This design comes from an exercise in tuning for small area and a short achievable clock period on the open sky130 flow, not from production work.
At most, simulation tests tie the RTL to the original design; equivalence was not proved.
The series may have gaps, and a smaller design here may also do less where the tests do not look.
No functional check of the RTL was part of runs 2 to 7.
The clock cells of runs 11 to 14 come from the design's own scripts or RTL, not from TritonCTS.
No driver is modelled on the clock port, so clock power and skew are understated where the tree is cut down; a real chip needs a root buffer or a tree.
Power and IR drop assume default switching activity.

==> run_1/cts_layout.png <==
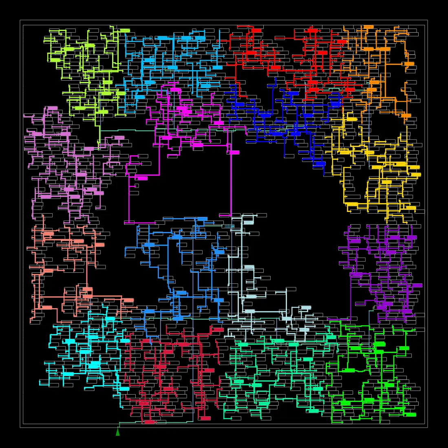
==> run_1/wire_density.png <==
Scale: 1 px per um. 30 x 30 tiles, from dark purple (low) to yellow (high), scaled to the fullest tile. Values are wire area over tile area, all layers added.
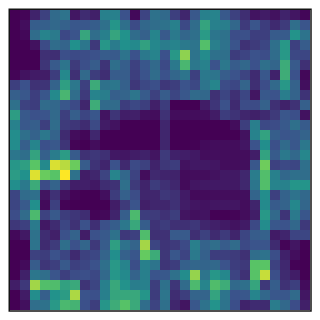
==> run_1/zoom.png <==
Window x 140 to 160, y 80 to 100 um. Cells in gray, sequential cells in the stronger gray; small squares are vias.
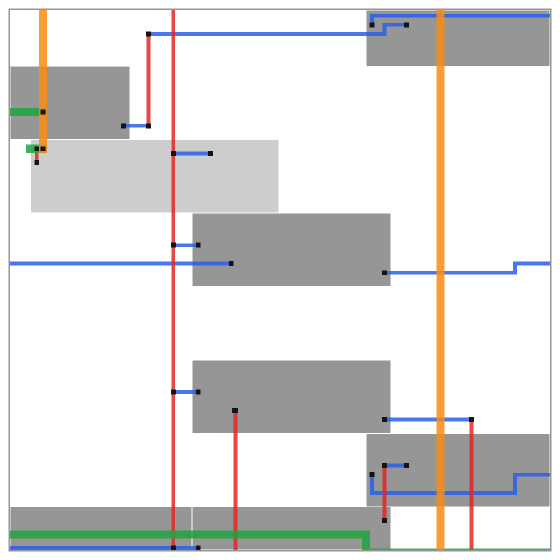
==> run_1/final_placement.png <==
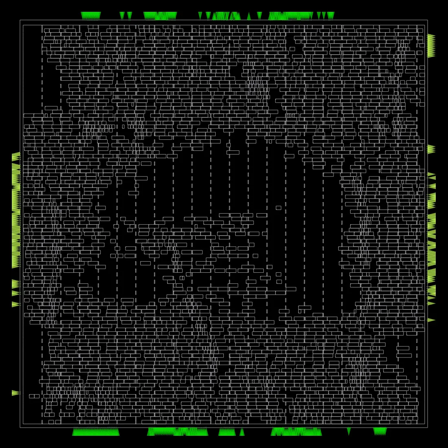
File: flow/config.mk
export PLATFORM = sky130hd
export DESIGN_NAME = part4
export DESIGN_NICKNAME = part4
export VERILOG_FILES = /design/flow/design.v
export SDC_FILE = /design/flow/constraint.sdc
export NUM_CORES = 4
export LEC_CHECK = 0
export CAP_MARGIN = 20
export CORE_MARGIN = 2
export CORE_UTILIZATION = 40
export SLEW_MARGIN = 20
File: flow/constraint.sdc
create_clock -name core_clock -period 3.2 [get_ports {clk}]
set_input_delay 0.6400 -clock core_clock [delete_from_list [all_inputs] [get_ports {clk}]]
set_output_delay 0.6400 -clock core_clock [all_outputs]
set_load 0.01 [all_outputs]
File: flow/design.v
`timescale 1ns / 1ps
module part3 #(
    parameter SIZE = 16
)(
    input clk,
    input [SIZE-1:0] a,
    input [SIZE-1:0] b,
    input cin,
    output [SIZE-1:0] s,
    output cout
);
    reg [SIZE:0]sum;
    always @(posedge clk) begin
        sum <= a + b + cin;
    end
    assign cout = sum[SIZE];
    assign s = sum[SIZE-1:0];
endmodule
`timescale 1ns / 1ps
module part4(
    input clk,
    input [127:0] a,
    input [127:0] b,
    input cin,
    output [127:0] s,
    output cout
);
    reg [31:0] pipe2_indelay1;
    reg [31:0] pipe3_indelay1;
    reg [31:0] pipe3_indelay2;
    reg [31:0] pipe4_indelay1;
    reg [31:0] pipe4_indelay2;
    reg [31:0] pipe4_indelay3;
    reg [31:0] pipe5_indelay1;
    reg [31:0] pipe5_indelay2;
    reg [31:0] pipe5_indelay3;
    reg [31:0] pipe5_indelay4;
    reg [31:0] pipe6_indelay1;
    reg [31:0] pipe6_indelay2;
    reg [31:0] pipe6_indelay3;
    reg [31:0] pipe6_indelay4;
    reg [31:0] pipe6_indelay5;
    reg [31:0] pipe7_indelay1;
    reg [31:0] pipe7_indelay2;
    reg [31:0] pipe7_indelay3;
    reg [31:0] pipe7_indelay4;
    reg [31:0] pipe7_indelay5;
    reg [31:0] pipe7_indelay6;
    reg [31:0] pipe8_indelay1;
    reg [31:0] pipe8_indelay2;
    reg [31:0] pipe8_indelay3;
    reg [31:0] pipe8_indelay4;
    reg [31:0] pipe8_indelay5;
    reg [31:0] pipe8_indelay6;
    reg [31:0] pipe8_indelay7;
    wire [15:0] sum_out1;
    wire [15:0] sum_out2;
    wire [15:0] sum_out3;
    wire [15:0] sum_out4;
    wire [15:0] sum_out5;
    wire [15:0] sum_out6;
    wire [15:0] sum_out7;
    wire [15:0] sum_out8;  
    reg [15:0] pipe1_outdelay1;
    reg [15:0] pipe1_outdelay2;
    reg [15:0] pipe1_outdelay3;
    reg [15:0] pipe1_outdelay4;
    reg [15:0] pipe1_outdelay5;
    reg [15:0] pipe1_outdelay6;
    reg [15:0] pipe1_outdelay7;
    reg [15:0] pipe2_outdelay1;
    reg [15:0] pipe2_outdelay2;
    reg [15:0] pipe2_outdelay3;
    reg [15:0] pipe2_outdelay4;
    reg [15:0] pipe2_outdelay5;
    reg [15:0] pipe2_outdelay6;
    reg [15:0] pipe3_outdelay1;
    reg [15:0] pipe3_outdelay2;
    reg [15:0] pipe3_outdelay3;
    reg [15:0] pipe3_outdelay4;
    reg [15:0] pipe3_outdelay5;
    reg [15:0] pipe4_outdelay1;
    reg [15:0] pipe4_outdelay2;
    reg [15:0] pipe4_outdelay3;
    reg [15:0] pipe4_outdelay4;
    reg [15:0] pipe5_outdelay1;
    reg [15:0] pipe5_outdelay2;
    reg [15:0] pipe5_outdelay3;
    reg [15:0] pipe6_outdelay1;
    reg [15:0] pipe6_outdelay2;
    reg [15:0] pipe7_outdelay1;
    wire pipe1_carry;
    wire pipe2_carry;
    wire pipe3_carry;
    wire pipe4_carry;
    wire pipe5_carry;
    wire pipe6_carry;
    wire pipe7_carry; 
    wire pipe8_carry;
    part3 #(.SIZE(16)) full_adder_one(.clk(clk), .a(a[15:0]), .b(b[15:0]), .cin(cin), .s(sum_out1), .cout(pipe1_carry));
    part3 #(.SIZE(16)) full_adder_two(.clk(clk), .a(pipe2_indelay1[31:16]), .b(pipe2_indelay1[15:0]), .cin(pipe1_carry), .s(sum_out2), .cout(pipe2_carry));
    part3 #(.SIZE(16)) full_adder_three(.clk(clk), .a(pipe3_indelay2[31:16]), .b(pipe3_indelay2[15:0]), .cin(pipe2_carry), .s(sum_out3), .cout(pipe3_carry));
    part3 #(.SIZE(16)) full_adder_four(.clk(clk), .a(pipe4_indelay3[31:16]), .b(pipe4_indelay3[15:0]), .cin(pipe3_carry), .s(sum_out4), .cout(pipe4_carry));
    part3 #(.SIZE(16)) full_adder_five(.clk(clk), .a(pipe5_indelay4[31:16]), .b(pipe5_indelay4[15:0]), .cin(pipe4_carry), .s(sum_out5), .cout(pipe5_carry));
    part3 #(.SIZE(16)) full_adder_six(.clk(clk), .a(pipe6_indelay5[31:16]), .b(pipe6_indelay5[15:0]), .cin(pipe5_carry), .s(sum_out6), .cout(pipe6_carry));
    part3 #(.SIZE(16)) full_adder_seven(.clk(clk), .a(pipe7_indelay6[31:16]), .b(pipe7_indelay6[15:0]), .cin(pipe6_carry), .s(sum_out7), .cout(pipe7_carry));
    part3 #(.SIZE(16)) full_adder_eight(.clk(clk), .a(pipe8_indelay7[31:16]), .b(pipe8_indelay7[15:0]), .cin(pipe7_carry), .s(sum_out8), .cout(pipe8_carry));
    assign cout = pipe8_carry;
    assign s = {sum_out8, pipe7_outdelay1, pipe6_outdelay2, pipe5_outdelay3, pipe4_outdelay4, pipe3_outdelay5, pipe2_outdelay6, pipe1_outdelay7};
    always @(posedge clk) begin
        pipe2_indelay1 <= {a[31:16], b[31:16]};
        pipe3_indelay1 <= {a[47:32], b[47:32]};
        pipe3_indelay2 <= pipe3_indelay1;
        pipe4_indelay1 <= {a[63:48], b[63:48]};
        pipe4_indelay2 <= pipe4_indelay1;
        pipe4_indelay3 <= pipe4_indelay2;
        pipe5_indelay1 <= {a[79:64], b[79:64]};
        pipe5_indelay2 <= pipe5_indelay1;
        pipe5_indelay3 <= pipe5_indelay2;
        pipe5_indelay4 <= pipe5_indelay3;
        pipe6_indelay1 <= {a[95:80], b[95:80]};
        pipe6_indelay2 <= pipe6_indelay1;
        pipe6_indelay3 <= pipe6_indelay2;
        pipe6_indelay4 <= pipe6_indelay3;
        pipe6_indelay5 <= pipe6_indelay4;
        pipe7_indelay1 <= {a[111:96], b[111:96]};
        pipe7_indelay2 <= pipe7_indelay1;
        pipe7_indelay3 <= pipe7_indelay2;
        pipe7_indelay4 <= pipe7_indelay3;
        pipe7_indelay5 <= pipe7_indelay4;
        pipe7_indelay6 <= pipe7_indelay5;
        pipe8_indelay1 <= {a[127:112], b[127:112]};
        pipe8_indelay2 <= pipe8_indelay1;
        pipe8_indelay3 <= pipe8_indelay2;
        pipe8_indelay4 <= pipe8_indelay3;
        pipe8_indelay5 <= pipe8_indelay4;
        pipe8_indelay6 <= pipe8_indelay5;
        pipe8_indelay7 <= pipe8_indelay6;
        pipe1_outdelay1 <= sum_out1;
        pipe1_outdelay2 <= pipe1_outdelay1;
        pipe1_outdelay3 <= pipe1_outdelay2;
        pipe1_outdelay4 <= pipe1_outdelay3;
        pipe1_outdelay5 <= pipe1_outdelay4;
        pipe1_outdelay6 <= pipe1_outdelay5;
        pipe1_outdelay7 <= pipe1_outdelay6;
        pipe2_outdelay1 <= sum_out2;
        pipe2_outdelay2 <= pipe2_outdelay1;
        pipe2_outdelay3 <= pipe2_outdelay2;
        pipe2_outdelay4 <= pipe2_outdelay3;
        pipe2_outdelay5 <= pipe2_outdelay4;
        pipe2_outdelay6 <= pipe2_outdelay5;
        pipe3_outdelay1 <= sum_out3;
        pipe3_outdelay2 <= pipe3_outdelay1;
        pipe3_outdelay3 <= pipe3_outdelay2;
        pipe3_outdelay4 <= pipe3_outdelay3;
        pipe3_outdelay5 <= pipe3_outdelay4;
        pipe4_outdelay1 <= sum_out4;
        pipe4_outdelay2 <= pipe4_outdelay1;
        pipe4_outdelay3 <= pipe4_outdelay2;
        pipe4_outdelay4 <= pipe4_outdelay3;
        pipe5_outdelay1 <= sum_out5;
        pipe5_outdelay2 <= pipe5_outdelay1;
        pipe5_outdelay3 <= pipe5_outdelay2;
        pipe6_outdelay1 <= sum_out6;
        pipe6_outdelay2 <= pipe6_outdelay1;
        pipe7_outdelay1 <= sum_out7;
    end
endmodule
File: flow/run.sh
#!/bin/bash
# synth_recipe.tcl (not shown) runs the flow's synth.tcl, then flattens the netlist and writes it again
# the make line also repeats each setting of config.mk as NAME=value (left out here)
make -C /OpenROAD-flow-scripts/flow DESIGN_CONFIG=/design/flow/config.mk WORK_HOME=/design/flow/orfs CLKGATE_MAP_FILE= SYNTH_SCRIPT=/design/flow/synth_recipe.tcl finish
==> results by group, run 1 <==
Logic synthesis
  • Synth top area cells: dfxtp_1, ha_1, xnor2_1, a21oi_1, fa_1
  • Synthesized flop and latch total: between 1000 and 1500
  • Synth area leader: dfxtp_1
  • Sequential area share after synthesis: between 80% and 90%
  • Most common cell in the netlist: dfxtp_1
  • Post-synth EDFFs: 0
  • Top cells by count, synth: dfxtp_1, ha_1, a21oi_1
  • Post-synth top area share: between 80% and 90%
  • Async SR Flop Fraction: 0%

Hold path
  • Hold path cells: 0
  • Hold Path Sink: pipe5_indelay3[2]$_DFF_P_
  • HP Class: register to register
  • Hold Crit Start: pipe5_indelay2[2]$_DFF_P_

STA
  • Worst Tran Pin Value: about 0.56 ns
  • RSZ-0062 raised after global routing: no
  • Fmax: 337 MHz
  • Max-slew headroom: between 60 and 70%
  • Layout Skew: 0.0232 ns
  • Period minus WS final: between 2 and 3 ns
  • Setup violators final: 0
  • Setup slack after layout: about 0.23 ns

Placement
  • Worst slack, placed: -0.294 ns
  • GPL Wtd Cong: around 0.8
  • # port buffers: 386
  • Post-DP HPWL: between 30000 and 40000 um

Outcome
  • Status: finished clean

Layout
  • Area growth syn-to-layout: 28.7%
  • # nets final: a little over 3000

Critical path
  • Slowest cell delay on critical path: 0.60 ns
  • CP Launch Point: full_adder_three.sum[16]$_DFF_P_
  • CP dominant cell by count: fa_1
  • Flop-to-flop setup slack: 0.23 ns
  • Critical path arrival: about 3.6 ns
  • Crit path max fanout: 3
  • Type of the worst setup path: register to register
  • CP delay by family, top: compound AO/OA/AOI/OAI gates

Run
  • Max-cap violation count: 0

Power
  • Power per cell area: 890 nW/um2
  • Combinational Power Share: ~6.2%
  • P_sw: between 8 and 9 mW
  • Leak: 18.9 nW
  • Clock power share: between 40% and 50%
  • Seq pwr share: 52.9%

CTS
  • Reg clk slew, reported paths: roughly 0.06 ns
  • Hold buffer count at CTS: 0
  • CTS max path bufs: 3
  • CTS tree: done
  • Worst-Skew Late Latency: 0.72 ns

Floorplanning
  • Full die area: between 90000 and 100000 um2
  • Core area: just under 90000 um2

Route
  • Drt first pass iters: 5
  • Vias per inst: 4.06
  • 1st-iter DRT viols: 543
  • DRC viols: 0
  • Drt wl/cell: roughly 14 um
Notes on cts_layout.png above:
Seq cells: 1480
# clock sinks: 1480
cts bufs inserted: 142
H-tree levels: 4
clk root buf: clkbuf_16

Notes on wire_density.png above:
emptiest ninth of the die	center
mean over tiles	0.097
nearly empty tiles	8.7%
tiles over half the peak	9.8%
Vias: 16120
gr usage total: 12.0%
final wirelength: 54300 um

Notes on zoom.png above:
color	layer
blue	met1
green	met3
orange	met4
red	met2
most frequent	dfxtp_1 (7), clkbuf_16 (1)
netlist names of flops here include	pipe3_outdelay1 (3), full_adder_three.sum (2), pipe3_outdelay2 (2)
sequential cells in the window	7
cells with their middle in the window	8

Notes on final_placement.png above:
fraction of area in registers: 65.6%
Finished Core Util: 52.0%
Post-Layout Cell Count: 3974
row count: 108
Tapcells: 1155

## run 1: metrics by stage
stage / hold slack (ns) / cell area [um2] / TNS, ns / total power [mW]
6_report: 0.301 / 45200 / 0 / 40.2
3_5_place_dp: 0.312 / 40400 / -0.558 / 24.2
4_1_cts: 0.287 / 45200 / 0 / 40.8
2_1_floorplan: 0.310 / 35100 / 0 / 22.6
5_1_grt: 0.299 / 45200 / 0 / 41.9
3_3_place_gp: 0.310 / 40400 / -0.495 / 24.1
## run 1: cell families after synthesis
logic type / share of synthesized area [%]
buffers and inverters: 0.321
AOI/OAI and AO/OA: 5.18
and+or+nand+nor: 2.56
adders and majority gates: 5.19
DFF: 84.4
xor gates and xnor gates: 2.35
## run 1: how the worst max path moves through the flow
stage / cells after the start / end / slack, ns
global route: 9 / full_adder_four.sum[14]$_DFF_P_ / 0.07
global placement: 10 / full_adder_one.sum[14]$_DFF_P_ / -0.27
CTS: 9 / full_adder_four.sum[12]$_DFF_P_ / 0.23
floorplan: 9 / full_adder_one.sum[14]$_DFF_P_ / 0.32
detailed placement: 10 / full_adder_one.sum[14]$_DFF_P_ / -0.29
finish: 9 / full_adder_four.sum[12]$_DFF_P_ / 0.23
## run 1: worst reg2reg max path: cells and delay by family (launching register included)
| family | cells | cell delay [ns] |
|---|---|---|
| flops | 1 | 0.32 |
| fa+ha+maj | 2 | 0.95 |
| compound gates | 7 | 1.56 |
## run 1: area by class of cell
cell class / instances / area share (%)
tap: 1155 / 3.20
timing repair buffer: 389 / 8.60
clock inverter: 56 / 1.54
clock buffer: 197 / 8.99
antenna: 2 / 0.0111
inverter: 28 / 0.233
sequential: 1480 / 65.6
multi-input combinational: 667 / 11.9
## run 1: layout by cell type, fill, tap and decap left out, types with 4 or more instances in the layout
cell / n
a211oi_1: 11
a21boi_1: 4
a21o_1: 36
a21oi_1: 68
a31oi_1: 11
and2_1: 4
bufinv_16: 11
clkbuf_1: 28
clkbuf_16: 145
clkbuf_8: 24
clkdlybuf4s50_1: 386
clkinv_2: 21
clkinv_8: 5
clkinvlp_4: 9
dfxtp_1: 1480
fa_1: 16
ha_1: 120
inv_1: 28
inv_6: 7
nand2_1: 25
nand2b_1: 15
nand3_1: 11
nand3b_1: 4
nor2_1: 56
nor2b_1: 14
nor3_1: 32
o211ai_1: 4
o21a_1: 13
o21ai_0: 36
o21ai_1: 14
o21bai_1: 9
o31ai_1: 6
xnor2_1: 58
xor2_1: 36
## run 1: power groups by stage
| stage | clock network [mW] | registers [mW] | logic (mW) |
|---|---|---|---|
| 6_report | 16.4 | 21.3 | 2.50 |
| 5_1_grt | 17.7 | 21.5 | 2.70 |
| 4_1_cts | 17.0 | 21.3 | 2.53 |
| 3_5_place_dp | 0 | 21.7 | 2.51 |
| 3_3_place_gp | 0 | 21.7 | 2.48 |
| 2_1_floorplan | 0 | 21.6 | 0.954 |
## run 1: layer usage
layer,share of wire [%],global-route usage (%),vias up,wire length [um]
met3,5.3,3.80,133,2890
met1,42,13.4,7322,22800
met5,0.17,0,-,92
met2,50,20.9,365,27000
li1,-,-,8286,-
met4,2.8,5.76,14,1500
==> run_1/drive_strength.png <==
Scale: 1.5 px per um.
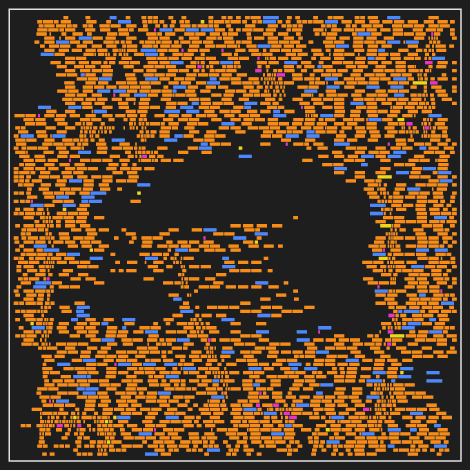

## Run 2: what changed since run 1
==> flow/design.v (replaced) <==
`timescale 1ns / 1ps
module part3 #(
    parameter W = 4
)(
    input  [W-1:0] a,
    input  [W-1:0] b,
    input          cin,
    output [W:0]   s
);
    assign s = a + b + cin;
endmodule
module pmerge #(
    parameter W = 4,
    parameter M = 4
)(
    input  [M*(W+1)-1:0] x,
    output [M*W:0]       y
);
    wire [M:0] c;
    assign c[0] = 1'b0;
    genvar j;
    generate
        for (j = 0; j < M; j = j + 1) begin : sl
            wire [W-1:0] sm = x[j*(W+1) +: W];
            wire         g  = x[j*(W+1) + W];
            assign c[j+1] = g | (&sm & c[j]);
            assign y[j*W +: W] = sm + c[j];
        end
    endgenerate
    assign y[M*W] = c[M];
endmodule
`timescale 1ns / 1ps
module part4(
    input clk,
    input [127:0] a,
    input [127:0] b,
    input cin,
    output [127:0] s,
    output cout
);
    localparam W0 = 4;
    localparam N0 = 128 / W0;
    localparam M1 = 4;
    localparam W1 = W0 * M1;
    localparam N1 = N0 / M1;
    wire [N0*(W0+1)-1:0] d0;
    genvar k;
    generate
        for (k = 0; k < N0; k = k + 1) begin : in_sl
            part3 #(.W(W0)) add (.a(a[k*W0 +: W0]), .b(b[k*W0 +: W0]),
                                 .cin(k == 0 ? cin : 1'b0), .s(d0[k*(W0+1) +: W0+1]));
        end
    endgenerate
    reg [N0*(W0+1)-1:0] r0;
    always @(posedge clk) r0 <= d0;
    wire [N1*(W1+1)-1:0] d1;
    generate
        for (k = 0; k < N1; k = k + 1) begin : m1
            pmerge #(.W(W0), .M(M1)) mg (.x(r0[k*M1*(W0+1) +: M1*(W0+1)]), .y(d1[k*(W1+1) +: W1+1]));
        end
    endgenerate
    reg [N1*(W1+1)-1:0] r1;
    always @(posedge clk) r1 <= d1;
    wire [128:0] d2;
    pmerge #(.W(W1), .M(N1)) m2 (.x(r1), .y(d2));
    reg [128:0] r2, r3, r4, r5, r6, r7;
    always @(posedge clk) begin
        r2 <= d2;
        r3 <= r2;
        r4 <= r3;
        r5 <= r4;
        r6 <= r5;
        r7 <= r6;
    end
    assign {cout, s} = r7;
endmodule
==> run_2/drive_strength.png <==
Scale: 1.5 px per um.
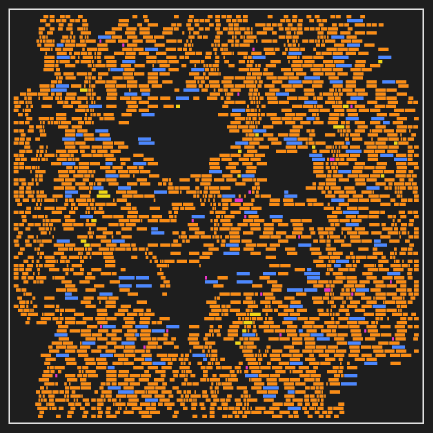
color	size	cells	most used
orange	drive 1 or less	2439	dfxtp_1
magenta	drive 2	24	clkinv_2
yellow	drive 3 to 4	20	clkinvlp_4
blue	drive 6 and up	141	clkbuf_16
Finished Cell Area: 38000 um2
Non-Clock Buffer Count: 386
Area growth syn-to-layout: 29.4%
setup slack after layout: 0.311 ns

==> results by group, run 2 <==
CTS
  • CTS max path bufs: 3 (unchanged)
  • Cts bufs inserted: 99 (-30%)
  • Reg clk slew, reported paths: 0.06 ns (about the same)
  • Hold buffer count at CTS: 0 (unchanged)
  • Worst-Skew Late Latency: 0.64 ns (-0.08 ns)
  • H-tree levels: 3 (-1)
  • # clock sinks: 1070 (-28%)
  • CTS tree: done
  • Clk root buf: clkbuf_16

STA
  • Fmax: 346 MHz (+2.9%)
  • RSZ-0062 raised after global routing: no
  • Max-slew headroom: 68.2% (+5.4 points)
  • Worst Tran Pin Value: 0.473 ns (-0.0850 ns)
  • Layout Skew: 0.0295 ns (+0.00628 ns)
  • Period minus WS final: 2.89 ns (-0.0824 ns)
  • Setup violators final: 0 (unchanged)
  • Post-route setup TNS: 0 ns (unchanged)

Logic synthesis
  • Async SR Flop Fraction: 0% (unchanged)
  • Sequential area share after synthesis: 72.9% (-12 points)
  • Synthesized flop and latch total: 1070 (-28%)
  • Top cells by count, synth: dfxtp_1, ha_1, xnor2_1
  • Unique cell type count in the Yosys netlist: 45
  • Synth area leader: dfxtp_1
  • Synth top area cells: dfxtp_1, ha_1, xnor2_1, fa_1, inv_1
  • Post-synth EDFFs: 0 (unchanged)
  • Most common cell in the netlist: dfxtp_1
  • Post-synth top area share: 72.9% (-12 points)
  • Mean Syn Cell Area: 14.3 um2

Route
  • Drt first pass iters: 4 (-1)
  • DRC viols: 0 (unchanged)
  • Vias per inst: 4.19 (+3.2%)
  • Post-DRT Antenna Nets: 0
  • 1st-iter DRT viols: 424 (-22%)

Critical path
  • Slowest cell delay on critical path: 0.38 ns (-0.22 ns)
  • Type of the worst setup path: register to register
  • Crit path max fanout: 4 (+1)
  • Critical path arrival: 3.41 ns (-0.15 ns)
  • Worst path cell trace: nand3_1 -> nor4_1 -> a21o_4 -> a31o_4 -> a21o_1 -> ha_1 -> ha_1 -> inv_1 -> or2_1 -> nor2_1 -> nand3_1 -> xnor2_1

Global route
  • First-pass GRT wire length: approximately 76000 um

Layout
  • Finished Core Util: 52.2% (+0.21 points)
  • Most common cell after layout, fill and taps aside: dfxtp_1
  • Most frequent cells in the layout: dfxtp_1, clkdlybuf4s50_1, ha_1
  • # nets final: 3020 (-2.6%)

Placement
  • GPL Wtd Cong: 0.796 (-0.19%)
  • # port buffers: 386 (unchanged)
  • Placed Area: 34400 um2 (-15%)
  • Post-DP HPWL: 37300 um (-0.99%)

Hold path
  • Hold path cells: 0 (unchanged)
  • HP Class: register to register

Power
  • Power per cell area: 872 nW/um2 (-2.0%)
  • Leak: 16.4 nW (-13%)
  • Final Total Pwr: 33.2 mW (-17%)

Floorplanning
  • Initial Util: 40.4%
  • Row count: 99 (-8.3%)
  • Full die area: 75700 um2 (-16%)
  • Core area: 72800 um2 (-16%)

Run
  • Max-cap violation count: 0 (unchanged)

Outcome
  • Status: finished clean
==> run_2/wire_density.png <==
Scale: 1.5 px per um. 28 x 28 tiles, from dark purple (low) to yellow (high), scaled to the fullest tile. Values are wire area over tile area, all layers added.
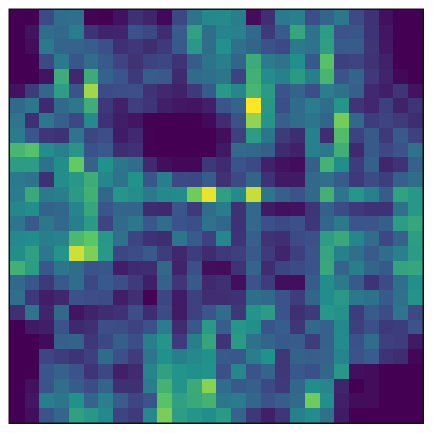
mean over tiles	0.11
fullest tile	0.37
emptiest ninth of the die	lower left
nearly empty tiles	7.7%
Vias: 15022
final wirelength: 49300 um
drt wl/cell: 13.7 um
gr usage total: 12.8%

-- run 2: cells by family after synthesis --
logic type,share of synthesized area [%]
buf+inv,1.82
xor+xnor,6.29
fa+ha+maj,10.3
compound gates,3.05
flops,72.9
simple gates,5.67
-- run 2: report_power, final --
group | total, mW | switching, mW | internal [mW]
combinational | 3.00 | 1.25 | 1.74
clock | 12.4 | 4.83 | 7.57
sequential | 17.8 | 1.13 | 16.6
total | 33.2 | 7.22 | 26.0
-- run 2: worst paths after layout --
path,from,to,slack [ns]
worst max-delay path,r1[21]$_DFF_P_,r2[76]$_DFF_P_,0.31
worst min-delay path,r2[123]$_DFF_P_,r3[123]$_DFF_P_,0.30
worst max register to register,r1[21]$_DFF_P_,r2[76]$_DFF_P_,0.31
worst min register to register,r2[123]$_DFF_P_,r3[123]$_DFF_P_,0.30
-- run 2: worst max-delay path, delay by kind of cell, from the launching register on --
family,cells,cell delay (ns)
fa+ha+maj,2,0.42
simple gates,5,1.18
xor+xnor,1,0.14
buf+inv,1,0.04
compound gates,3,0.62
flops,1,0.38
-- run 2: layer usage --
| metal | share of wire [%] | global-route usage, % | wire (um) |
|---|---|---|---|
| met2 | 50 | 22.8 | 24700 |
| met4 | 3.2 | 6.23 | 1570 |
| met5 | 0.032 | 0 | 16 |
| met1 | 40 | 14.1 | 19800 |
| met3 | 6.6 | 3.52 | 3260 |
-- run 2: area by class of cell --
cell class	instances	share of cell area, %
multi-input combinational	847	19.6
sequential	1070	56.3
clock buffer	127	7.11
tap	959	3.16
antenna	4	0.0263
timing repair buffer	386	10.2
inverter	136	1.34
clock inverter	58	2.33
-- run 2: through the flow --
stage | worst slack, ns | hold WS [ns] | instances
after floorplan | 0.677 | 0.310 | 2057
after global placement | 0.358 | 0.310 | 3398
after detailed placement | 0.327 | 0.312 | 3398
after CTS | 0.281 | 0.300 | 3583
after global routing | 0.0564 | 0.305 | 3586
final | 0.311 | 0.302 | 3587
==> run_2/final_placement.png <==
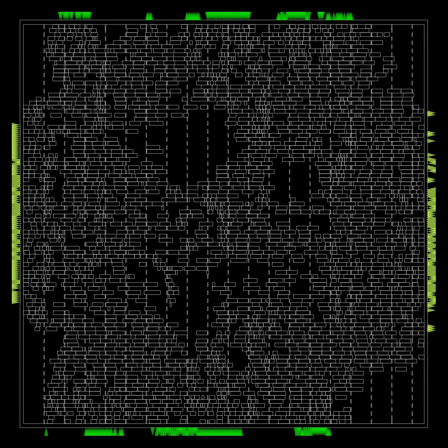

## Run 3: what changed since run 2
==> flow/design.v (replaced) <==
`timescale 1ns / 1ps
module part3 #(
    parameter W = 8
)(
    input  [W-1:0] a,
    input  [W-1:0] b,
    input          cin,
    output [W:0]   s
);
    assign s = a + b + cin;
endmodule
module plook #(
    parameter N = 16
)(
    input  [N-1:0] g,
    input  [N-1:0] p,
    output [N:0]   c
);
    localparam L = $clog2(N);
    wire [N-1:0] gg [0:L];
    wire [N-1:0] pp [0:L];
    assign gg[0] = g;
    assign pp[0] = p;
    genvar l, j;
    generate
        for (l = 0; l < L; l = l + 1) begin : lv
            for (j = 0; j < N; j = j + 1) begin : nd
                if (j >= (1 << l)) begin : mg
                    assign gg[l+1][j] = gg[l][j] | (pp[l][j] & gg[l][j-(1<<l)]);
                    assign pp[l+1][j] = pp[l][j] & pp[l][j-(1<<l)];
                end else begin : cp
                    assign gg[l+1][j] = gg[l][j];
                    assign pp[l+1][j] = pp[l][j];
                end
            end
        end
    endgenerate
    assign c = {gg[L], 1'b0};
endmodule
module pinc #(
    parameter W = 8
)(
    input  [W-1:0] x,
    input          c,
    output [W-1:0] y
);
    genvar i;
    generate
        for (i = 0; i < W; i = i + 1) begin : bt
            if (i == 0) begin : b0
                assign y[i] = x[i] ^ c;
            end else begin : bn
                assign y[i] = x[i] ^ (c & (&x[i-1:0]));
            end
        end
    endgenerate
endmodule
`timescale 1ns / 1ps
module part4(
    input clk,
    input [127:0] a,
    input [127:0] b,
    input cin,
    output [127:0] s,
    output cout
);
    localparam W = 8;
    localparam N = 128 / W;
    wire [127:0] d0s;
    wire [N-1:0] d0g;
    genvar k;
    generate
        for (k = 0; k < N; k = k + 1) begin : in_sl
            part3 #(.W(W)) add (.a(a[k*W +: W]), .b(b[k*W +: W]),
                                .cin(k == 0 ? cin : 1'b0), .s({d0g[k], d0s[k*W +: W]}));
        end
    endgenerate
    reg [127:0] r0s;
    reg [N-1:0] r0g;
    always @(posedge clk) begin
        r0s <= d0s;
        r0g <= d0g;
    end
    wire [N-1:0] p0;
    generate
        for (k = 0; k < N; k = k + 1) begin : pr
            assign p0[k] = &r0s[k*W +: W];
        end
    endgenerate
    wire [N:0] c1;
    plook #(.N(N)) look (.g(r0g), .p(p0), .c(c1));
    reg [127:0] r1s;
    reg [N:1] r1c;
    always @(posedge clk) begin
        r1s <= r0s;
        r1c <= c1[N:1];
    end
    wire [127:0] d2;
    assign d2[W-1:0] = r1s[W-1:0];
    generate
        for (k = 1; k < N; k = k + 1) begin : ic
            pinc #(.W(W)) inc (.x(r1s[k*W +: W]), .c(r1c[k]), .y(d2[k*W +: W]));
        end
    endgenerate
    reg [128:0] r2, r3, r4, r5, r6, r7;
    always @(posedge clk) begin
        r2 <= {r1c[N], d2};
        r3 <= r2;
        r4 <= r3;
        r5 <= r4;
        r6 <= r5;
        r7 <= r6;
    end
    assign {cout, s} = r7;
endmodule
==> run_3/final_placement.png <==
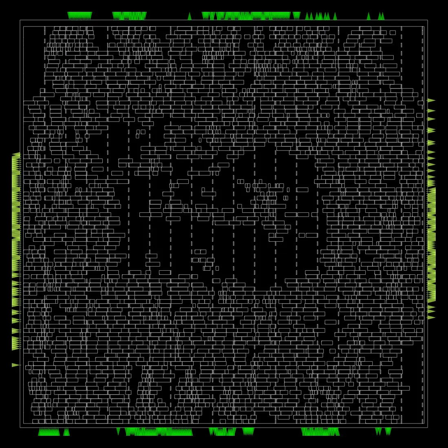
Post-Layout Cell Count: 3444
Finished Core Util: 52.9%
Tapcells: 931
fraction of area in registers: 58.3%
FILL cells: 5717

==> run_3/cts_layout.png <==
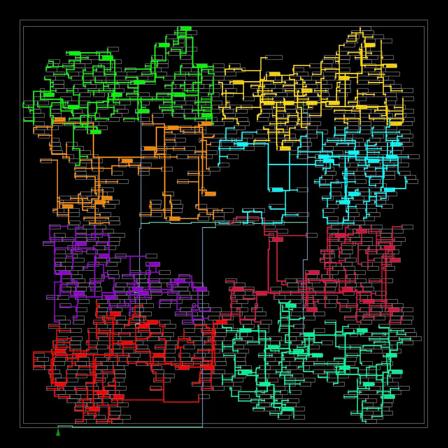
H-tree levels: 3
Seq cells: 1062
cts bufs inserted: 99
# clock sinks: 1062

==> results by group, run 3 <==
Outcome
  • Status: finished clean

Logic synthesis
  • Top cells by count, synth: dfxtp_1, xnor2_1, ha_1
  • Synth area leader: dfxtp_1
  • Largest family of logic cells by synthesized area: adder cells
  • Synth top area cells: dfxtp_1, ha_1, xnor2_1, xor2_1, a21oi_1
  • Post-synth EDFFs: 0 (unchanged)
  • Synth Area in XOR/XNOR: 6.31% (+0.022 points)
  • Simple-gate share of the synthesized area: 4.80% (-0.88 points)
  • Async SR Flop Fraction: 0% (unchanged)
  • Complex-gate fraction of the synthesized area: 4.46% (+1.4 points)
  • Mean Syn Cell Area: 14.4 um2 (+0.75%)
  • Post-synth top area share: 76.2% (+3.3 points)
  • Most common cell in the netlist: dfxtp_1
  • Unique cell type count in the Yosys netlist: 43 (-4.4%)
  • Mux cell area share after synthesis: 0% (unchanged)
  • Sequential area share after synthesis: 76.2% (+3.3 points)
  • Post-Synth Adder-Cell Area: 7.59% (-2.7 points)

Layout
  • Most frequent cells in the layout: dfxtp_1, clkdlybuf4s50_1, xnor2_1
  • Area growth syn-to-layout: 30.6%
  • Most common cell after layout, fill and taps aside: dfxtp_1

Route
  • Drt wl/cell: 13.4 um (-2.8%)
  • Drt first pass iters: 4 (unchanged)
  • 1st-iter DRT viols: 388 (-8.5%)
  • DRC viols: 0 (unchanged)
  • Vias per inst: 4.18 (-0.10%)
  • Vias: 14408 (-4.1%)
  • Final wirelength: 46000 um (-6.6%)

Hold path
  • Hold Path Sink: r6[15]$_DFF_P_
  • HP Class: register to register

Floorplanning
  • Full die area: 71900 um2 (-5.0%)
  • Initial Util: 40.5% (+0.18 points)
  • Row count: 96 (-3.0%)

Power
  • Combinational Power Share: 8.7% (-0.3 points)
  • Internal Pwr Total: 25.3 mW (-2.7%)
  • Seq pwr share: 54.0% (+0.4 points)
  • Sw frac: 21.5% (-0.24 points)
  • Clock power share: 37.3% (about the same)
  • Leak: 15.2 nW (-7.8%)

STA
  • Worst Tran Pin Value: 0.738 ns (+0.265 ns)
  • Layout Skew: 0.0180 ns (-0.0115 ns)
  • Setup violators final: 0 (unchanged)
  • Fmax: 427 MHz (+23%)
  • Post-route setup TNS: 0 ns (unchanged)
  • RSZ-0062 raised after global routing: no

Global route
  • First-pass GRT wire length: 71200 um (-6.4%)
  • Gr usage total: 12.6% (-0.19 points)

CTS
  • CTS max path bufs: 3 (unchanged)
  • Hold buffer count at CTS: 0 (unchanged)
  • CTS tree: done
  • Reg clk slew, reported paths: 0.07 ns (about the same)

Critical path
  • Crit path max fanout: 2 (-2)
  • Worst path cell trace: nand4_1 -> o31ai_1 -> a311oi_2 -> a211oi_1 -> nor3_1 -> a31oi_1
  • RR Startpoint: r0g[0]$_DFF_P_
  • CP delay by family, top: compound AO/OA/AOI/OAI gates
  • Type of the worst setup path: register to register
  • Flop-to-flop setup slack: 0.86 ns (+0.55 ns)

Placement
  • Post-DP HPWL: 34200 um (-8.4%)
  • Placed Area: 32900 um2 (-4.3%)
  • # port buffers: 386 (unchanged)
  • GPL Wtd Cong: 0.817 (+2.6%)
[run 3: kinds of logic after synthesis]
kind of cell             count (synthesis)
buffers and inverters                   48
AND/OR/NAND/NOR                        274
adder cells (fa/ha/maj)                159
flip-flops                            1062
AO/OA/AOI/OAI                          194
XOR/XNOR                               201
[run 3: per-layer routing]
| metal | GRT usage (%) | part of all wire [%] | wire length (um) | vias to the layer above |
|---|---|---|---|---|
| li1 | - | - | - | 7471 |
| met3 | 3.15 | 6.3 | 2880 | 101 |
| met2 | 21.9 | 49 | 22400 | 318 |
| met5 | 0 | 0 | 0 | - |
| met1 | 14.7 | 42 | 19300 | 6518 |
| met4 | 5.80 | 3.1 | 1430 | 0 |
[run 3: area by class of cell]
type / instances / area share (%)
Antenna cell: 2 / 0.0137
Clock buffer: 145 / 7.96
Clock inverter: 40 / 1.62
Inverter: 48 / 0.494
Multi-Input combinational cell: 828 / 17.7
Sequential cell: 1062 / 58.3
Tap cell: 931 / 3.20
Timing Repair Buffer: 388 / 10.6
[run 3: power groups by stage]
stage / Combinational [mW] / Clock (mW) / Sequential [mW]
finish: 2.80 / 12.0 / 17.4
global route: 3.06 / 12.9 / 17.7
CTS: 2.87 / 12.4 / 17.5
detailed placement: 2.85 / 0 / 17.7
global placement: 2.83 / 0 / 17.6
floorplan: 1.08 / 0 / 17.6
[run 3: worst max-delay path by stage]
stage	from	to	slack (ns)	depth (start not counted)
5_1_grt	r0g[0]$_DFF_P_	r1c[14]$_DFF_P_	0.81	7
3_3_place_gp	a[48]	r0g[6]$_DFF_P_	0.48	8
2_1_floorplan	a[0]	r0g[0]$_DFF_P_	1.07	9
6_report	r0g[0]$_DFF_P_	r1c[15]$_DFF_P_	0.86	6
3_5_place_dp	a[48]	r0g[6]$_DFF_P_	0.41	8
4_1_cts	r0g[0]$_DFF_P_	r1c[15]$_DFF_P_	0.86	6
[run 3: through the flow]
| stage | hold WS (ns) | power (mW) | instances | setup WS, ns |
|---|---|---|---|---|
| final | 0.317 | 32.2 | 3444 | 0.857 |
| after global routing | 0.322 | 33.7 | 3442 | 0.806 |
| after global placement | 0.310 | 20.4 | 3257 | 0.484 |
| after detailed placement | 0.312 | 20.6 | 3257 | 0.413 |
| after floorplan | 0.310 | 18.7 | 1938 | 1.07 |
| after CTS | 0.308 | 32.7 | 3442 | 0.858 |
==> run_3/zoom.png <==
Window x 124 to 144, y 70 to 90 um. Cells in gray, sequential cells in the stronger gray; small squares are vias.
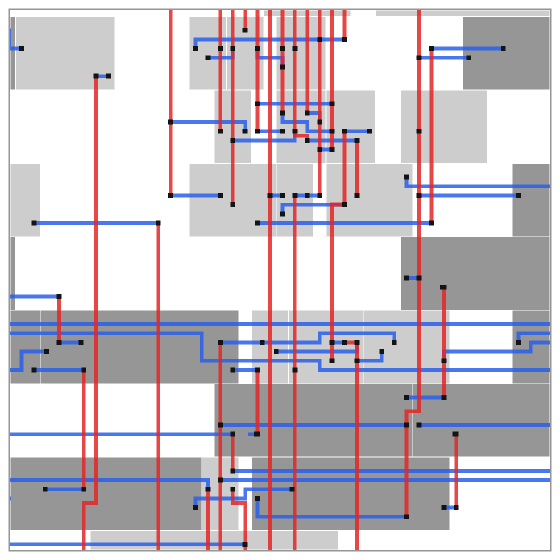

## Run 4: what changed since run 3
--- a/flow/config.mk
+++ b/flow/config.mk
@@ -5,6 +5,7 @@
 export SDC_FILE = /design/flow/constraint.sdc
 export NUM_CORES = 4
 export LEC_CHECK = 0
+export ABC_AREA = 1
 export CAP_MARGIN = 20
 export CORE_MARGIN = 2
 export CORE_UTILIZATION = 40
==> run_4/zoom.png <==
Window x 127 to 147, y 72 to 92 um. Cells in gray, sequential cells in the stronger gray; small squares are vias.
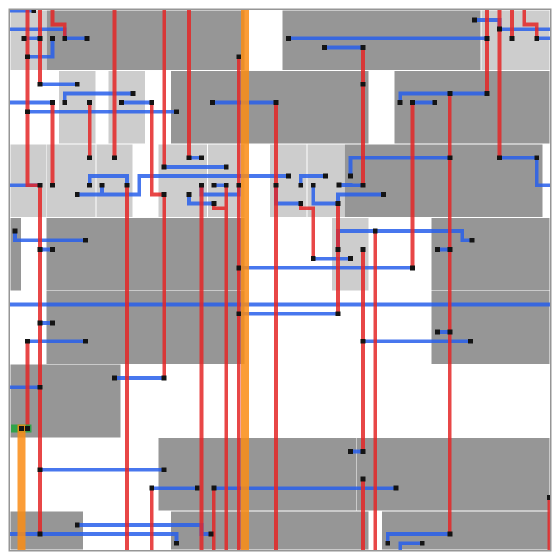
color	layer
blue	met1
green	met3
orange	met4
red	met2
most frequent	dfxtp_1 (14), nand2_1 (5)
sequential cells in the window	14
netlist names of flops here include	r1s (4), r0s (3), r3 (3)
cells with their middle in the window	26

==> results by group, run 4 <==
Hold path
  • HP Class: register to register

Power
  • Leak: 16.6 nW (+9.2%)

Critical path
  • Flop-to-flop setup slack: 1.32 ns (+0.46 ns)
  • Worst path cell trace: clkdlybuf4s50_1
  • CP delay by family, top: buffers and inverters

Placement
  • Placed Area: 34100 um2 (+3.6%)
  • # port buffers: 386 (unchanged)
  • Post-DP HPWL: 37100 um (+8.6%)

Logic synthesis
  • Top cells by count, synth: dfxtp_1, nand2_1, inv_1
  • Post-synth top area share: 73.1% (-3.1 points)
  • Synth area leader: dfxtp_1
  • Synth top area cells: dfxtp_1, ha_1, xor2_1, nand2_1, a21oi_1
  • Sequential area share after synthesis: 73.1% (-3.1 points)
  • Syn nets: approximately 2700
  • Unique cell type count in the Yosys netlist: 25 (-42%)
  • Post-synth EDFFs: 0 (unchanged)
  • Async SR Flop Fraction: 0% (unchanged)

CTS
  • # clock sinks: 1062 (unchanged)
  • Hold buffer count at CTS: 0 (unchanged)
  • H-tree levels: 3 (unchanged)
  • CTS tree: done
  • Reg clk slew, reported paths: 0.06 ns (about the same)

STA
  • Post-route setup TNS: 0 ns (unchanged)
  • RSZ-0062 raised after global routing: no
  • Fmax: 438 MHz (+2.5%)
  • Worst Tran Pin Value: 0.487 ns (-0.251 ns)

Floorplanning
  • Row count: 98 (+2.1%)
  • Full die area: 74900 um2 (+4.2%)
  • Initial Util: 40.6% (about the same)

Layout
  • Number of diodes: 0 (-2)
  • Area growth syn-to-layout: 29.5%
  • Most frequent cells in the layout: dfxtp_1, clkdlybuf4s50_1, nand2_1

Route
  • DRC viols: 0 (unchanged)
  • Vias per inst: 4.14 (-1.1%)
  • Drt first pass iters: 5 (+1)

Outcome
  • Status: finished clean

Global route
  • First-pass GRT wire length: 76800 um (+7.8%)
==> run_4/wire_density.png <==
Scale: 1.5 px per um. 27 x 27 tiles, from dark purple (low) to yellow (high), scaled to the fullest tile. Values are wire area over tile area, all layers added.
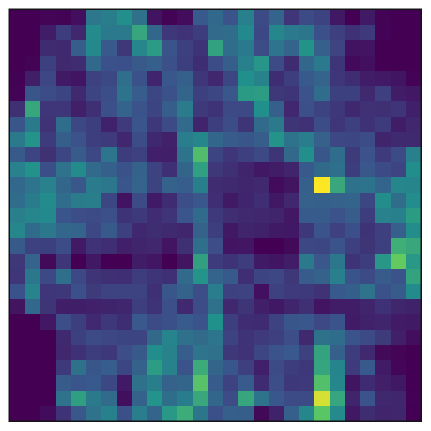
densest ninth of the die	middle right
tiles over half the peak	5.5%
fullest tile	0.46
Vias: 15608
gr usage total: 13.1%
final wirelength: 49200 um
drt wl/cell: 13.0 um

run 4: logic make-up (layout without fill, tap and decap cells):
group,after synthesis,after routing,share of synthesized area [%]
flip-flops,1062,1062,73.1
adder cells (fa/ha/maj),159,159,7.28
AO/OA/AOI/OAI,153,153,2.84
AND/OR/NAND/NOR,565,565,9.43
XOR/XNOR,171,171,5.53
buffers and inverters,143,714,1.84
run 4: worst paths after layout:
kind                   startpoint         endpoint  cells past startpoint
hold / removal     r3[80]$_DFF_P_   r4[80]$_DFF_P_                      0
setup reg to reg  r0s[40]$_DFF_P_  r1c[15]$_DFF_P_                      9
hold reg to reg    r3[80]$_DFF_P_   r4[80]$_DFF_P_                      0
setup / recovery   r7[86]$_DFF_P_            s[86]                      1
run 4: area by class of cell:
| class | count | area [um2] |
|---|---|---|
| Clock buffer | 139 | 2880 |
| Timing Repair Buffer | 386 | 3860 |
| Fill cell | 6021 | 34100 |
| Multi-Input combinational cell | 1048 | 7300 |
| Tap cell | 950 | 1190 |
| Clock inverter | 46 | 639 |
| Inverter | 143 | 537 |
| Sequential cell | 1062 | 21300 |
run 4: worst register-to-register path: stages, from the launching register on:
cell	delay, ns
dfxtp_1	0.32
nand2_1	0.05
nor2_1	0.35
nand2_1	0.17
nor2_1	0.32
and2_1	0.18
nand2_1	0.05
nand2_2	0.15
nand2_1	0.07
nand2_1	0.14
run 4: metrics by stage:
| step | hold WS [ns] | std cells | worst slack (ns) | utilization [%] | total power, mW |
|---|---|---|---|---|---|
| 4_1_cts | 0.319 | 3774 | 0.880 | 52.5 | 32.8 |
| 2_1_floorplan | 0.310 | 2253 | 1.23 | - | 18.6 |
| 5_1_grt | 0.315 | 3774 | 0.849 | 52.5 | 33.9 |
| 6_report | 0.316 | 3774 | 0.915 | 52.5 | 32.3 |
| 3_5_place_dp | 0.312 | 3589 | 0.626 | 47.6 | 20.6 |
| 3_3_place_gp | 0.310 | 3589 | 0.611 | 47.6 | 20.4 |
run 4: where the power goes:
part | leakage, nW | switching (mW) | internal [mW]
combinational | 5.89 | 1.40 | 1.55
sequential | 8.96 | 0.922 | 16.3
clock | 1.72 | 4.71 | 7.44
run 4: routing by layer:
layer | vias to the layer above | wire length [um] | global-route usage [%]
li1 | 8175 | - | -
met1 | 7019 | 21300 | 15.5
met2 | 321 | 23400 | 22.0
met3 | 89 | 3010 | 3.63
met4 | 4 | 1440 | 5.81
met5 | - | 27 | 0
==> run_4/final_placement.png <==
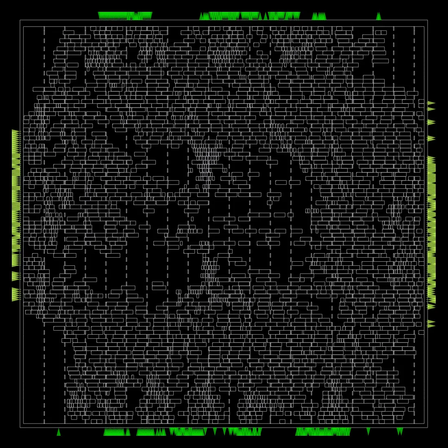

## Run 5: what changed since run 4
--- a/flow/config.mk
+++ b/flow/config.mk
@@ -5,8 +5,8 @@
 export SDC_FILE = /design/flow/constraint.sdc
 export NUM_CORES = 4
 export LEC_CHECK = 0
-export ABC_AREA = 1
 export CAP_MARGIN = 20
 export CORE_MARGIN = 2
 export CORE_UTILIZATION = 40
+export SETUP_SLACK_MARGIN = 1.6
 export SLEW_MARGIN = 20
==> run_5/final_placement.png <==
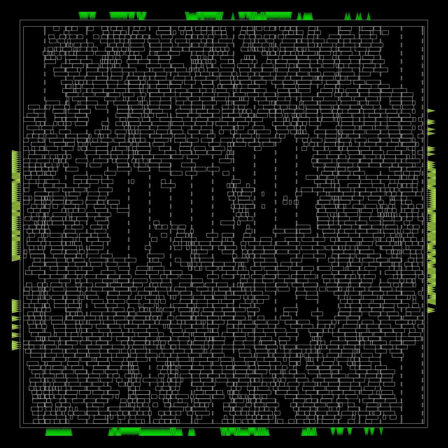
Finished Core Util: 55.3%
FILL cells: 5604
row count: 96
core area: 68800 um2
fraction of area in registers: 56.2%

==> results by group, run 5 <==
STA
  • Worst Tran Pin Value: 0.511 ns (+0.0243 ns)
  • Post-route setup TNS: 0 ns (unchanged)
  • Setup slack after layout: 1.41 ns (+0.491 ns)

Critical path
  • R2R cell count: 7 (-2)
  • Worst R2R End: r1c[10]$_DFF_P_
  • Flop-to-flop setup slack: 1.41 ns (+0.09 ns)
  • Worst Setup EP: r1c[10]$_DFF_P_
  • CP Launch Point: r0s[34]$_DFF_P_
  • RR Startpoint: r0s[34]$_DFF_P_

Placement
  • Worst slack, placed: 0.546 ns (-0.0796 ns)
  • # port buffers: 386 (unchanged)
  • Placed Area: 33700 um2 (-1.3%)

Route
  • Vias: 14729 (-5.6%)
  • Drt first pass iters: 4 (-1)
  • Drt wl/cell: 14.3 um (+9.5%)
  • Vias per inst: 4.22 (+2.0%)

Outcome
  • Status: finished clean

Logic synthesis
  • Top cells by count, synth: dfxtp_1, xnor2_1, ha_1
  • Synth Area in XOR/XNOR: 6.31% (+0.77 points)
  • Post-synth top area share: 76.2% (+3.1 points)
  • Mux cell area share after synthesis: 0% (unchanged)
  • Unique cell type count in the Yosys netlist: 43 (+72%)
  • Post-Synth Adder-Cell Area: 7.59% (+0.31 points)
  • Synth top area cells: dfxtp_1, ha_1, xnor2_1, xor2_1, a21oi_1
  • Synth area leader: dfxtp_1
  • Post-synth EDFFs: 0 (unchanged)
  • Async SR Flop Fraction: 0% (unchanged)

CTS
  • # clock sinks: 1062 (unchanged)
  • Reg clk slew, reported paths: 0.06 ns (about the same)

Floorplanning
  • Full die area: 71900 um2 (-4.0%)
  • Initial Util: 40.5% (about the same)

Layout
  • Area growth syn-to-layout: 36.4%
  • Most frequent cells in the layout: dfxtp_1, clkdlybuf4s50_1, xnor2_1

Power
  • Leak: 15.9 nW (-4.0%)
==> run_5/cts_layout.png <==
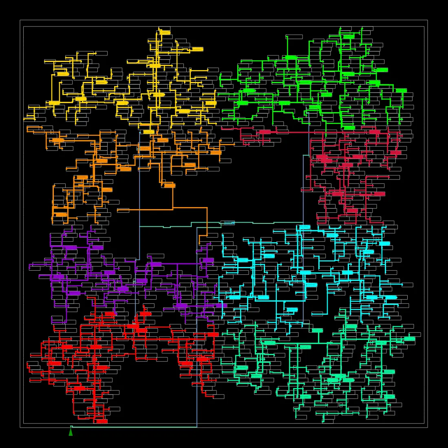

run 5: cell count changes after synthesis, moves of 19 or more:
| cell | change |
|---|---|
| a21o_1 | +32 |
| a21oi_1 | -52 |
| inv_1 | -96 |
| nand2_1 | -218 |
| nand2_2 | -32 |
| nand3_1 | -59 |
| nand4_1 | +43 |
| nor2_4 | -28 |
| nor3_1 | +19 |
| o21ai_1 | +31 |
| xnor2_1 | +140 |
| xor2_1 | -95 |
run 5: timing repair:
item,4_1_cts,5_1_grt
setup endpoints to repair,203,190
setup buffers,40,14
resized for setup,856,121
pin swaps,94,116
run 5: kinds of logic (layout without fill, tap and decap cells):
kind of cell / after synthesis / in the layout
other: 0 / 1
AO/OA/AOI/OAI: 194 / 194
XOR/XNOR: 201 / 201
AND/OR/NAND/NOR: 274 / 274
adder cells (fa/ha/maj): 159 / 159
buffers and inverters: 48 / 670
flip-flops: 1062 / 1062
run 5: metal layers:
metal	vias to the layer above	global-route usage [%]	routed length (um)	share of wire, %
met4	12	6.07	1770	3.5
met5	-	0	76	0.15
met2	299	23.8	24400	49
met3	110	3.81	3050	6.1
li1	7568	-	-	-
met1	6740	15.6	20500	41
run 5: critical path, stage by stage (launching register included):
cell and delay [ns]:
dfxtp_2 0.32, nand4_1 0.11, buf_6 0.15, nor4_4 0.34
a311oi_4 0.14, buf_12 0.18, o221ai_4 0.21, a21o_1 0.24
run 5: per-stage QoR:
stage / util [%] / cells
after floorplan: - / 1938
after global placement: 49.0 / 3256
after detailed placement: 49.0 / 3256
after CTS: 54.7 / 3477
after global routing: 55.3 / 3492
final: 55.3 / 3492
run 5: area by class of cell:
class	instances	area, um2
inverters	48	198
clock buffers	132	2800
diodes	1	2.50
well taps	931	1160
multi-input cells	828	7640
clock inverters	49	692
flip-flops and latches	1062	21400
repair buffers	441	4160
fillers	5604	30800
run 5: worst min path at each step:
stage	startpoint	to	slack, ns	cells past startpoint
detailed placement	r2[103]$_DFF_P_	r3[103]$_DFF_P_	0.31	0
CTS	b[96]	r0s[96]$_DFF_P_	0.25	2
floorplan	r0s[0]$_DFF_P_	r1s[0]$_DFF_P_	0.31	0
global placement	r3[87]$_DFF_P_	r4[87]$_DFF_P_	0.31	0
finish	b[96]	r0s[96]$_DFF_P_	0.25	2
global route	b[96]	r0s[96]$_DFF_P_	0.22	2
run 5: power breakdown:
group          internal [mW]  switching (mW)  leakage (nW)
Sequential              16.5            1.04          8.96
Clock                   7.33            4.72          1.71
Combinational           1.76            1.36          5.24
Total                   25.6            7.12          15.9
==> run_5/registers.png <==
Scale: 1.5 px per um.
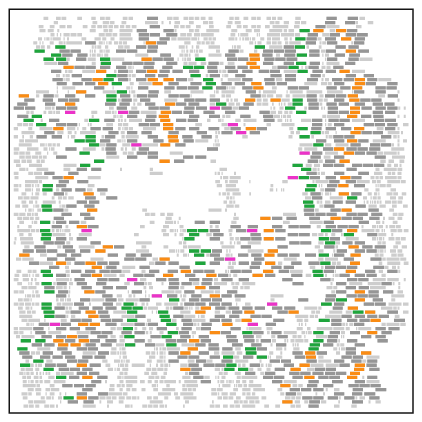

## Run 6: what changed since run 5
--- a/flow/design.v
+++ b/flow/design.v
@@ -1,16 +1,25 @@
 `timescale 1ns / 1ps
 module part3 #(
-    parameter W = 8
+    parameter W = 4
 )(
     input  [W-1:0] a,
     input  [W-1:0] b,
     input          cin,
     output [W:0]   s
 );
-    assign s = a + b + cin;
+    wire [W:0] c;
+    assign c[0] = cin;
+    genvar i;
+    generate
+        for (i = 0; i < W; i = i + 1) begin : fa
+            assign s[i] = a[i] ^ b[i] ^ c[i];
+            assign c[i+1] = (a[i] & b[i]) | (a[i] & c[i]) | (b[i] & c[i]);
+        end
+    endgenerate
+    assign s[W] = c[W];
 endmodule
 module plook #(
-    parameter N = 16
+    parameter N = 32
 )(
     input  [N-1:0] g,
     input  [N-1:0] p,
@@ -38,7 +47,7 @@
     assign c = {gg[L], 1'b0};
 endmodule
 module pinc #(
-    parameter W = 8
+    parameter W = 4
 )(
     input  [W-1:0] x,
     input          c,
@@ -64,7 +73,7 @@
     output [127:0] s,
     output cout
 );
-    localparam W = 8;
+    localparam W = 4;
     localparam N = 128 / W;
     wire [127:0] d0s;
     wire [N-1:0] d0g;
@@ -79,7 +88,7 @@
     reg [N-1:0] r0g;
     always @(posedge clk) begin
         r0s <= d0s;
-        r0g <= d0g;
+        r0g <= ~d0g;
     end
     wire [N-1:0] p0;
     generate
@@ -88,7 +97,7 @@
         end
     endgenerate
     wire [N:0] c1;
-    plook #(.N(N)) look (.g(r0g), .p(p0), .c(c1));
+    plook #(.N(N)) look (.g(~r0g), .p(p0), .c(c1));
     reg [127:0] r1s;
     reg [N:1] r1c;
     always @(posedge clk) begin
--- a/flow/config.mk
+++ b/flow/config.mk
@@ -8,5 +8,5 @@
 export CAP_MARGIN = 20
 export CORE_MARGIN = 2
 export CORE_UTILIZATION = 40
-export SETUP_SLACK_MARGIN = 1.6
+export SETUP_SLACK_MARGIN = 1.4
 export SLEW_MARGIN = 20
==> run_6/registers.png <==
Scale: 1.5 px per um.
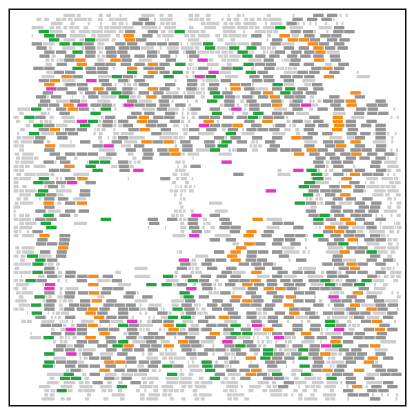
color	name in the netlist	sequential cells
green	r0s	128
orange	r4	129
magenta	r1c	32
not colored	805
fraction of area in registers: 61.1%
seq pwr: 17.8 mW

==> run_6/cts_layout.png <==
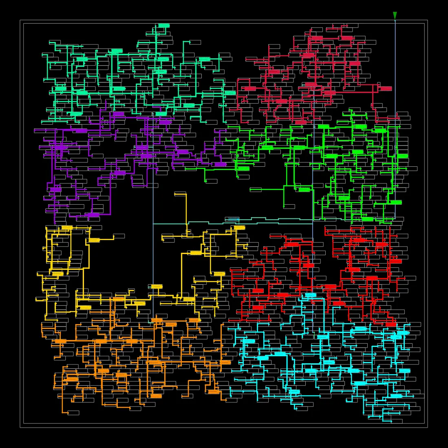
cts bufs inserted: 101
# clock sinks: 1094
Seq cells: 1094

==> results by group, run 6 <==
Route
  • Vias per inst: 4.08 (-3.3%)
  • Drt first pass iters: 4 (unchanged)
  • Drt wl/cell: 14.7 um (+3.3%)

Layout
  • FILL cells: 5447 (-2.8%)
  • Area growth syn-to-layout: 33.4%
  • Number of diodes: 0 (-1)

STA
  • Worst Tran Pin Value: 0.546 ns (+0.0355 ns)
  • Post-route setup TNS: 0 ns (unchanged)
  • Setup slack after layout: 0.920 ns (-0.486 ns)

Placement
  • # port buffers: 386 (unchanged)
  • Dpl cells: 2868 (-12%)
  • Worst slack, placed: 0.548 ns (+0.00190 ns)

Critical path
  • Flop-to-flop setup slack: 0.92 ns (-0.49 ns)
  • RR Startpoint: r0s[51]$_DFF_P_
  • Worst R2R End: r1c[32]$_DFF_P_

Logic synthesis
  • Top cells by count, synth: dfxtp_1, fa_1, ha_1, xnor2_1, nand4_1
  • Synth top area cells: dfxtp_1, fa_1, ha_1, xnor2_1, nand4_1
  • Post-synth top area share: 81.4% (+5.2 points)
  • Synth area leader: dfxtp_1

Hold path
  • Hold path cells: 2 (unchanged)
  • Hold Crit Start: b[72]

Floorplanning
  • Full die area: 69300 um2 (-3.5%)
  • Row count: 95 (-1.0%)
  • Core area: 66900 um2 (-2.8%)

Outcome
  • Status: finished clean
==> run 6: area by class of cell <==
cell class	instances	area [um2]	area share, %
timing repair buffer	407	3330	9.27
clock buffer	131	2830	7.89
tap	873	1090	3.04
inverter	55	209	0.582
sequential	1094	21900	61.1
multi-input combinational	458	5580	15.6
clock inverter	55	922	2.57
==> run 6: timing repair <==
| action | in CTS | in global routing |
|---|---|---|
| buffers inserted | 14 | 5 |
| cloned | 0 | 0 |
| gates resized for setup | 647 | 27 |
| setup endpoints to repair | 201 | 45 |
| hold buffers | 0 | 0 |
| pin swaps | 46 | 30 |
==> run 6: through the flow <==
step	util, %	area (um2)	hold slack, ns	total power, mW
floorplan	-	27500	0.310	18.6
global placement	48.6	32500	0.310	20.6
finish	53.6	35900	0.284	32.9
detailed placement	48.6	32500	0.312	20.7
global route	53.6	35900	0.245	34.3
CTS	53.5	35800	0.317	33.4
==> run 6: kinds of logic after synthesis <==
| logic type | count (synthesis) | synth area share, % |
|---|---|---|
| DFF | 1094 | 81.4 |
| adders and majority gates | 159 | 10.1 |
| and+or+nand+nor | 137 | 2.92 |
| xor gates and xnor gates | 93 | 3.03 |
| AOI/OAI and AO/OA | 69 | 1.77 |
| buffers and inverters | 55 | 0.767 |
==> run 6: worst max path at each step <==
stage | slack, ns | depth (start not counted) | to | start
finish | 0.92 | 7 | r1c[32]$_DFF_P_ | r0s[51]$_DFF_P_
global route | 0.79 | 7 | r1c[32]$_DFF_P_ | r0s[51]$_DFF_P_
CTS | 0.93 | 7 | r1c[32]$_DFF_P_ | r0s[66]$_DFF_P_
detailed placement | 0.55 | 5 | r0s[75]$_DFF_P_ | a[72]
global placement | 0.57 | 5 | r0s[75]$_DFF_P_ | a[72]
floorplan | 1.09 | 6 | r0s[3]$_DFF_P_ | cin
==> run 6: per-layer routing <==
metal,global-route usage (%),wire [um],vias up
li1,-,-,6261
met1,15.8,19500,5892
met2,22.4,22400,289
met3,2.84,1970,96
met4,6.22,1470,0
met5,0,0,-
==> run 6: critical path: stages, from the launching register on <==
cell and delay [ns]:
dfxtp_1 0.37, nand4_1 0.20, or4_1 0.63, o22ai_2 0.23
nor2_1 0.08, a41o_1 0.27, o21a_1 0.24, o31ai_2 0.17
==> run 6: power breakdown <==
group | internal [mW] | switching (mW)
Clock | 8.06 | 4.88
Combinational | 1.10 | 1.06
Sequential | 16.8 | 0.944
==> run_6/zoom.png <==
Window x 122 to 142, y 69 to 89 um. Cells in gray, sequential cells in the stronger gray; small squares are vias.
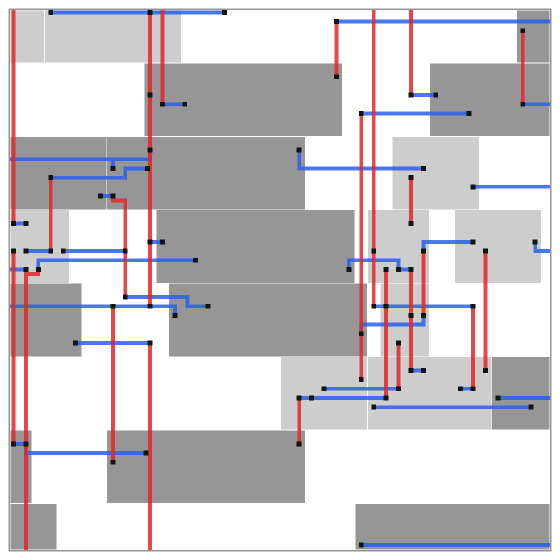

## Run 7: what changed since run 6
--- a/flow/config.mk
+++ b/flow/config.mk
@@ -7,6 +7,10 @@
 export LEC_CHECK = 0
 export CAP_MARGIN = 20
 export CORE_MARGIN = 2
-export CORE_UTILIZATION = 40
+export CORE_UTILIZATION = 60
+export CTS_BUF_LIST = sky130_fd_sc_hd__clkbuf_8 sky130_fd_sc_hd__clkbuf_16
+export CTS_CLUSTER_DIAMETER = 60
+export CTS_CLUSTER_SIZE = 20
+export PLACE_DENSITY = 0.75
 export SETUP_SLACK_MARGIN = 1.4
 export SLEW_MARGIN = 20
==> run_7/zoom.png <==
Window x 98 to 118, y 55 to 75 um. Cells in gray, sequential cells in the stronger gray; small squares are vias.
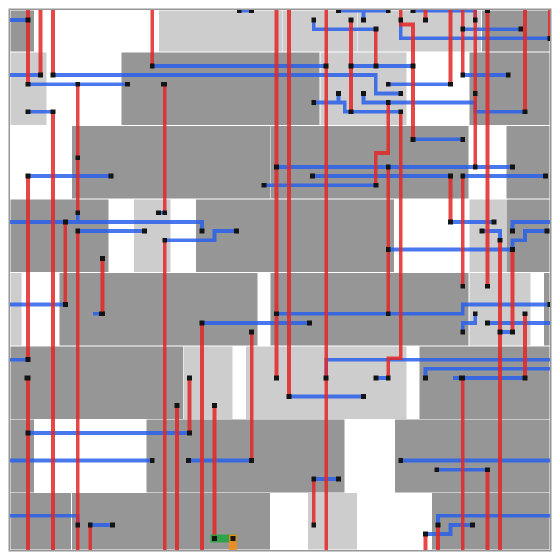
color	layer
green	met3
red	met2
orange	met4
blue	met1
most frequent	dfxtp_1 (12), buf_2 (3), inv_1 (2)
cells with their middle in the window	23
sequential cells in the window	12
netlist names of flops here include	r0g (3), r0s (3), r1s (2)

==> run_7/final_placement.png <==
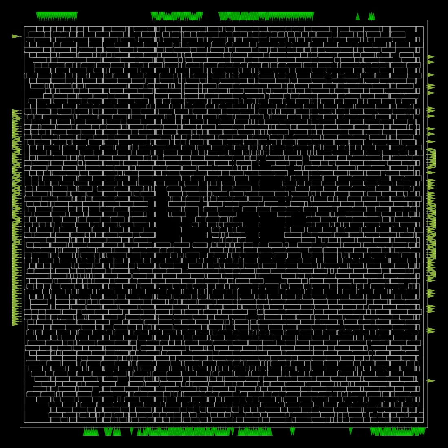
FILL cells: 2684
core area: 44200 um2
Post-Layout Cell Count: 2672
Tapcells: 592

==> results by group, run 7 <==
Placement
  • Post-DP HPWL: a little over 30000 um
  • Placed Area: 32100 um2 (-1.1%)
  • # port buffers: 386 (unchanged)

Logic synthesis
  • Synth top area cells: dfxtp_1, fa_1, ha_1, xnor2_1, nand4_1
  • Post-synth top area share: 81.4% (unchanged)
  • Synth area leader: dfxtp_1
  • Synthesized area: 26900 um2
  • Top cells by count, synth: dfxtp_1, fa_1, ha_1, xnor2_1, nand4_1
  • Unique cell type count in the Yosys netlist: 41

Critical path
  • Worst R2R End: r1c[32]$_DFF_P_
  • RR Startpoint: r0s[14]$_DFF_P_
  • CP Capture Type: register
  • Flop-to-flop setup slack: 0.97 ns (+0.05 ns)
  • Worst Setup EP: r1c[32]$_DFF_P_
  • CP Launch Point: r0s[14]$_DFF_P_

STA
  • Post-route setup TNS: 0 ns (unchanged)
  • Worst Tran Pin Value: 0.448 ns (-0.0988 ns)
  • Fin crit share: between 60% and 70%
  • Final hold slack: 0.313 ns (+0.0291 ns)

Floorplanning
  • Row count: 77 (-19%)
  • I/O pin total: 387
  • Initial Util: slightly above 60%
  • Full die area: 46500 um2 (-33%)

CTS
  • Cts bufs inserted: 61 (-40%)
  • Clk root buf: clkbuf_16
  • H-tree levels: 2
  • # clock sinks: 1094 (unchanged)
  • Worst-Skew Late Latency: roughly 0.6 ns

Route
  • Drt first pass iters: 6 (+2)
  • Vias per inst: 4.57 (+12%)
  • Drt wl/cell: 15.7 um (+6.6%)
  • Final wirelength: approximately 42000 um

Power
  • Leak: 13.9 nW

Layout
  • Finished Cell Area: 33500 um2 (-6.8%)
  • Area growth syn-to-layout: 24.4%
  • Share of layout cells above drive strength 1: a little under a fifth

Global route
  • Grt total ovfl: 0
  • Initial antenna violation count: 3

Hold path
  • Hold path cells: 0 (-2)

Outcome
  • Status: finished clean
run 7: where the power goes:
group / total (mW) / leakage (nW) / switching (mW) / internal, mW
Sequential: 17.7 / 9.23 / 0.942 / 16.8
Clock: 7.44 / 0.813 / 3.86 / 3.58
Combinational: 2.16 / 3.84 / 1.06 / 1.11
run 7: logic make-up (layout without fill, tap and decap cells):
logic type / after synthesis / after routing / share of synthesized area [%]
compound gates: 69 / 69 / 1.77
fa+ha+maj: 159 / 159 / 10.1
flops: 1094 / 1094 / 81.4
other cells: 0 / 1 / 0
xor+xnor: 93 / 93 / 3.03
buf+inv: 55 / 527 / 0.767
simple gates: 137 / 137 / 2.92
run 7: layer usage:
metal | global-route usage, % | routed length (um) | up-vias
met5 | 0 | 20 | -
li1 | - | - | 6101
met4 | 6.44 | 1090 | 4
met3 | 4.65 | 2490 | 71
met1 | 21.2 | 17000 | 5761
met2 | 31.9 | 21400 | 270
run 7: through the flow:
step	total power [mW]	util (%)	setup slack [ns]	std cells
floorplan	18.6	-	1.09	1607
global placement	20.4	72.7	0.249	2586
detailed placement	20.6	72.7	0.260	2586
CTS	27.6	75.4	0.979	2666
global route	28.6	75.7	0.879	2671
finish	27.3	75.7	0.970	2672
run 7: worst max-delay path, cell delays in order (launching register included):
cell and delay (ns):
dfxtp_2 0.33, nand4_1 0.20, nor4_4 0.39, o211ai_1 0.13
buf_4 0.18, a41o_4 0.26, a41o_4 0.25, o21a_4 0.23
o31ai_2 0.17
run 7: timing repair:
item,in CTS,in global routing
endpoints found under the setup margin,213,54
gates cloned,0,0
pin swaps,36,30
buffers inserted,12,5
hold buffers,0,0
gates resized for setup,636,24
run 7: worst min-delay path by stage:
stage / start / to / slack [ns]
6_report: r6[51]$_DFF_P_ / r7[51]$_DFF_P_ / 0.31
5_1_grt: r6[45]$_DFF_P_ / r7[45]$_DFF_P_ / 0.32
4_1_cts: r6[51]$_DFF_P_ / r7[51]$_DFF_P_ / 0.31
3_5_place_dp: r2[100]$_DFF_P_ / r3[100]$_DFF_P_ / 0.31
3_3_place_gp: r6[116]$_DFF_P_ / r7[116]$_DFF_P_ / 0.31
2_1_floorplan: r0s[0]$_DFF_P_ / r1s[0]$_DFF_P_ / 0.31
run 7: final cells by class:
class	count	area, um2	share of cell area [%]
Antenna cell	1	2.50	0.00748
Inverter	55	209	0.624
Timing Repair Buffer	404	3340	9.98
Tap cell	592	741	2.21
Clock buffer	63	1580	4.71
Clock inverter	5	70.1	0.209
Multi-Input combinational cell	458	5600	16.7
Sequential cell	1094	21900	65.5
==> run_7/drive_strength.png <==
Scale: 2 px per um.
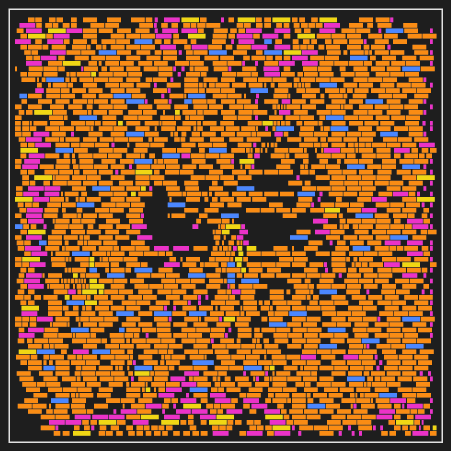

## Run 8: what changed since run 7
==> flow/design.v (replaced) <==
`timescale 1ns / 1ps
module gpo (
    input  gn_hi, pn_hi, gn_lo, pn_lo,
    output g, p
);
    assign g = ~(gn_hi & (pn_hi | gn_lo));
    assign p = ~(pn_hi | pn_lo);
endmodule
module gpa (
    input  g_hi, p_hi, g_lo, p_lo,
    output gn, pn
);
    assign gn = ~(g_hi | (p_hi & g_lo));
    assign pn = ~(p_hi & p_lo);
endmodule
module go (
    input  gn_hi, pn_hi, gn_lo,
    output g
);
    assign g = ~(gn_hi & (pn_hi | gn_lo));
endmodule
module ga (
    input  g_hi, p_hi, g_lo,
    output gn
);
    assign gn = ~(g_hi | (p_hi & g_lo));
endmodule
module ginv (
    input  x,
    output y
);
    assign y = ~x;
endmodule
module part3 #(
    parameter L = 5
)(
    input  [(1<<L)-1:0] gn,
    input  [(1<<L)-1:0] pn,
    output [(1<<L)-1:0] c
);
    localparam N = 1 << L;
    wire [N-1:0] gg [0:L];
    wire [N-1:0] pp [0:L];
    assign gg[0] = gn;
    assign pp[0] = pn;
    genvar l, j;
    generate
        for (l = 0; l < L; l = l + 1) begin : lv
            for (j = 0; j < N; j = j + 1) begin : nd
                if (j < (1 << l)) begin : pass
                    ginv u (.x(gg[l][j]), .y(gg[l+1][j]));
                    assign pp[l+1][j] = 1'b0;
                end else if (j < (2 << l)) begin : fin
                    if (l % 2 == 0) begin : o
                        go u (.gn_hi(gg[l][j]), .pn_hi(pp[l][j]), .gn_lo(gg[l][j-(1<<l)]), .g(gg[l+1][j]));
                    end else begin : a
                        ga u (.g_hi(gg[l][j]), .p_hi(pp[l][j]), .g_lo(gg[l][j-(1<<l)]), .gn(gg[l+1][j]));
                    end
                    assign pp[l+1][j] = 1'b0;
                end else begin : mid
                    if (l % 2 == 0) begin : o
                        gpo u (.gn_hi(gg[l][j]), .pn_hi(pp[l][j]), .gn_lo(gg[l][j-(1<<l)]), .pn_lo(pp[l][j-(1<<l)]),
                               .g(gg[l+1][j]), .p(pp[l+1][j]));
                    end else begin : a
                        gpa u (.g_hi(gg[l][j]), .p_hi(pp[l][j]), .g_lo(gg[l][j-(1<<l)]), .p_lo(pp[l][j-(1<<l)]),
                               .gn(gg[l+1][j]), .pn(pp[l+1][j]));
                    end
                end
            end
        end
    endgenerate
    assign c = gg[L];
endmodule
`timescale 1ns / 1ps
module part4(
    input clk,
    input [127:0] a,
    input [127:0] b,
    input cin,
    output [127:0] s,
    output cout
);
    localparam W = 4;
    localparam N = 128 / W;
    wire [128:0] c0;
    wire [127:0] d0s;
    wire [N-1:0] d0g;
    genvar k, i;
    generate
        for (k = 0; k < N; k = k + 1) begin : in_sl
            for (i = 0; i < W; i = i + 1) begin : fa
                localparam n = k*W + i;
                wire ci = (i == 0) ? ((k == 0) ? cin : 1'b0) : c0[n];
                assign d0s[n] = a[n] ^ b[n] ^ ci;
                assign c0[n+1] = (a[n] & b[n]) | (a[n] & ci) | (b[n] & ci);
            end
            assign d0g[k] = c0[k*W+W];
        end
    endgenerate
    reg [127:0] r0s;
    reg [N-1:0] r0gn;    
    always @(posedge clk) begin
        r0s <= d0s;
        r0gn <= ~d0g;
    end
    wire [N-1:0] pn;
    generate
        for (k = 0; k < N; k = k + 1) begin : pr
            assign pn[k] = ~&r0s[k*W +: W];
        end
    endgenerate
    wire [N-1:0] c1;
    part3 #(.L(5)) look (.gn(r0gn), .pn(pn), .c(c1));
    reg [127:0] r1s;
    reg [N:1] r1c;
    always @(posedge clk) begin
        r1s <= r0s;
        r1c <= c1;
    end
    wire [127:0] d2;
    assign d2[W-1:0] = r1s[W-1:0];
    generate
        for (k = 1; k < N; k = k + 1) begin : ic
            for (i = 0; i < W; i = i + 1) begin : bt
                if (i == 0) begin : b0
                    assign d2[k*W] = r1s[k*W] ^ r1c[k];
                end else begin : bn
                    assign d2[k*W+i] = r1s[k*W+i] ^ (r1c[k] & (&r1s[k*W +: i]));
                end
            end
        end
    endgenerate
    reg [128:0] r2, r3, r4, r5, r6, r7;
    always @(posedge clk) begin
        r2 <= {r1c[N], d2};
        r3 <= r2;
        r4 <= r3;
        r5 <= r4;
        r6 <= r5;
        r7 <= r6;
    end
    assign {cout, s} = r7;
endmodule
--- a/flow/config.mk
+++ b/flow/config.mk
@@ -14,3 +14,5 @@
 export PLACE_DENSITY = 0.75
 export SETUP_SLACK_MARGIN = 1.4
 export SLEW_MARGIN = 20
+export SYNTH_HIERARCHICAL = 1
+export SYNTH_MINIMUM_KEEP_SIZE = 0
==> run_8/drive_strength.png <==
Scale: 2 px per um.
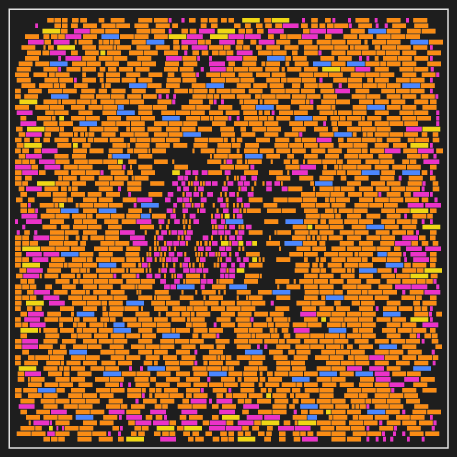
color	size	cells	most used
magenta	drive 2	369	buf_2
blue	drive 6 and up	65	clkbuf_16
orange	drive 1 or less	1716	dfxtp_1
yellow	drive 3 to 4	48	ha_4
Finished Cell Area: 33900 um2
Non-Clock Buffer Count: 399
Area growth syn-to-layout: 22.7%
setup slack after layout: 1.38 ns

==> results by group, run 8 <==
CTS
  • Worst-Skew Late Latency: 0.62 ns (about the same)
  • H-tree levels: 2 (unchanged)
  • Clk root buf: clkbuf_16
  • # clock sinks: 1094 (unchanged)
  • Reg clk slew, reported paths: 0.08 ns
  • Hold buffer count at CTS: 0 (unchanged)
  • Cts bufs inserted: 60 (-1.6%)

STA
  • Worst Tran Pin Value: 0.350 ns (-0.0973 ns)
  • Final hold slack: 0.316 ns (+0.00364 ns)
  • Post-route setup TNS: 0 ns (unchanged)
  • Period minus WS final: approximately 1.8 ns
  • Setup violators final: 0
  • Fin crit share: 56.8% (-13 points)

Route
  • Drt first pass iters: 4 (-2)
  • Final wirelength: 46000 um (+9.5%)
  • Drt wl/cell: 16.4 um (+4.6%)
  • Vias per inst: 4.68 (+2.5%)

Hold path
  • Hold path cells: 0 (unchanged)
  • HP Class: register to register

Layout
  • Most common cell after layout, fill and taps aside: dfxtp_1
  • Number of diodes: 0 (-1)
  • Share of layout cells above drive strength 1: 21.9% (+3.1 points)
  • Finished Core Util: 74.6% (-1.1 points)
  • FILL cells: 2914 (+8.6%)

Floorplanning
  • Initial Util: 60.8% (about the same)
  • I/O pin total: 387 (unchanged)
  • Die Wd: 219 um
  • Core area: 45500 um2 (+2.8%)
  • Full die area: 47800 um2 (+2.7%)
  • Row count: 78 (+1.3%)

Global route
  • Gr usage total: 19.4%
  • Initial antenna violation count: 0 (-3)
  • Grt total ovfl: 0 (unchanged)

Placement
  • Post-DP HPWL: 34900 um (+13%)
  • # port buffers: 386 (unchanged)
  • GPL Wtd Cong: roughly 0.82

Power
  • Internal Pwr Total: 21.3 mW (-0.84%)
  • Power per cell area: 802 nW/um2
  • Sw frac: 21.8% (+0.34 points)
  • Clock power share: 26.5% (-0.7 points)
  • Combinational Power Share: 8.2% (+0.3 points)
  • Seq pwr share: 65.3% (+0.4 points)
  • P_sw: 5.93 mW (+1.2%)
  • Leak: 13.9 nW (-0.15%)

Logic synthesis
  • Yosys synthesis warning count: 8
  • Synth Instances: 1734
  • Synthesized area: 27700 um2 (+2.8%)

Critical path
  • CP Capture Type: register
  • Worst Setup Start Kind: primary input
  • Type of the worst setup path: primary input to register

Run
  • Max-cap violation count: 0

Outcome
  • Status: finished clean
==> run_8/zoom.png <==
Window x 99 to 119, y 56 to 76 um. Cells in gray, sequential cells in the stronger gray; small squares are vias.
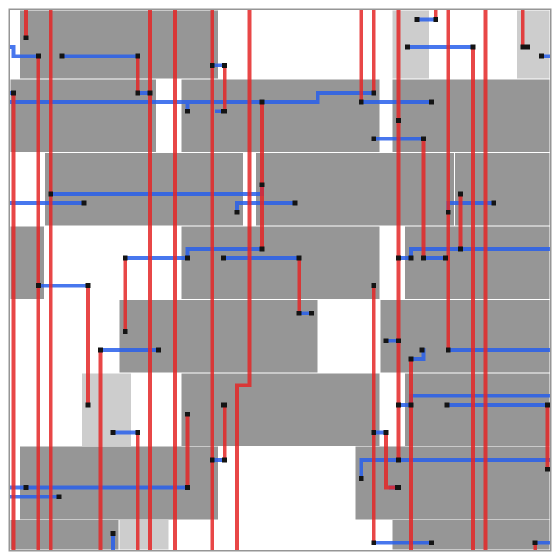
color	layer
blue	met1
red	met2
netlist names of flops here include	r4 (4), r5 (3), r6 (2)
cells with their middle in the window	17
sequential cells in the window	14
most frequent	dfxtp_1 (14), inv_1 (2), buf_2 (1)

==> run 8: what timing repair did <==
action / in CTS / in global routing
endpoints found under the setup margin: 202 / 35
setup buffers: 1 / 12
pin swaps: 14 / 30
gates resized for setup: 617 / 14
cloned: 0 / 0
==> run 8: worst max-delay path: stages <==
cell and delay, ns:
clkdlybuf4s50_1 0.44, fa_2 0.40, fa_2 0.36, fa_2 0.52
==> run 8: path summary, 6_finish.rpt <==
kind | start | to | slack (ns)
worst min register to register | r3[91]$_DFF_P_ | r4[91]$_DFF_P_ | 0.32
worst max register to register | r0s[59]$_DFF_P_ | r1c[20]$_DFF_P_ | 1.40
worst max-delay path | a[33] | r0s[35]$_DFF_P_ | 1.38
worst min-delay path | r3[91]$_DFF_P_ | r4[91]$_DFF_P_ | 0.32
==> run 8: cell type report <==
cell class | instances | area, um2 | area share, %
clock inverters | 2 | 25.0 | 0.0737
clock buffers | 63 | 1540 | 4.55
multi-input cells | 572 | 6190 | 18.3
repair buffers | 399 | 3250 | 9.56
flip-flops and latches | 1094 | 21900 | 64.6
inverters | 68 | 258 | 0.760
well taps | 600 | 751 | 2.21
==> run 8: stage by stage <==
stage	cell area [um2]	total power, mW	std cells	setup slack [ns]
floorplan	28300	18.7	1734	1.09
global placement	32900	20.6	2720	0.593
detailed placement	32900	20.8	2720	0.548
CTS	33800	27.5	2786	1.28
global route	33900	28.5	2798	1.32
finish	33900	27.2	2798	1.38
==> run 8: power groups by stage <==
stage / sequential [mW] / clock, mW / combinational, mW
2_1_floorplan: 17.9 / 0 / 0.767
3_3_place_gp: 17.9 / 0 / 2.61
3_5_place_dp: 18.1 / 0 / 2.67
4_1_cts: 17.8 / 7.44 / 2.29
5_1_grt: 18.1 / 7.94 / 2.46
6_report: 17.8 / 7.21 / 2.24
==> run 8: layer usage <==
metal | GRT usage [%] | vias up | part of all wire [%]
li1 | - | 6469 | -
met1 | 22.4 | 6255 | 40
met2 | 35.5 | 295 | 52
met3 | 4.13 | 80 | 5.5
met4 | 6.51 | 0 | 2.6
met5 | 0 | - | 0
==> run_8/cts_layout.png <==
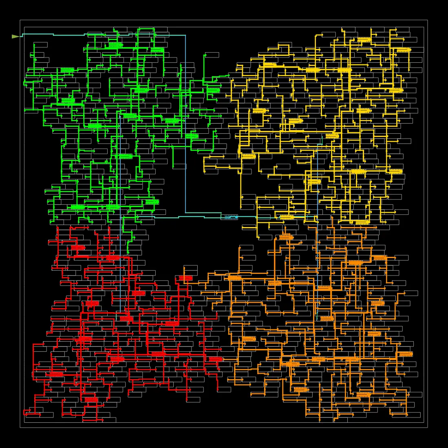

## Run 9: what changed since run 8
==> flow/flow/run.sh (new file) <==
#!/bin/bash
# The standard layout, with the smallest buffer on the ports in place of
# the default port buffer; the resizer still upsizes port buffers that
# limit timing. make's full output goes to make.log in this folder.
set -euo pipefail
export BUFFER_PORTS_ARGS="-buffer_cell sky130_fd_sc_hd__buf_1"
bash standard.sh > make.log 2>&1
==> flow/standard.sh (new file) <==
#!/bin/bash
# synth_recipe.tcl (not shown) runs the flow's synth.tcl, then flattens the netlist and writes it again
# the make line also repeats each setting of config.mk as NAME=value (left out here)
make -C /OpenROAD-flow-scripts/flow DESIGN_CONFIG=/design/flow/config.mk WORK_HOME=/design/flow/orfs CLKGATE_MAP_FILE= SYNTH_SCRIPT=/design/flow/synth_recipe.tcl "${@:-finish}"
removed: flow/run.sh
==> run_9/cts_layout.png <==
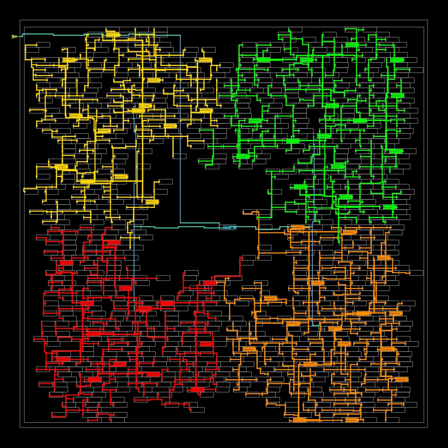
H-tree levels: 2
cts bufs inserted: 61

==> run_9/wire_density.png <==
Scale: 1.5 px per um. 22 x 22 tiles, from dark purple (low) to yellow (high), scaled to the fullest tile. Values are wire area over tile area, all layers added.
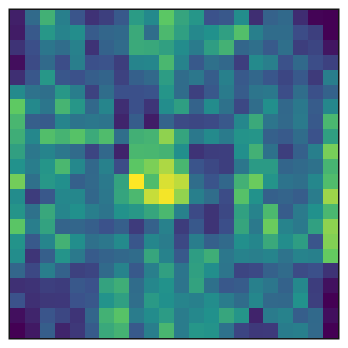
nearly empty tiles	1.2%
mean over tiles	0.15
fullest tile	0.37
tiles over half the peak	25%
final wirelength: 45300 um
drt wl/cell: 16.1 um
gr usage total: 18.8%
Vias: 13002

==> results by group, run 9 <==
CTS
  • Reg clk slew, reported paths: 0.08 ns (about the same)
  • Worst-Skew Late Latency: 0.62 ns (about the same)
  • Clk root buf: clkbuf_16
  • # clock sinks: 1094 (unchanged)

Outcome
  • Status: finished clean

Hold path
  • Hold path cells: 2 (+2)
  • Hold Crit Start: b[40]
  • Hold Path Sink: r0s[40]$_DFF_P_

Power
  • Combinational Power Share: 7.2% (-1.0 points)
  • Seq pwr share: 65.8% (+0.5 points)
  • Sw frac: 22.1% (+0.28 points)
  • P_sw: 5.98 mW (+0.83%)
  • Power per cell area: 837 nW/um2 (+4.3%)
  • Final Total Pwr: 27.1 mW (-0.44%)

Floorplanning
  • I/O pin total: 387 (unchanged)
  • Row count: 78 (unchanged)

Placement
  • Post-DP HPWL: 34300 um (-1.9%)
  • Worst slack, placed: 0.917 ns (+0.369 ns)
  • Placed Area: 30500 um2 (-7.3%)

Critical path
  • CP Capture Type: register
  • RR Startpoint: r0s[54]$_DFF_P_
  • Worst Setup Start Kind: register
  • Worst R2R End: r1c[20]$_DFF_P_

Global route
  • Initial antenna violation count: 0 (unchanged)
  • Grt total ovfl: 0 (unchanged)

Route
  • Vias per inst: 4.64 (-0.95%)
  • Drt first pass iters: 4 (unchanged)

Layout
  • Most common cell after layout, fill and taps aside: dfxtp_1
  • Number of diodes: 0 (unchanged)
  • Finished Core Util: 71.2% (-3.4 points)

Run
  • Max-cap violation count: 0 (unchanged)

Logic synthesis
  • Synth Instances: 1734 (unchanged)
  • Synthesized area: 27700 um2 (unchanged)

STA
  • Setup slack after layout: 1.42 ns (+0.0312 ns)
run 9: changes by cell type in the layout (fill, tap and decap cells not counted), sizes merged, moves of 2 or more:
cell,before,now
buf,142,395
clkbuf,63,69
clkdlybuf4s50,185,0
dlymetal6s2s,4,0
dlygate4sd2,65,0
clkinv,1,3
clkdlybuf4s15,3,0
run 9: worst max-delay path by stage:
stage                               start          endpoint  slack (ns)  cells after the start
after floorplan                       cin    r0s[3]$_DFF_P_        1.09                      6
after global placement               a[0]    r0s[3]$_DFF_P_        0.95                      7
after detailed placement           b[120]  r0s[123]$_DFF_P_        0.92                      5
after CTS                 r0s[59]$_DFF_P_   r1c[20]$_DFF_P_        1.35                      6
after global routing      r0s[54]$_DFF_P_   r1c[20]$_DFF_P_        1.36                      6
final                     r0s[54]$_DFF_P_   r1c[20]$_DFF_P_        1.42                      6
run 9: routing by layer:
metal	part of all wire, %	track usage, %	vias up
met2	53	34.4	289
met3	4.1	2.84	66
met5	0	0	-
met1	41	22.5	6177
li1	-	-	6470
met4	2.3	6.55	0
run 9: cell type report:
cell class,instances,area [um2]
sequential,1094,21900
fill,2997,13100
multi-input combinational,572,6220
timing repair buffer,400,1620
clock buffer,64,1570
tap,600,751
inverter,68,258
clock inverter,6,47.5
run 9: worst max-delay path: stages (launching register included):
cell and delay, ns:
dfxtp_1 0.33, nand4_1 0.29, nor2_2 0.27, nand2_1 0.14, nor2_1 0.24, nand2_1 0.10
o21ai_2 0.29
run 9: timing repair:
action | 4_1_cts | 5_1_grt
setup endpoints to repair | 57 | 23
resized for setup | 74 | 24
pin swaps | 2 | 13
setup buffers | 2 | 12
hold buffers | 0 | 0
run 9: stage by stage:
step / cells / hold slack, ns
floorplan: 1734 / 0.310
detailed placement: 2720 / 0.312
global placement: 2720 / 0.310
global route: 2804 / 0.259
finish: 2804 / 0.287
CTS: 2792 / 0.238
run 9: power groups by stage:
stage | registers, mW | logic (mW) | clock network [mW]
3_5_place_dp | 18.2 | 1.89 | 0
2_1_floorplan | 17.9 | 0.767 | 0
6_report | 17.8 | 1.94 | 7.32
3_3_place_gp | 18.0 | 1.82 | 0
5_1_grt | 18.1 | 2.16 | 8.04
4_1_cts | 17.9 | 1.96 | 7.57
## Run 10: what changed since run 9
==> flow/flow/run.sh (replaced) <==
#!/bin/bash
# The standard layout with two changes: the smallest buffer on the ports
# (the resizer still upsizes those that limit timing), and a shallow
# two-level clock tree (flow/cts_tree.tcl) in place of TritonCTS's.
# make's full output goes to make.log in this folder.
set -euo pipefail
export BUFFER_PORTS_ARGS="-buffer_cell sky130_fd_sc_hd__buf_1"
export PRE_CTS_TCL="$(pwd)/flow/cts_tree.tcl"
bash standard.sh > make.log 2>&1
==> flow/flow/cts_tree.tcl (new file) <==
# Sourced by ORFS's cts.tcl as PRE_CTS_TCL. Replaces clock_tree_synthesis
# with a two-level tree: the flip-flops are split by recursive bisection of
# their placement into clusters of at most CTS_TREE_CAP sinks, each driven
# by a leaf buffer at its centre; the leaves are split the same way into
# CTS_TREE_ROOTS groups, each driven by a root buffer that the clock port
# drives. Every flip-flop sees the same two buffers, so the tree is
# balanced; it is just shallower than TritonCTS's.

proc cts_tree_bisect { pts cap } {
  # pts: list of {item x y}; returns a list of clusters (lists of pts)
  if { [llength $pts] <= $cap } { return [list $pts] }
  set xs [lsort -real [lmap p $pts { lindex $p 1 }]]
  set ys [lsort -real [lmap p $pts { lindex $p 2 }]]
  set dx [expr { [lindex $xs end] - [lindex $xs 0] }]
  set dy [expr { [lindex $ys end] - [lindex $ys 0] }]
  set idx [expr { $dx >= $dy ? 1 : 2 }]
  set s [lsort -real -index $idx $pts]
  set h [expr { [llength $s] / 2 }]
  return [concat [cts_tree_bisect [lrange $s 0 [expr { $h - 1 }]] $cap] \
                 [cts_tree_bisect [lrange $s $h end] $cap]]
}

proc cts_tree_centre { pts } {
  set sx 0.0; set sy 0.0
  foreach p $pts { set sx [expr { $sx + [lindex $p 1] }]; set sy [expr { $sy + [lindex $p 2] }] }
  set n [llength $pts]
  return [list [expr { int($sx / $n) }] [expr { int($sy / $n) }]]
}

proc cts_tree_buffer { block master name x y innet } {
  set inst [odb::dbInst_create $block $master $name]
  $inst setLocation $x $y
  $inst setPlacementStatus PLACED
  set net [odb::dbNet_create $block "${name}_net"]
  $net setSigType CLOCK
  [$inst findITerm X] connect $net
  if { $innet ne "" } { [$inst findITerm A] connect $innet }
  return [list $inst $net]
}

rename clock_tree_synthesis cts_tree_tritoncts
proc clock_tree_synthesis { args } {
  set cap [expr { [info exists ::env(CTS_TREE_CAP)] ? $::env(CTS_TREE_CAP) : 35 }]
  set nroots [expr { [info exists ::env(CTS_TREE_ROOTS)] ? $::env(CTS_TREE_ROOTS) : 4 }]
  set leafbuf [expr { [info exists ::env(CTS_TREE_LEAF)] ? $::env(CTS_TREE_LEAF) : "sky130_fd_sc_hd__clkbuf_16" }]
  set rootbuf [expr { [info exists ::env(CTS_TREE_ROOT)] ? $::env(CTS_TREE_ROOT) : "sky130_fd_sc_hd__clkbuf_16" }]
  set db [ord::get_db]
  set block [ord::get_db_block]
  set clk [get_ports [get_property [lindex [all_clocks] 0] sources]]
  set clknet [$block findNet [get_name [get_nets -of_objects $clk]]]
  set sinks {}
  foreach it [$clknet getITerms] {
    set bb [[$it getInst] getBBox]
    lappend sinks [list $it [expr { ([$bb xMin] + [$bb xMax]) / 2 }] [expr { ([$bb yMin] + [$bb yMax]) / 2 }]]
  }
  set clusters [cts_tree_bisect $sinks $cap]
  set leaves {}
  set i 0
  foreach c $clusters {
    lassign [cts_tree_centre $c] x y
    lappend leaves [list $i $x $y]
    set leafnet($i) $c
    incr i
  }
  set groups [cts_tree_bisect $leaves [expr { int(ceil([llength $leaves] / double($nroots))) }]]
  set lm [$db findMaster $leafbuf]
  set rm [$db findMaster $rootbuf]
  set r 0
  foreach g $groups {
    lassign [cts_tree_centre $g] x y
    lassign [cts_tree_buffer $block $rm "ctree_root_$r" $x $y $clknet] rinst rnet
    foreach l $g {
      lassign $l li lx ly
      lassign [cts_tree_buffer $block $lm "ctree_leaf_$li" $lx $ly $rnet] linst lnet
      foreach s $leafnet($li) {
        set it [lindex $s 0]
        $it disconnect
        $it connect $lnet
      }
    }
    incr r
  }
  puts "cts_tree: [llength $sinks] sinks, [llength $clusters] leaf buffers, [llength $groups] root buffers"
  set_propagated_clock [all_clocks]
}
==> results by group, run 10 <==
Outcome
  • Status: stopped before the end
  • Last stage: 4_1_cts
  • Error msg: [ERROR STA-0333] object '_f27193de6e7f0000_p_Pin' is not a port.

Floorplanning
  • Initial Util: between 60% and 70%
  • Die Wd: around 220 um
  • I/O pin total: 387 (unchanged)
  • Row count: 78 (unchanged)
  • Chip height: 219 um

Placement
  • Dpl cells: 2720 (unchanged)
  • GPL Wtd Cong: 0.821
  • # port buffers: a little under 400
  • Post-DP HPWL: 34300 um (unchanged)

Logic synthesis
  • Mean Syn Cell Area: around 16 um2
  • Syn nets: between 2000 and 2500
  • Synth Instances: 1734 (unchanged)
  • Yosys synthesis warning count: 8
  • Synthesized area: 27700 um2 (unchanged)
-- run 10: stage by stage --
step                      cell area [um2]  worst slack, ns
after floorplan                     28300             1.09
after detailed placement            30500            0.917
after global placement              30500            0.949
-- run 10: worst max-delay path by stage --
stage	start	to	cells after the start
after global placement	a[0]	r0s[3]$_DFF_P_	7
after floorplan	cin	r0s[3]$_DFF_P_	6
after detailed placement	b[120]	r0s[123]$_DFF_P_	5
-- run 10: power by group through the flow --
stage / Clock, mW / Sequential [mW] / Combinational, mW
3_5_place_dp: 0 / 18.2 / 1.89
2_1_floorplan: 0 / 17.9 / 0.767
3_3_place_gp: 0 / 18.0 / 1.82
## Run 11: what changed since run 10
--- a/flow/flow/cts_tree.tcl
+++ b/flow/flow/cts_tree.tcl
@@ -46,8 +46,8 @@
   set rootbuf [expr { [info exists ::env(CTS_TREE_ROOT)] ? $::env(CTS_TREE_ROOT) : "sky130_fd_sc_hd__clkbuf_16" }]
   set db [ord::get_db]
   set block [ord::get_db_block]
-  set clk [get_ports [get_property [lindex [all_clocks] 0] sources]]
-  set clknet [$block findNet [get_name [get_nets -of_objects $clk]]]
+  set src [lindex [get_property [lindex [all_clocks] 0] sources] 0]
+  set clknet [[$block findBTerm [get_full_name $src]] getNet]
   set sinks {}
   foreach it [$clknet getITerms] {
     set bb [[$it getInst] getBBox]
==> run_11/wire_density.png <==
Scale: 1.5 px per um. 22 x 22 tiles, from dark purple (low) to yellow (high), scaled to the fullest tile. Values are wire area over tile area, all layers added.
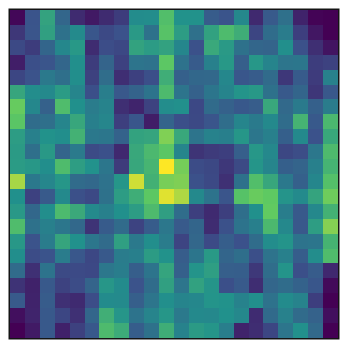
mean over tiles	0.14
nearly empty tiles	1.4%
tiles over half the peak	25%
fullest tile	0.37
drt wl/cell: 16.0 um
final wirelength: 44200 um
gr usage total: 17.8%
Vias: 12696

==> results by group, run 11 <==
Critical path
  • Crit path max fanout: 1
  • Worst path depth: 5
  • Worst path cell trace: buf_1 -> ha_4 -> fa_2 -> fa_2 -> fa_2
  • R2R cell count: 6
  • Worst Setup Start Kind: primary input
  • Slowest cell delay on critical path: between 0.5 and 0.6 ns
  • CP required: ~3.5 ns
  • Type of the worst setup path: primary input to register

Global route
  • Initial antenna violation count: 0
  • First-pass GRT wire length: 65300 um
  • Vias in the first global route: ~13000
  • Largest net degree at the start of global routing: 36

STA
  • Final hold vios: 0
  • Max-slew headroom: 74.4%
  • Layout Skew: about 0.018 ns
  • Setup violators final: 0
  • Final hold slack: ~0.32 ns
  • Final Max Tran Viols: 0
  • Period minus WS final: between 1.5 and 2 ns
  • Fmax: roughly 540 MHz
  • Post-route setup TNS: 0 ns

Power
  • Final Total Pwr: about 25 mW
  • Leak: 12.4 nW
  • Max IR drop VDD: between 0.5 and 0.6 mV

Layout
  • Area of the multi-input gates: slightly above 6000 um2
  • # nets final: about 2600
  • Post-Layout Cell Count: approximately 2800
  • Most frequent cells in the layout: dfxtp_1, buf_1, fa_2
  • Area growth syn-to-layout: 14.6%

Logic synthesis
  • Yosys synthesis warning count: 8 (unchanged)
  • Syn nets: 2151 (unchanged)
  • Synth Instances: 1734 (unchanged)
  • Synthesized area: 27700 um2 (unchanged)
  • Mean Syn Cell Area: 15.9 um2 (unchanged)

Floorplanning
  • Initial Util: 60.8% (unchanged)
  • I/O pin total: 387 (unchanged)
  • Die Wd: 219 um (unchanged)
  • Core area: ~45000 um2
  • Row count: 78 (unchanged)
  • Chip height: 219 um (unchanged)
  • Full die area: roughly 48000 um2

Hold path
  • HP Class: register to register

Placement
  • # port buffers: 386 (unchanged)
  • Worst slack, placed: 0.917 ns (unchanged)
  • Post-DP HPWL: 34300 um (unchanged)
  • GPL Wtd Cong: 0.821 (unchanged)
  • Dpl cells: 2720 (unchanged)

Route
  • 1st-iter DRT viols: 541
  • Vias per inst: approximately 4.6
  • Post-DRT Antenna Nets: 0
  • DRC viols: 0

CTS
  • Reg clk slew, reported paths: roughly 0.12 ns
  • Worst-Skew Late Latency: a little under 0.4 ns

Outcome
  • Status: finished clean
==> run_11/registers.png <==
Scale: 1.5 px per um.
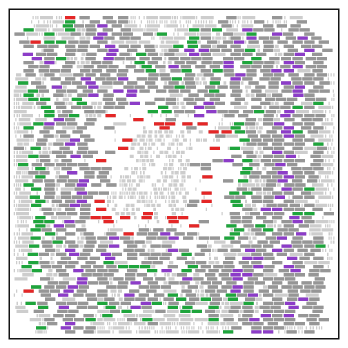
color	name in the netlist	sequential cells
green	r0s	128
red	r0gn	32
purple	r4	129
Finished Core Util: 69.7%
Register Area: 21900 um2

## run 11: area by class of cell
cell class / instances / area share, %
timing repair buffer: 400 / 5.20
inverter: 68 / 0.813
multi-input combinational: 572 / 19.7
tap: 600 / 2.37
sequential: 1094 / 69.1
buffer: 36 / 2.84
## run 11: what timing repair did
action | in CTS | in global routing
cloned | 0 | 0
buffers inserted | 2 | 12
pin swaps | 41 | 37
resized for setup | 23 | 50
setup endpoints to repair | 41 | 35
## run 11: worst paths after layout
kind / startpoint / slack [ns] / to
setup / recovery: a[52] / 1.36 / r0s[55]$_DFF_P_
hold / removal: r4[110]$_DFF_P_ / 0.32 / r5[110]$_DFF_P_
setup reg to reg: r0s[54]$_DFF_P_ / 1.43 / r1c[20]$_DFF_P_
hold reg to reg: r4[110]$_DFF_P_ / 0.32 / r5[110]$_DFF_P_
## run 11: through the flow
step / instance area (um2) / utilization, %
final: 31700 / 69.7
after global routing: 31700 / 69.7
after CTS: 31500 / 69.2
after detailed placement: 30500 / 67.0
after global placement: 30500 / 67.0
after floorplan: 28300 / -
## run 11: routing by layer
metal	GRT usage [%]	vias to the layer above	part of all wire, %
met3	1.56	41	3.8
met2	33.2	244	52
li1	-	6403	-
met5	0	-	0
met4	3.45	0	1.9
met1	22.5	6008	42
## run 11: power breakdown
group,switching [mW],internal [mW],leakage (nW)
clock,3.43,2.06,0.444
combinational,1.08,0.819,2.76
sequential,1.04,16.8,9.23
total,5.55,19.6,12.4
==> run_11/zoom.png <==
Window x 99 to 119, y 56 to 76 um. Cells in gray, sequential cells in the stronger gray; small squares are vias.
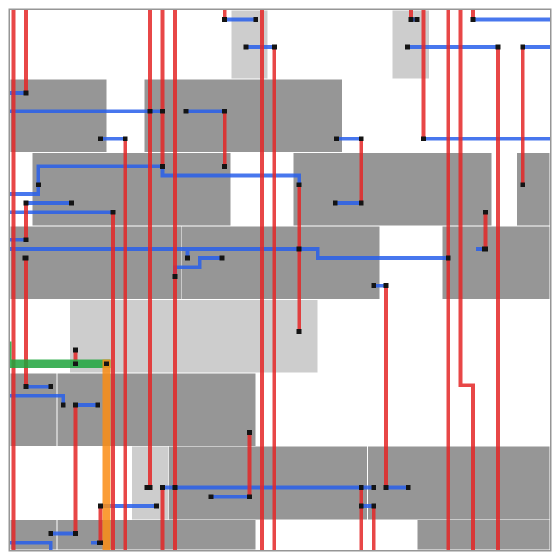

## Run 12: what changed since run 11
==> flow/design.v (replaced) <==
`timescale 1ns / 1ps
module gpo (
    input  gn_hi, pn_hi, gn_lo, pn_lo,
    output g, p
);
    assign g = ~(gn_hi & (pn_hi | gn_lo));
    assign p = ~(pn_hi | pn_lo);
endmodule
module gpa (
    input  g_hi, p_hi, g_lo, p_lo,
    output gn, pn
);
    assign gn = ~(g_hi | (p_hi & g_lo));
    assign pn = ~(p_hi & p_lo);
endmodule
module go (
    input  gn_hi, pn_hi, gn_lo,
    output g
);
    assign g = ~(gn_hi & (pn_hi | gn_lo));
endmodule
module ga (
    input  g_hi, p_hi, g_lo,
    output gn
);
    assign gn = ~(g_hi | (p_hi & g_lo));
endmodule
module ginv (
    input  x,
    output y
);
    assign y = ~x;
endmodule
module part3 #(
    parameter N = 43,
    parameter L = 4
)(
    input  [N-1:0]          gn,
    input  [N-1:0]          pn,
    output [(1<<L)-1:0]     c,
    output [(N-1)/2-1:1<<L] g,
    output [(N-1)/2-1:1<<L] p
);
    localparam M = (N - 1) / 2;
    wire [M-1:0] gg [0:L];
    wire [M-1:0] pp [0:L];
    genvar l, m;
    generate
        for (m = 0; m < M; m = m + 1) begin : pr
            if (m == 0) begin : fin
                go u (.gn_hi(gn[1]), .pn_hi(pn[1]), .gn_lo(gn[0]), .g(gg[0][0]));
                assign pp[0][0] = 1'b0;
            end else begin : mid
                gpo u (.gn_hi(gn[2*m+1]), .pn_hi(pn[2*m+1]), .gn_lo(gn[2*m]), .pn_lo(pn[2*m]),
                       .g(gg[0][m]), .p(pp[0][m]));
            end
        end
        for (l = 0; l < L; l = l + 1) begin : lv
            for (m = 0; m < M; m = m + 1) begin : nd
                if (m < (1 << l)) begin : pass
                    ginv u (.x(gg[l][m]), .y(gg[l+1][m]));
                    assign pp[l+1][m] = 1'b0;
                end else if (m < (2 << l)) begin : fin
                    if (l % 2 == 0) begin : a
                        ga u (.g_hi(gg[l][m]), .p_hi(pp[l][m]), .g_lo(gg[l][m-(1<<l)]), .gn(gg[l+1][m]));
                    end else begin : o
                        go u (.gn_hi(gg[l][m]), .pn_hi(pp[l][m]), .gn_lo(gg[l][m-(1<<l)]), .g(gg[l+1][m]));
                    end
                    assign pp[l+1][m] = 1'b0;
                end else begin : mid
                    if (l % 2 == 0) begin : a
                        gpa u (.g_hi(gg[l][m]), .p_hi(pp[l][m]), .g_lo(gg[l][m-(1<<l)]), .p_lo(pp[l][m-(1<<l)]),
                               .gn(gg[l+1][m]), .pn(pp[l+1][m]));
                    end else begin : o
                        gpo u (.gn_hi(gg[l][m]), .pn_hi(pp[l][m]), .gn_lo(gg[l][m-(1<<l)]), .pn_lo(pp[l][m-(1<<l)]),
                               .g(gg[l+1][m]), .p(pp[l+1][m]));
                    end
                end
            end
        end
    endgenerate
    assign c = gg[L][(1<<L)-1:0];
    assign g = gg[L][M-1:1<<L];
    assign p = pp[L][M-1:1<<L];
endmodule
`timescale 1ns / 1ps
module part4(
    input clk,
    input [127:0] a,
    input [127:0] b,
    input cin,
    output [127:0] s,
    output cout
);
    localparam N = 43;
    localparam M = (N - 1) / 2;    
    localparam L = 4;              
    localparam F = 1 << L;         
    wire [128:0] c0;
    wire [127:0] d0s;
    wire [N-1:0] d0g;
    genvar j, i;
    generate
        for (i = 0; i < 128; i = i + 1) begin : fa
            wire ci = (i == 0) ? cin : (i % 3 == 2) ? 1'b0 : c0[i];
            assign d0s[i] = a[i] ^ b[i] ^ ci;
            assign c0[i+1] = (a[i] & b[i]) | (a[i] & ci) | (b[i] & ci);
        end
        for (j = 0; j < N; j = j + 1) begin : sg
            assign d0g[j] = c0[3*j+2];
        end
    endgenerate
    reg [127:0] r0s;
    reg [N-1:0] r0gn;    
    always @(posedge clk) begin
        r0s <= d0s;
        r0gn <= ~d0g;
    end
    wire [N-1:0] pn0;
    assign pn0[0] = ~&r0s[1:0];
    generate
        for (j = 1; j < N; j = j + 1) begin : p0
            assign pn0[j] = ~&r0s[3*j-1 +: 3];
        end
    endgenerate
    wire [F-1:0] c1;
    wire [M-1:F] g1, p1;
    part3 #(.N(N), .L(L)) look (.gn(r0gn), .pn(pn0), .c(c1), .g(g1), .p(p1));
    reg [127:0] r1s;
    reg [F-1:0] r1c;         
    reg [M-1:F] r1g, r1p;    
    reg [M:0]   r1gn;        
    wire [M:0]  gn_even;
    generate
        for (j = 0; j <= M; j = j + 1) begin : ev
            assign gn_even[j] = r0gn[2*j];
        end
    endgenerate
    always @(posedge clk) begin
        r1s <= r0s;
        r1c <= c1;
        r1g <= g1;
        r1p <= p1;
        r1gn <= gn_even;
    end
    wire [N-1:0] co;         
    generate
        for (j = 0; j < N; j = j + 1) begin : fc
            if (j == 0) begin : s0
                assign co[0] = ~r1gn[0];
            end else if (j % 2 == 1 && (j - 1) / 2 < F) begin : odd_done
                assign co[j] = r1c[(j-1)/2];
            end else if (j % 2 == 1) begin : odd
                assign co[j] = r1g[(j-1)/2] | (r1p[(j-1)/2] & r1c[(j-1)/2 - F]);
            end else begin : even
                assign co[j] = ~r1gn[j/2] | ((&r1s[3*j-1 +: 3]) & co[j-1]);
            end
        end
    endgenerate
    wire [127:0] d2;
    assign d2[1:0] = r1s[1:0];
    generate
        for (j = 1; j < N; j = j + 1) begin : ic
            for (i = 0; i < 3; i = i + 1) begin : bt
                if (i == 0) begin : b0
                    assign d2[3*j-1] = r1s[3*j-1] ^ co[j-1];
                end else begin : bn
                    assign d2[3*j-1+i] = r1s[3*j-1+i] ^ (co[j-1] & (&r1s[3*j-1 +: i]));
                end
            end
        end
    endgenerate
    reg [128:0] r2, r3, r4, r5, r6, r7;
    always @(posedge clk) begin
        r2 <= {co[N-1], d2};
        r3 <= r2;
        r4 <= r3;
        r5 <= r4;
        r6 <= r5;
        r7 <= r6;
    end
    assign {cout, s} = r7;
endmodule
==> flow/config.mk (replaced) <==
export PLATFORM = sky130hd
export DESIGN_NAME = part4
export DESIGN_NICKNAME = part4
export VERILOG_FILES = /design/flow/design.v
export SDC_FILE = /design/flow/constraint.sdc
export NUM_CORES = 4
export LEC_CHECK = 0
export CAP_MARGIN = 20
export CORE_MARGIN = 2
export CORE_UTILIZATION = 60
export PLACE_DENSITY = 0.75
export SETUP_SLACK_MARGIN = 1.5
export SLEW_MARGIN = 20
export SYNTH_HIERARCHICAL = 1
export SYNTH_MINIMUM_KEEP_SIZE = 0
==> run_12/zoom.png <==
Window x 100 to 120, y 56 to 76 um. Cells in gray, sequential cells in the stronger gray; small squares are vias.
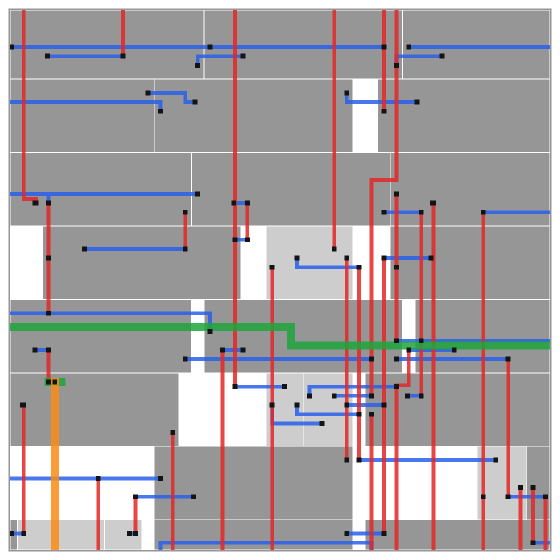
color	layer
blue	met1
orange	met4
red	met2
green	met3
most frequent	dfxtp_1 (17), nand3_1 (2)
netlist names of flops here include	r0s (3), r3 (3), r4 (3)
cells with their middle in the window	21
sequential cells in the window	17

==> run_12/registers.png <==
Scale: 1.5 px per um.
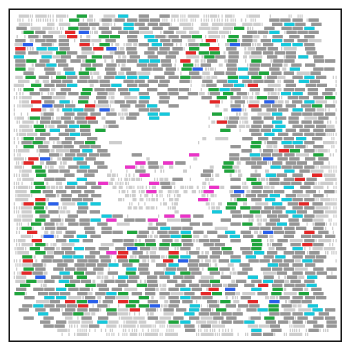
color	name in the netlist	sequential cells	where
red	r0gn	43	widely spread
cyan	r4	129	widely spread
green	r0s	128	widely spread
blue	r1gn	22	widely spread
magenta	r1c	16	center
not colored	783
seq pwr: 18.0 mW
fraction of area in registers: 71.0%
Finished Core Util: 68.2%
Register Area: 22400 um2

==> results by group, run 12 <==
STA
  • Period minus WS final: 1.61 ns (-0.231 ns)
  • Max-slew headroom: 69.9% (-4.4 points)
  • Layout Skew: 0.0374 ns (+0.0195 ns)
  • Post-route setup TNS: 0 ns (unchanged)

Route
  • Vias: 12699 (+0.024%)
  • Drt wl/cell: 15.1 um (-5.7%)
  • DRC viols: 0 (unchanged)
  • Post-DRT Antenna Nets: 0 (unchanged)

Power
  • Seq pwr share: 70.9% (+0.2 points)
  • Final Total Pwr: 25.5 mW (+1.0%)
  • Leak: 12.8 nW (+3.0%)
  • Sw frac: 21.8% (-0.26 points)
  • Clock power share: 22.2% (+0.4 points)

Logic synthesis
  • Yosys synthesis warning count: 8 (unchanged)
  • Synthesized area: 28100 um2 (+1.5%)
  • Synth Instances: 1769 (+2.0%)
  • Mean Syn Cell Area: 15.9 um2 (-0.47%)

Critical path
  • Type of the worst setup path: register to primary output
  • Worst path cell trace: buf_1
  • RR Startpoint: r0s[74]$_DFF_P_
  • Crit path max fanout: 1 (unchanged)
  • Slowest cell delay on critical path: 0.40 ns (-0.11 ns)
  • Flop-to-flop setup slack: 1.67 ns (+0.24 ns)
  • Worst R2R End: r1c[13]$_DFF_P_

CTS
  • Worst-Skew Late Latency: 0.40 ns (about the same)
  • Reg clk slew, reported paths: 0.12 ns (about the same)

Floorplanning
  • Core area: 46400 um2 (+1.9%)
  • Chip height: 220 um (+0.75%)
  • Die Wd: 220 um (+0.75%)
  • Row count: 79 (+1.3%)

Layout
  • Most frequent cells in the layout: dfxtp_1, buf_1, nand2_1
  • Area growth syn-to-layout: 12.6%

Hold path
  • Hold Crit Start: r6[110]$_DFF_P_

Placement
  • # port buffers: 386 (unchanged)
  • GPL Wtd Cong: 0.801 (-2.5%)
  • Post-DP HPWL: 32800 um (-4.3%)

Global route
  • Largest net degree at the start of global routing: 36 (unchanged)
  • First-pass GRT wire length: 62500 um (-4.2%)
  • Gr usage total: 16.6% (-1.2 points)

Outcome
  • Status: finished clean
[run 12: cell types whose count changed in the layout (fill, tap and decap cells not counted), sizes merged, moves of 6 or more]
cell / before / now
buf: 393 / 386
clkbuf: 43 / 37
dfxtp: 1094 / 1121
fa: 97 / 86
ha: 62 / 84
nand2: 44 / 72
nand3: 31 / 62
nand4: 62 / 16
o21ai: 75 / 62
xnor2: 62 / 17
xor2: 31 / 63
[run 12: worst max-delay path by stage]
stage / start / endpoint / depth (start not counted)
after floorplan: a[98] / r0s[100]$_DFF_P_ / 3
after global placement: a[77] / r0s[79]$_DFF_P_ / 4
after detailed placement: a[77] / r0s[79]$_DFF_P_ / 4
after CTS: r0s[26]$_DFF_P_ / r1c[15]$_DFF_P_ / 6
after global routing: r0s[100]$_DFF_P_ / r1p[16]$_DFF_P_ / 6
final: r7[6]$_DFF_P_ / s[6] / 1
[run 12: final cells by class]
cell class	count	area share [%]
buffer	37	2.93
inverter	69	0.819
multi-input combinational	579	18.3
sequential	1121	71.0
tap	607	2.40
timing repair buffer	386	4.58
[run 12: stage by stage]
step | instance area (um2) | std cells | hold WS (ns) | setup WS (ns)
floorplan | 28400 | 1769 | 0.310 | 1.50
global route | 31600 | 2799 | 0.297 | 1.51
detailed placement | 30600 | 2762 | 0.312 | 1.26
finish | 31600 | 2799 | 0.301 | 1.59
global placement | 30600 | 2762 | 0.310 | 1.29
CTS | 31600 | 2799 | 0.300 | 1.52
[run 12: layer usage]
metal | routed length (um) | up-vias | global-route usage, % | part of all wire [%]
met5 | 0 | - | 0 | 0
met4 | 1140 | 0 | 3.96 | 2.7
met3 | 1850 | 69 | 1.87 | 4.4
met2 | 21000 | 266 | 30.3 | 50
met1 | 18200 | 5914 | 21.0 | 43
li1 | - | 6450 | - | -
[run 12: worst register-to-register path, cell delays in order (launching register included)]
cell	delay, ns
dfxtp_1	0.35
nand3_1	0.13
nor2_2	0.26
nand2_1	0.17
nor2_1	0.28
nand2_1	0.09
o21ai_1	0.17
[run 12: power groups by stage]
stage          Sequential, mW  Clock (mW)  Combinational (mW)
2_1_floorplan            18.2           0               0.711
3_3_place_gp             18.3           0                1.75
3_5_place_dp             18.4           0                1.81
4_1_cts                  18.1        5.79                1.83
5_1_grt                  18.3        6.25                2.00
6_report                 18.0        5.64                1.78
[run 12: timing repair]
action,4_1_cts,5_1_grt
endpoints found under the setup margin,1,18
gates resized for setup,1,13
pin swaps,0,0
==> run_12/wire_density.png <==
Scale: 1.5 px per um. 22 x 22 tiles, from dark purple (low) to yellow (high), scaled to the fullest tile. Values are wire area over tile area, all layers added.
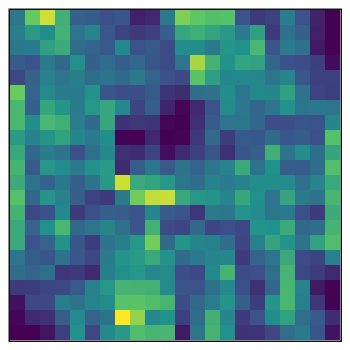

## Run 13: what changed since run 12
--- a/flow/flow/cts_tree.tcl
+++ b/flow/flow/cts_tree.tcl
@@ -1,23 +1,25 @@
 # Sourced by ORFS's cts.tcl as PRE_CTS_TCL. Replaces clock_tree_synthesis
 # with a two-level tree: the flip-flops are split by recursive bisection of
-# their placement into clusters of at most CTS_TREE_CAP sinks, each driven
+# their placement into equal clusters of at most CTS_TREE_CAP sinks, each driven
 # by a leaf buffer at its centre; the leaves are split the same way into
 # CTS_TREE_ROOTS groups, each driven by a root buffer that the clock port
 # drives. Every flip-flop sees the same two buffers, so the tree is
 # balanced; it is just shallower than TritonCTS's.
 
-proc cts_tree_bisect { pts cap } {
-  # pts: list of {item x y}; returns a list of clusters (lists of pts)
-  if { [llength $pts] <= $cap } { return [list $pts] }
+proc cts_tree_bisect { pts k } {
+  # pts: list of {item x y}; splits them into k clusters of near-equal size
+  # by recursive bisection across the longer side of their bounding box
+  if { $k <= 1 } { return [list $pts] }
   set xs [lsort -real [lmap p $pts { lindex $p 1 }]]
   set ys [lsort -real [lmap p $pts { lindex $p 2 }]]
   set dx [expr { [lindex $xs end] - [lindex $xs 0] }]
   set dy [expr { [lindex $ys end] - [lindex $ys 0] }]
   set idx [expr { $dx >= $dy ? 1 : 2 }]
   set s [lsort -real -index $idx $pts]
-  set h [expr { [llength $s] / 2 }]
-  return [concat [cts_tree_bisect [lrange $s 0 [expr { $h - 1 }]] $cap] \
-                 [cts_tree_bisect [lrange $s $h end] $cap]]
+  set k1 [expr { $k / 2 }]
+  set h [expr { int(round([llength $s] * double($k1) / $k)) }]
+  return [concat [cts_tree_bisect [lrange $s 0 [expr { $h - 1 }]] $k1] \
+                 [cts_tree_bisect [lrange $s $h end] [expr { $k - $k1 }]]]
 }
 
 proc cts_tree_centre { pts } {
@@ -40,7 +42,7 @@
 
 rename clock_tree_synthesis cts_tree_tritoncts
 proc clock_tree_synthesis { args } {
-  set cap [expr { [info exists ::env(CTS_TREE_CAP)] ? $::env(CTS_TREE_CAP) : 35 }]
+  set cap [expr { [info exists ::env(CTS_TREE_CAP)] ? $::env(CTS_TREE_CAP) : 30 }]
   set nroots [expr { [info exists ::env(CTS_TREE_ROOTS)] ? $::env(CTS_TREE_ROOTS) : 4 }]
   set leafbuf [expr { [info exists ::env(CTS_TREE_LEAF)] ? $::env(CTS_TREE_LEAF) : "sky130_fd_sc_hd__clkbuf_16" }]
   set rootbuf [expr { [info exists ::env(CTS_TREE_ROOT)] ? $::env(CTS_TREE_ROOT) : "sky130_fd_sc_hd__clkbuf_16" }]
@@ -53,7 +55,7 @@
     set bb [[$it getInst] getBBox]
     lappend sinks [list $it [expr { ([$bb xMin] + [$bb xMax]) / 2 }] [expr { ([$bb yMin] + [$bb yMax]) / 2 }]]
   }
-  set clusters [cts_tree_bisect $sinks $cap]
+  set clusters [cts_tree_bisect $sinks [expr { int(ceil([llength $sinks] / double($cap))) }]]
   set leaves {}
   set i 0
   foreach c $clusters {
@@ -62,7 +64,7 @@
     set leafnet($i) $c
     incr i
   }
-  set groups [cts_tree_bisect $leaves [expr { int(ceil([llength $leaves] / double($nroots))) }]]
+  set groups [cts_tree_bisect $leaves [expr { min($nroots, [llength $leaves]) }]]
   set lm [$db findMaster $leafbuf]
   set rm [$db findMaster $rootbuf]
   set r 0
--- a/flow/config.mk
+++ b/flow/config.mk
@@ -9,7 +9,7 @@
 export CORE_MARGIN = 2
 export CORE_UTILIZATION = 60
 export PLACE_DENSITY = 0.75
-export SETUP_SLACK_MARGIN = 1.5
+export SETUP_SLACK_MARGIN = 1.75
 export SLEW_MARGIN = 20
 export SYNTH_HIERARCHICAL = 1
 export SYNTH_MINIMUM_KEEP_SIZE = 0
==> run_13/wire_density.png <==
Scale: 1.5 px per um. 22 x 22 tiles, from dark purple (low) to yellow (high), scaled to the fullest tile. Values are wire area over tile area, all layers added.
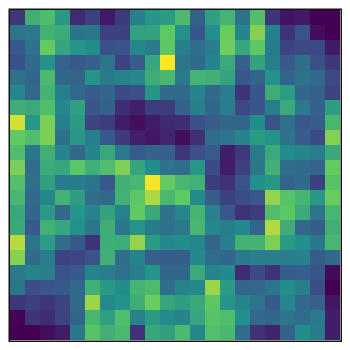
nearly empty tiles	1.4%
fullest tile	0.33
tiles over half the peak	34%
drt wl/cell: 15.6 um
Vias: 12805
gr usage total: 17.2%

==> run_13/zoom.png <==
Window x 100 to 120, y 56 to 76 um. Cells in gray, sequential cells in the stronger gray; small squares are vias.
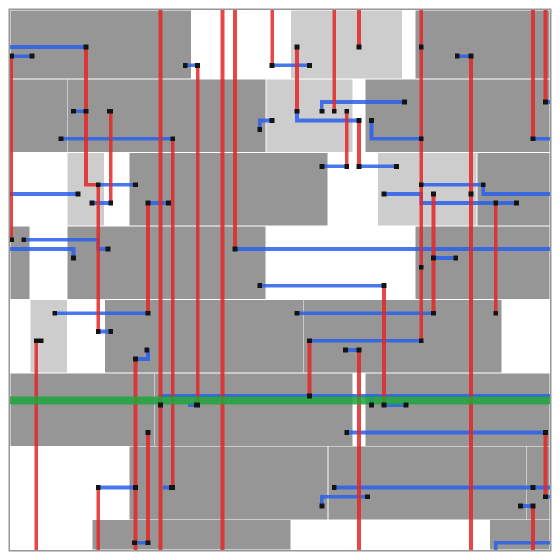
color	layer
blue	met1
red	met2
green	met3
most frequent	dfxtp_1 (14), inv_1 (2)
sequential cells in the window	14
cells with their middle in the window	19
netlist names of flops here include	r5 (4), r0gn (2), r0s (2)

==> results by group, run 13 <==
Layout
  • Finished Cell Area: 33700 um2 (+6.6%)
  • Most common cell after layout, fill and taps aside: dfxtp_1
  • Most frequent cells in the layout: dfxtp_1, buf_1, dfxtp_2
  • Share of layout cells above drive strength 1: approximately 27%
  • Area growth syn-to-layout: 20.0%

Floorplanning
  • Die Wd: 220 um (unchanged)
  • Core area: 46400 um2 (unchanged)
  • Initial Util: roughly three fifths
  • Chip height: 220 um (unchanged)
  • Row count: 79 (unchanged)

Critical path
  • CP Capture Type: primary output
  • Crit path max fanout: 1 (unchanged)
  • CP delay by family, top: flip-flops
  • Worst path cell trace: buf_6
  • Slowest cell delay on critical path: 0.38 ns (-0.02 ns)
  • Flop-to-flop setup slack: 1.71 ns (+0.04 ns)
  • Worst R2R End: r1c[14]$_DFF_P_
  • Type of the worst setup path: register to primary output
  • RR Startpoint: r0s[16]$_DFF_P_

Placement
  • Worst slack, placed: 1.31 ns (+0.0452 ns)
  • # port buffers: 386 (unchanged)
  • Placed Area: 31000 um2 (+1.2%)
  • Post-DP HPWL: 32300 um (-1.6%)
  • GPL Wtd Cong: 0.777 (-3.0%)

STA
  • Final hold vios: 0
  • Post-route setup TNS: 0 ns (unchanged)
  • RSZ-0062 raised after global routing: yes
  • Max-slew headroom: 77.3% (+7.4 points)
  • Layout Skew: 0.0169 ns (-0.0204 ns)
  • Setup slack after layout: 1.68 ns (+0.0837 ns)
  • Worst Tran Pin Value: ~0.34 ns
  • Period minus WS final: 1.52 ns (-0.0837 ns)

Logic synthesis
  • Synth Instances: 1769 (unchanged)
  • Mean Syn Cell Area: 15.9 um2 (unchanged)
  • Synthesized area: 28100 um2 (unchanged)
  • Yosys synthesis warning count: 8 (unchanged)

Power
  • Power per cell area: 789 nW/um2
  • Max IR drop VDD: around 0.75 mV
  • Leak: 13.7 nW (+6.9%)

Route
  • Post-DRT Antenna Nets: 0 (unchanged)
  • DRC viols: 0 (unchanged)
  • 1st-iter DRT viols: between 400 and 500

CTS
  • Reg clk slew, reported paths: 0.10 ns (-0.02 ns)
  • Worst-Skew Late Latency: 0.40 ns (about the same)
  • Hold buffer count at CTS: 0

Global route
  • First-pass GRT wire length: 64800 um (+3.6%)
  • Largest net degree at the start of global routing: 31 (-14%)

Outcome
  • Status: finished clean

Hold path
  • Hold path cells: 0
  • Hold Crit Start: r6[126]$_DFF_P_
-- run 13: power breakdown --
| group | internal (mW) | switching (mW) | leakage, nW | total (mW) |
|---|---|---|---|---|
| clock network | 2.38 | 3.60 | 0.518 | 5.98 |
| logic | 1.25 | 1.13 | 3.72 | 2.38 |
| registers | 17.2 | 1.08 | 9.46 | 18.2 |
-- run 13: worst max-delay path by stage --
stage	to	cells after the start	slack, ns	startpoint
2_1_floorplan	r0s[100]$_DFF_P_	3	1.50	a[98]
3_3_place_gp	r0s[76]$_DFF_P_	4	1.32	a[74]
3_5_place_dp	r0s[73]$_DFF_P_	4	1.31	a[71]
4_1_cts	r1c[14]$_DFF_P_	6	1.64	r0s[40]$_DFF_P_
5_1_grt	s[7]	1	1.62	r7[7]$_DFF_P_
6_report	s[10]	1	1.68	r7[10]$_DFF_P_
-- run 13: area by class of cell --
class / instances / area, um2
inverters: 69 / 267
multi-input cells: 579 / 6670
plain buffers: 42 / 1050
repair buffers: 393 / 2380
fillers: 2827 / 12700
flip-flops and latches: 1121 / 22600
well taps: 607 / 759
-- run 13: stage by stage --
stage	power (mW)	cells	utilization, %	hold WS (ns)
after floorplan	19.0	1769	-	0.310
after global placement	20.1	2762	66.9	0.310
after detailed placement	20.3	2762	66.9	0.312
after CTS	26.6	2804	71.3	0.321
after global routing	27.8	2811	72.7	0.333
final	26.6	2811	72.7	0.324
-- run 13: repair_timing --
action / 4_1_cts / 5_1_grt
setup buffers: 0 / 7
endpoints found under the setup margin: 161 / 162
resized for setup: 350 / 167
pin swaps: 20 / 53
-- run 13: layer usage --
layer / track usage [%] / part of all wire [%] / vias up
met5: 0 / 0 / -
met4: 2.84 / 1.8 / 0
met3: 2.03 / 4.2 / 54
met2: 32.4 / 52 / 251
met1: 21.4 / 42 / 6035
li1: - / - / 6465
-- run 13: worst reg2reg max path, stage by stage, from the launching register on --
cell     delay [ns]
dfxtp_2        0.37
nand3_4        0.11
nor2_4         0.19
nand2_1        0.14
o21ai_2        0.22
a21oi_2        0.12
o21ai_1        0.24
==> run_13/final_placement.png <==
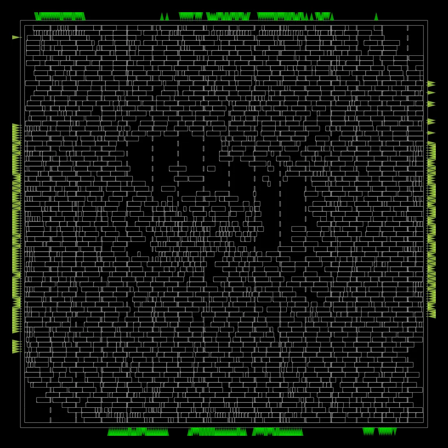

## Run 14: what changed since run 13
--- a/flow/config.mk
+++ b/flow/config.mk
@@ -9,7 +9,7 @@
 export CORE_MARGIN = 2
 export CORE_UTILIZATION = 60
 export PLACE_DENSITY = 0.75
-export SETUP_SLACK_MARGIN = 1.75
+export SETUP_SLACK_MARGIN = 1.5
 export SLEW_MARGIN = 20
 export SYNTH_HIERARCHICAL = 1
 export SYNTH_MINIMUM_KEEP_SIZE = 0
==> run_14/final_placement.png <==
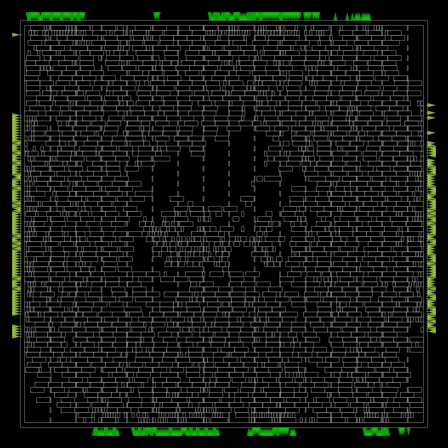
fraction of area in registers: 70.7%
Seq cells: 1121
Finished Core Util: 68.4%
FILL cells: 3157
row count: 79

==> results by group, run 14 <==
Outcome
  • Status: finished clean

STA
  • Post-route setup TNS: 0 ns (unchanged)
  • Period minus WS final: 1.62 ns (+0.0904 ns)
  • Max-slew headroom: 71.2% (-6.1 points)
  • RSZ-0062 raised after global routing: no

Layout
  • Most common cell after layout, fill and taps aside: dfxtp_1
  • Most frequent cells in the layout: dfxtp_1, buf_1, nand2_1

Logic synthesis
  • Yosys synthesis warning count: 8 (unchanged)

Critical path
  • CP Launch Point: r7[6]$_DFF_P_
  • Worst R2R End: r1c[15]$_DFF_P_
  • Worst path cell trace: buf_1
  • Flop-to-flop setup slack: 1.66 ns (-0.05 ns)
  • Type of the worst setup path: register to primary output
  • Crit path max fanout: 1 (unchanged)
  • Slowest cell delay on critical path: 0.39 ns (about the same)
  • CP Capture Type: primary output
  • CP delay by family, top: flip-flops

Route
  • DRC viols: 0 (unchanged)
  • 1st-iter DRT viols: 461 (-3.2%)

Power
  • Leak: 12.9 nW (-6.0%)
  • Power per cell area: 812 nW/um2 (+3.0%)

Floorplanning
  • Core area: 46400 um2 (unchanged)
  • Chip height: 220 um (unchanged)
  • Initial Util: 60.6% (unchanged)
  • Die Wd: 220 um (unchanged)

CTS
  • Post-cts resize count: 1 (-99.7%)
  • Hold buffer count at CTS: 0 (unchanged)

Placement
  • # port buffers: 386 (unchanged)
==> run_14/wire_density.png <==
Scale: 1.5 px per um. 22 x 22 tiles, from dark purple (low) to yellow (high), scaled to the fullest tile. Values are wire area over tile area, all layers added.
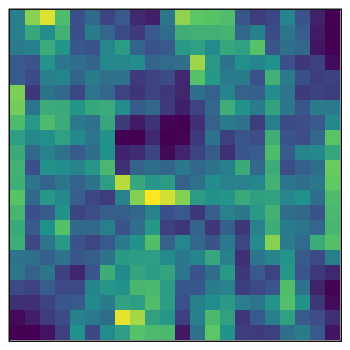
densest ninth of the die	bottom center
mean over tiles	0.14
nearly empty tiles	2.5%
drt wl/cell: 15.0 um
Vias: 12696

run 14: area by class of cell:
cell class,instances,area [um2],area share (%)
Buffer,42,1050,3.31
Multi-Input combinational cell,579,5770,18.2
Timing Repair Buffer,386,1450,4.57
Sequential cell,1121,22400,70.7
Inverter,69,259,0.816
Tap cell,607,759,2.39
run 14: through the flow:
step	utilization, %	hold WS (ns)	worst slack, ns	cells
global placement	66.1	0.310	1.29	2762
CTS	68.4	0.327	1.51	2804
detailed placement	66.1	0.312	1.26	2762
finish	68.4	0.325	1.58	2804
global route	68.4	0.333	1.50	2804
floorplan	-	0.310	1.50	1769
run 14: layer usage:
metal / vias to the layer above / wire length, um / track usage, %
li1: 6459 / - / -
met1: 5917 / 18400 / 21.2
met2: 256 / 21100 / 30.2
met3: 64 / 1620 / 1.58
met4: 0 / 1130 / 4.12
met5: - / 0 / 0
run 14: worst min-delay path by stage:
| stage | startpoint | end | slack (ns) | cells past startpoint |
|---|---|---|---|---|
| finish | r5[32]$_DFF_P_ | r6[32]$_DFF_P_ | 0.32 | 0 |
| global route | r6[27]$_DFF_P_ | r7[27]$_DFF_P_ | 0.33 | 0 |
| CTS | r4[34]$_DFF_P_ | r5[34]$_DFF_P_ | 0.33 | 0 |
| detailed placement | r2[102]$_DFF_P_ | r3[102]$_DFF_P_ | 0.31 | 0 |
| global placement | r2[96]$_DFF_P_ | r3[96]$_DFF_P_ | 0.31 | 0 |
| floorplan | r0gn[42]$_DFF_P_ | r1gn[21]$_DFF_P_ | 0.31 | 0 |
run 14: power breakdown:
| part | internal, mW | total [mW] | switching (mW) |
|---|---|---|---|
| combinational | 0.728 | 1.78 | 1.05 |
| clock | 2.38 | 5.96 | 3.58 |
| sequential | 17.1 | 18.0 | 0.963 |

## what the ideal ports hide
In the flow no input, the clock included, has a driving cell. The finished layouts below were timed again as built, in two steps. Step 1, drivers: a clkbuf_16 drives clk and a buf_2 each remaining input, both assumed. Step 2, shift: input delay + t, output delay - t, t = (earliest + latest rising clock arrival at the registers) / 2. This alone moves slack from input paths to output paths. Three values: no drivers, after step 1, after step 2; two values: the first two.
run | t (ns) | setup WS [ns] | hold WS [ns] | slew at the worst register clock pin (ns) | pins driven straight from the clock port
run 1 | 0.764 | 0.228 / 0.228 / -0.347 | 0.301 / 0.301 / 0.301 | 0.06 / 0.06 | 1
run 2 | 0.692 | 0.311 / 0.311 / 0.311 | 0.302 / 0.302 / 0.302 | 0.07 / 0.07 | 1
run 3 | 0.675 | 0.857 / 0.857 / 0.460 | 0.317 / 0.317 / 0.317 | 0.07 / 0.07 | 1
run 4 | 0.675 | 0.915 / 0.858 / 0.614 | 0.316 / 0.316 / 0.316 | 0.07 / 0.07 | 1
run 5 | 0.667 | 1.406 / 1.406 / 0.969 | 0.246 / 0.227 / 0.312 | 0.07 / 0.07 | 1
run 6 | 0.681 | 0.920 / 0.920 / 0.737 | 0.284 / 0.256 / 0.310 | 0.07 / 0.07 | 1
run 7 | 0.660 | 0.970 / 0.970 / 0.756 | 0.313 / 0.313 / 0.313 | 0.08 / 0.08 | 1
run 8 | 0.666 | 1.384 / 1.400 / 0.748 | 0.316 / 0.316 / 0.316 | 0.08 / 0.08 | 1
run 9 | 0.673 | 1.415 / 1.383 / 0.913 | 0.287 / 0.256 / 0.316 | 0.08 / 0.08 | 1
run 11 | 0.493 | 1.361 / 1.429 / 0.949 | 0.324 / 0.324 / 0.324 | 0.12 / 0.12 | 4
run 12 | 0.497 | 1.592 / 1.476 / 1.278 | 0.301 / 0.301 / 0.301 | 0.12 / 0.12 | 4
run 13 | 0.500 | 1.675 / 1.565 / 1.317 | 0.324 / 0.324 / 0.324 | 0.10 / 0.10 | 4
run 14 | 0.503 | 1.585 / 1.471 / 1.245 | 0.325 / 0.325 / 0.325 | 0.10 / 0.10 | 4
Met with ideal ports but missed after step 2: setup timing in run 1. For run 8, which loses most, drivers alone change the setup slack by +0.016 ns; drivers and shift together by -0.636 ns.
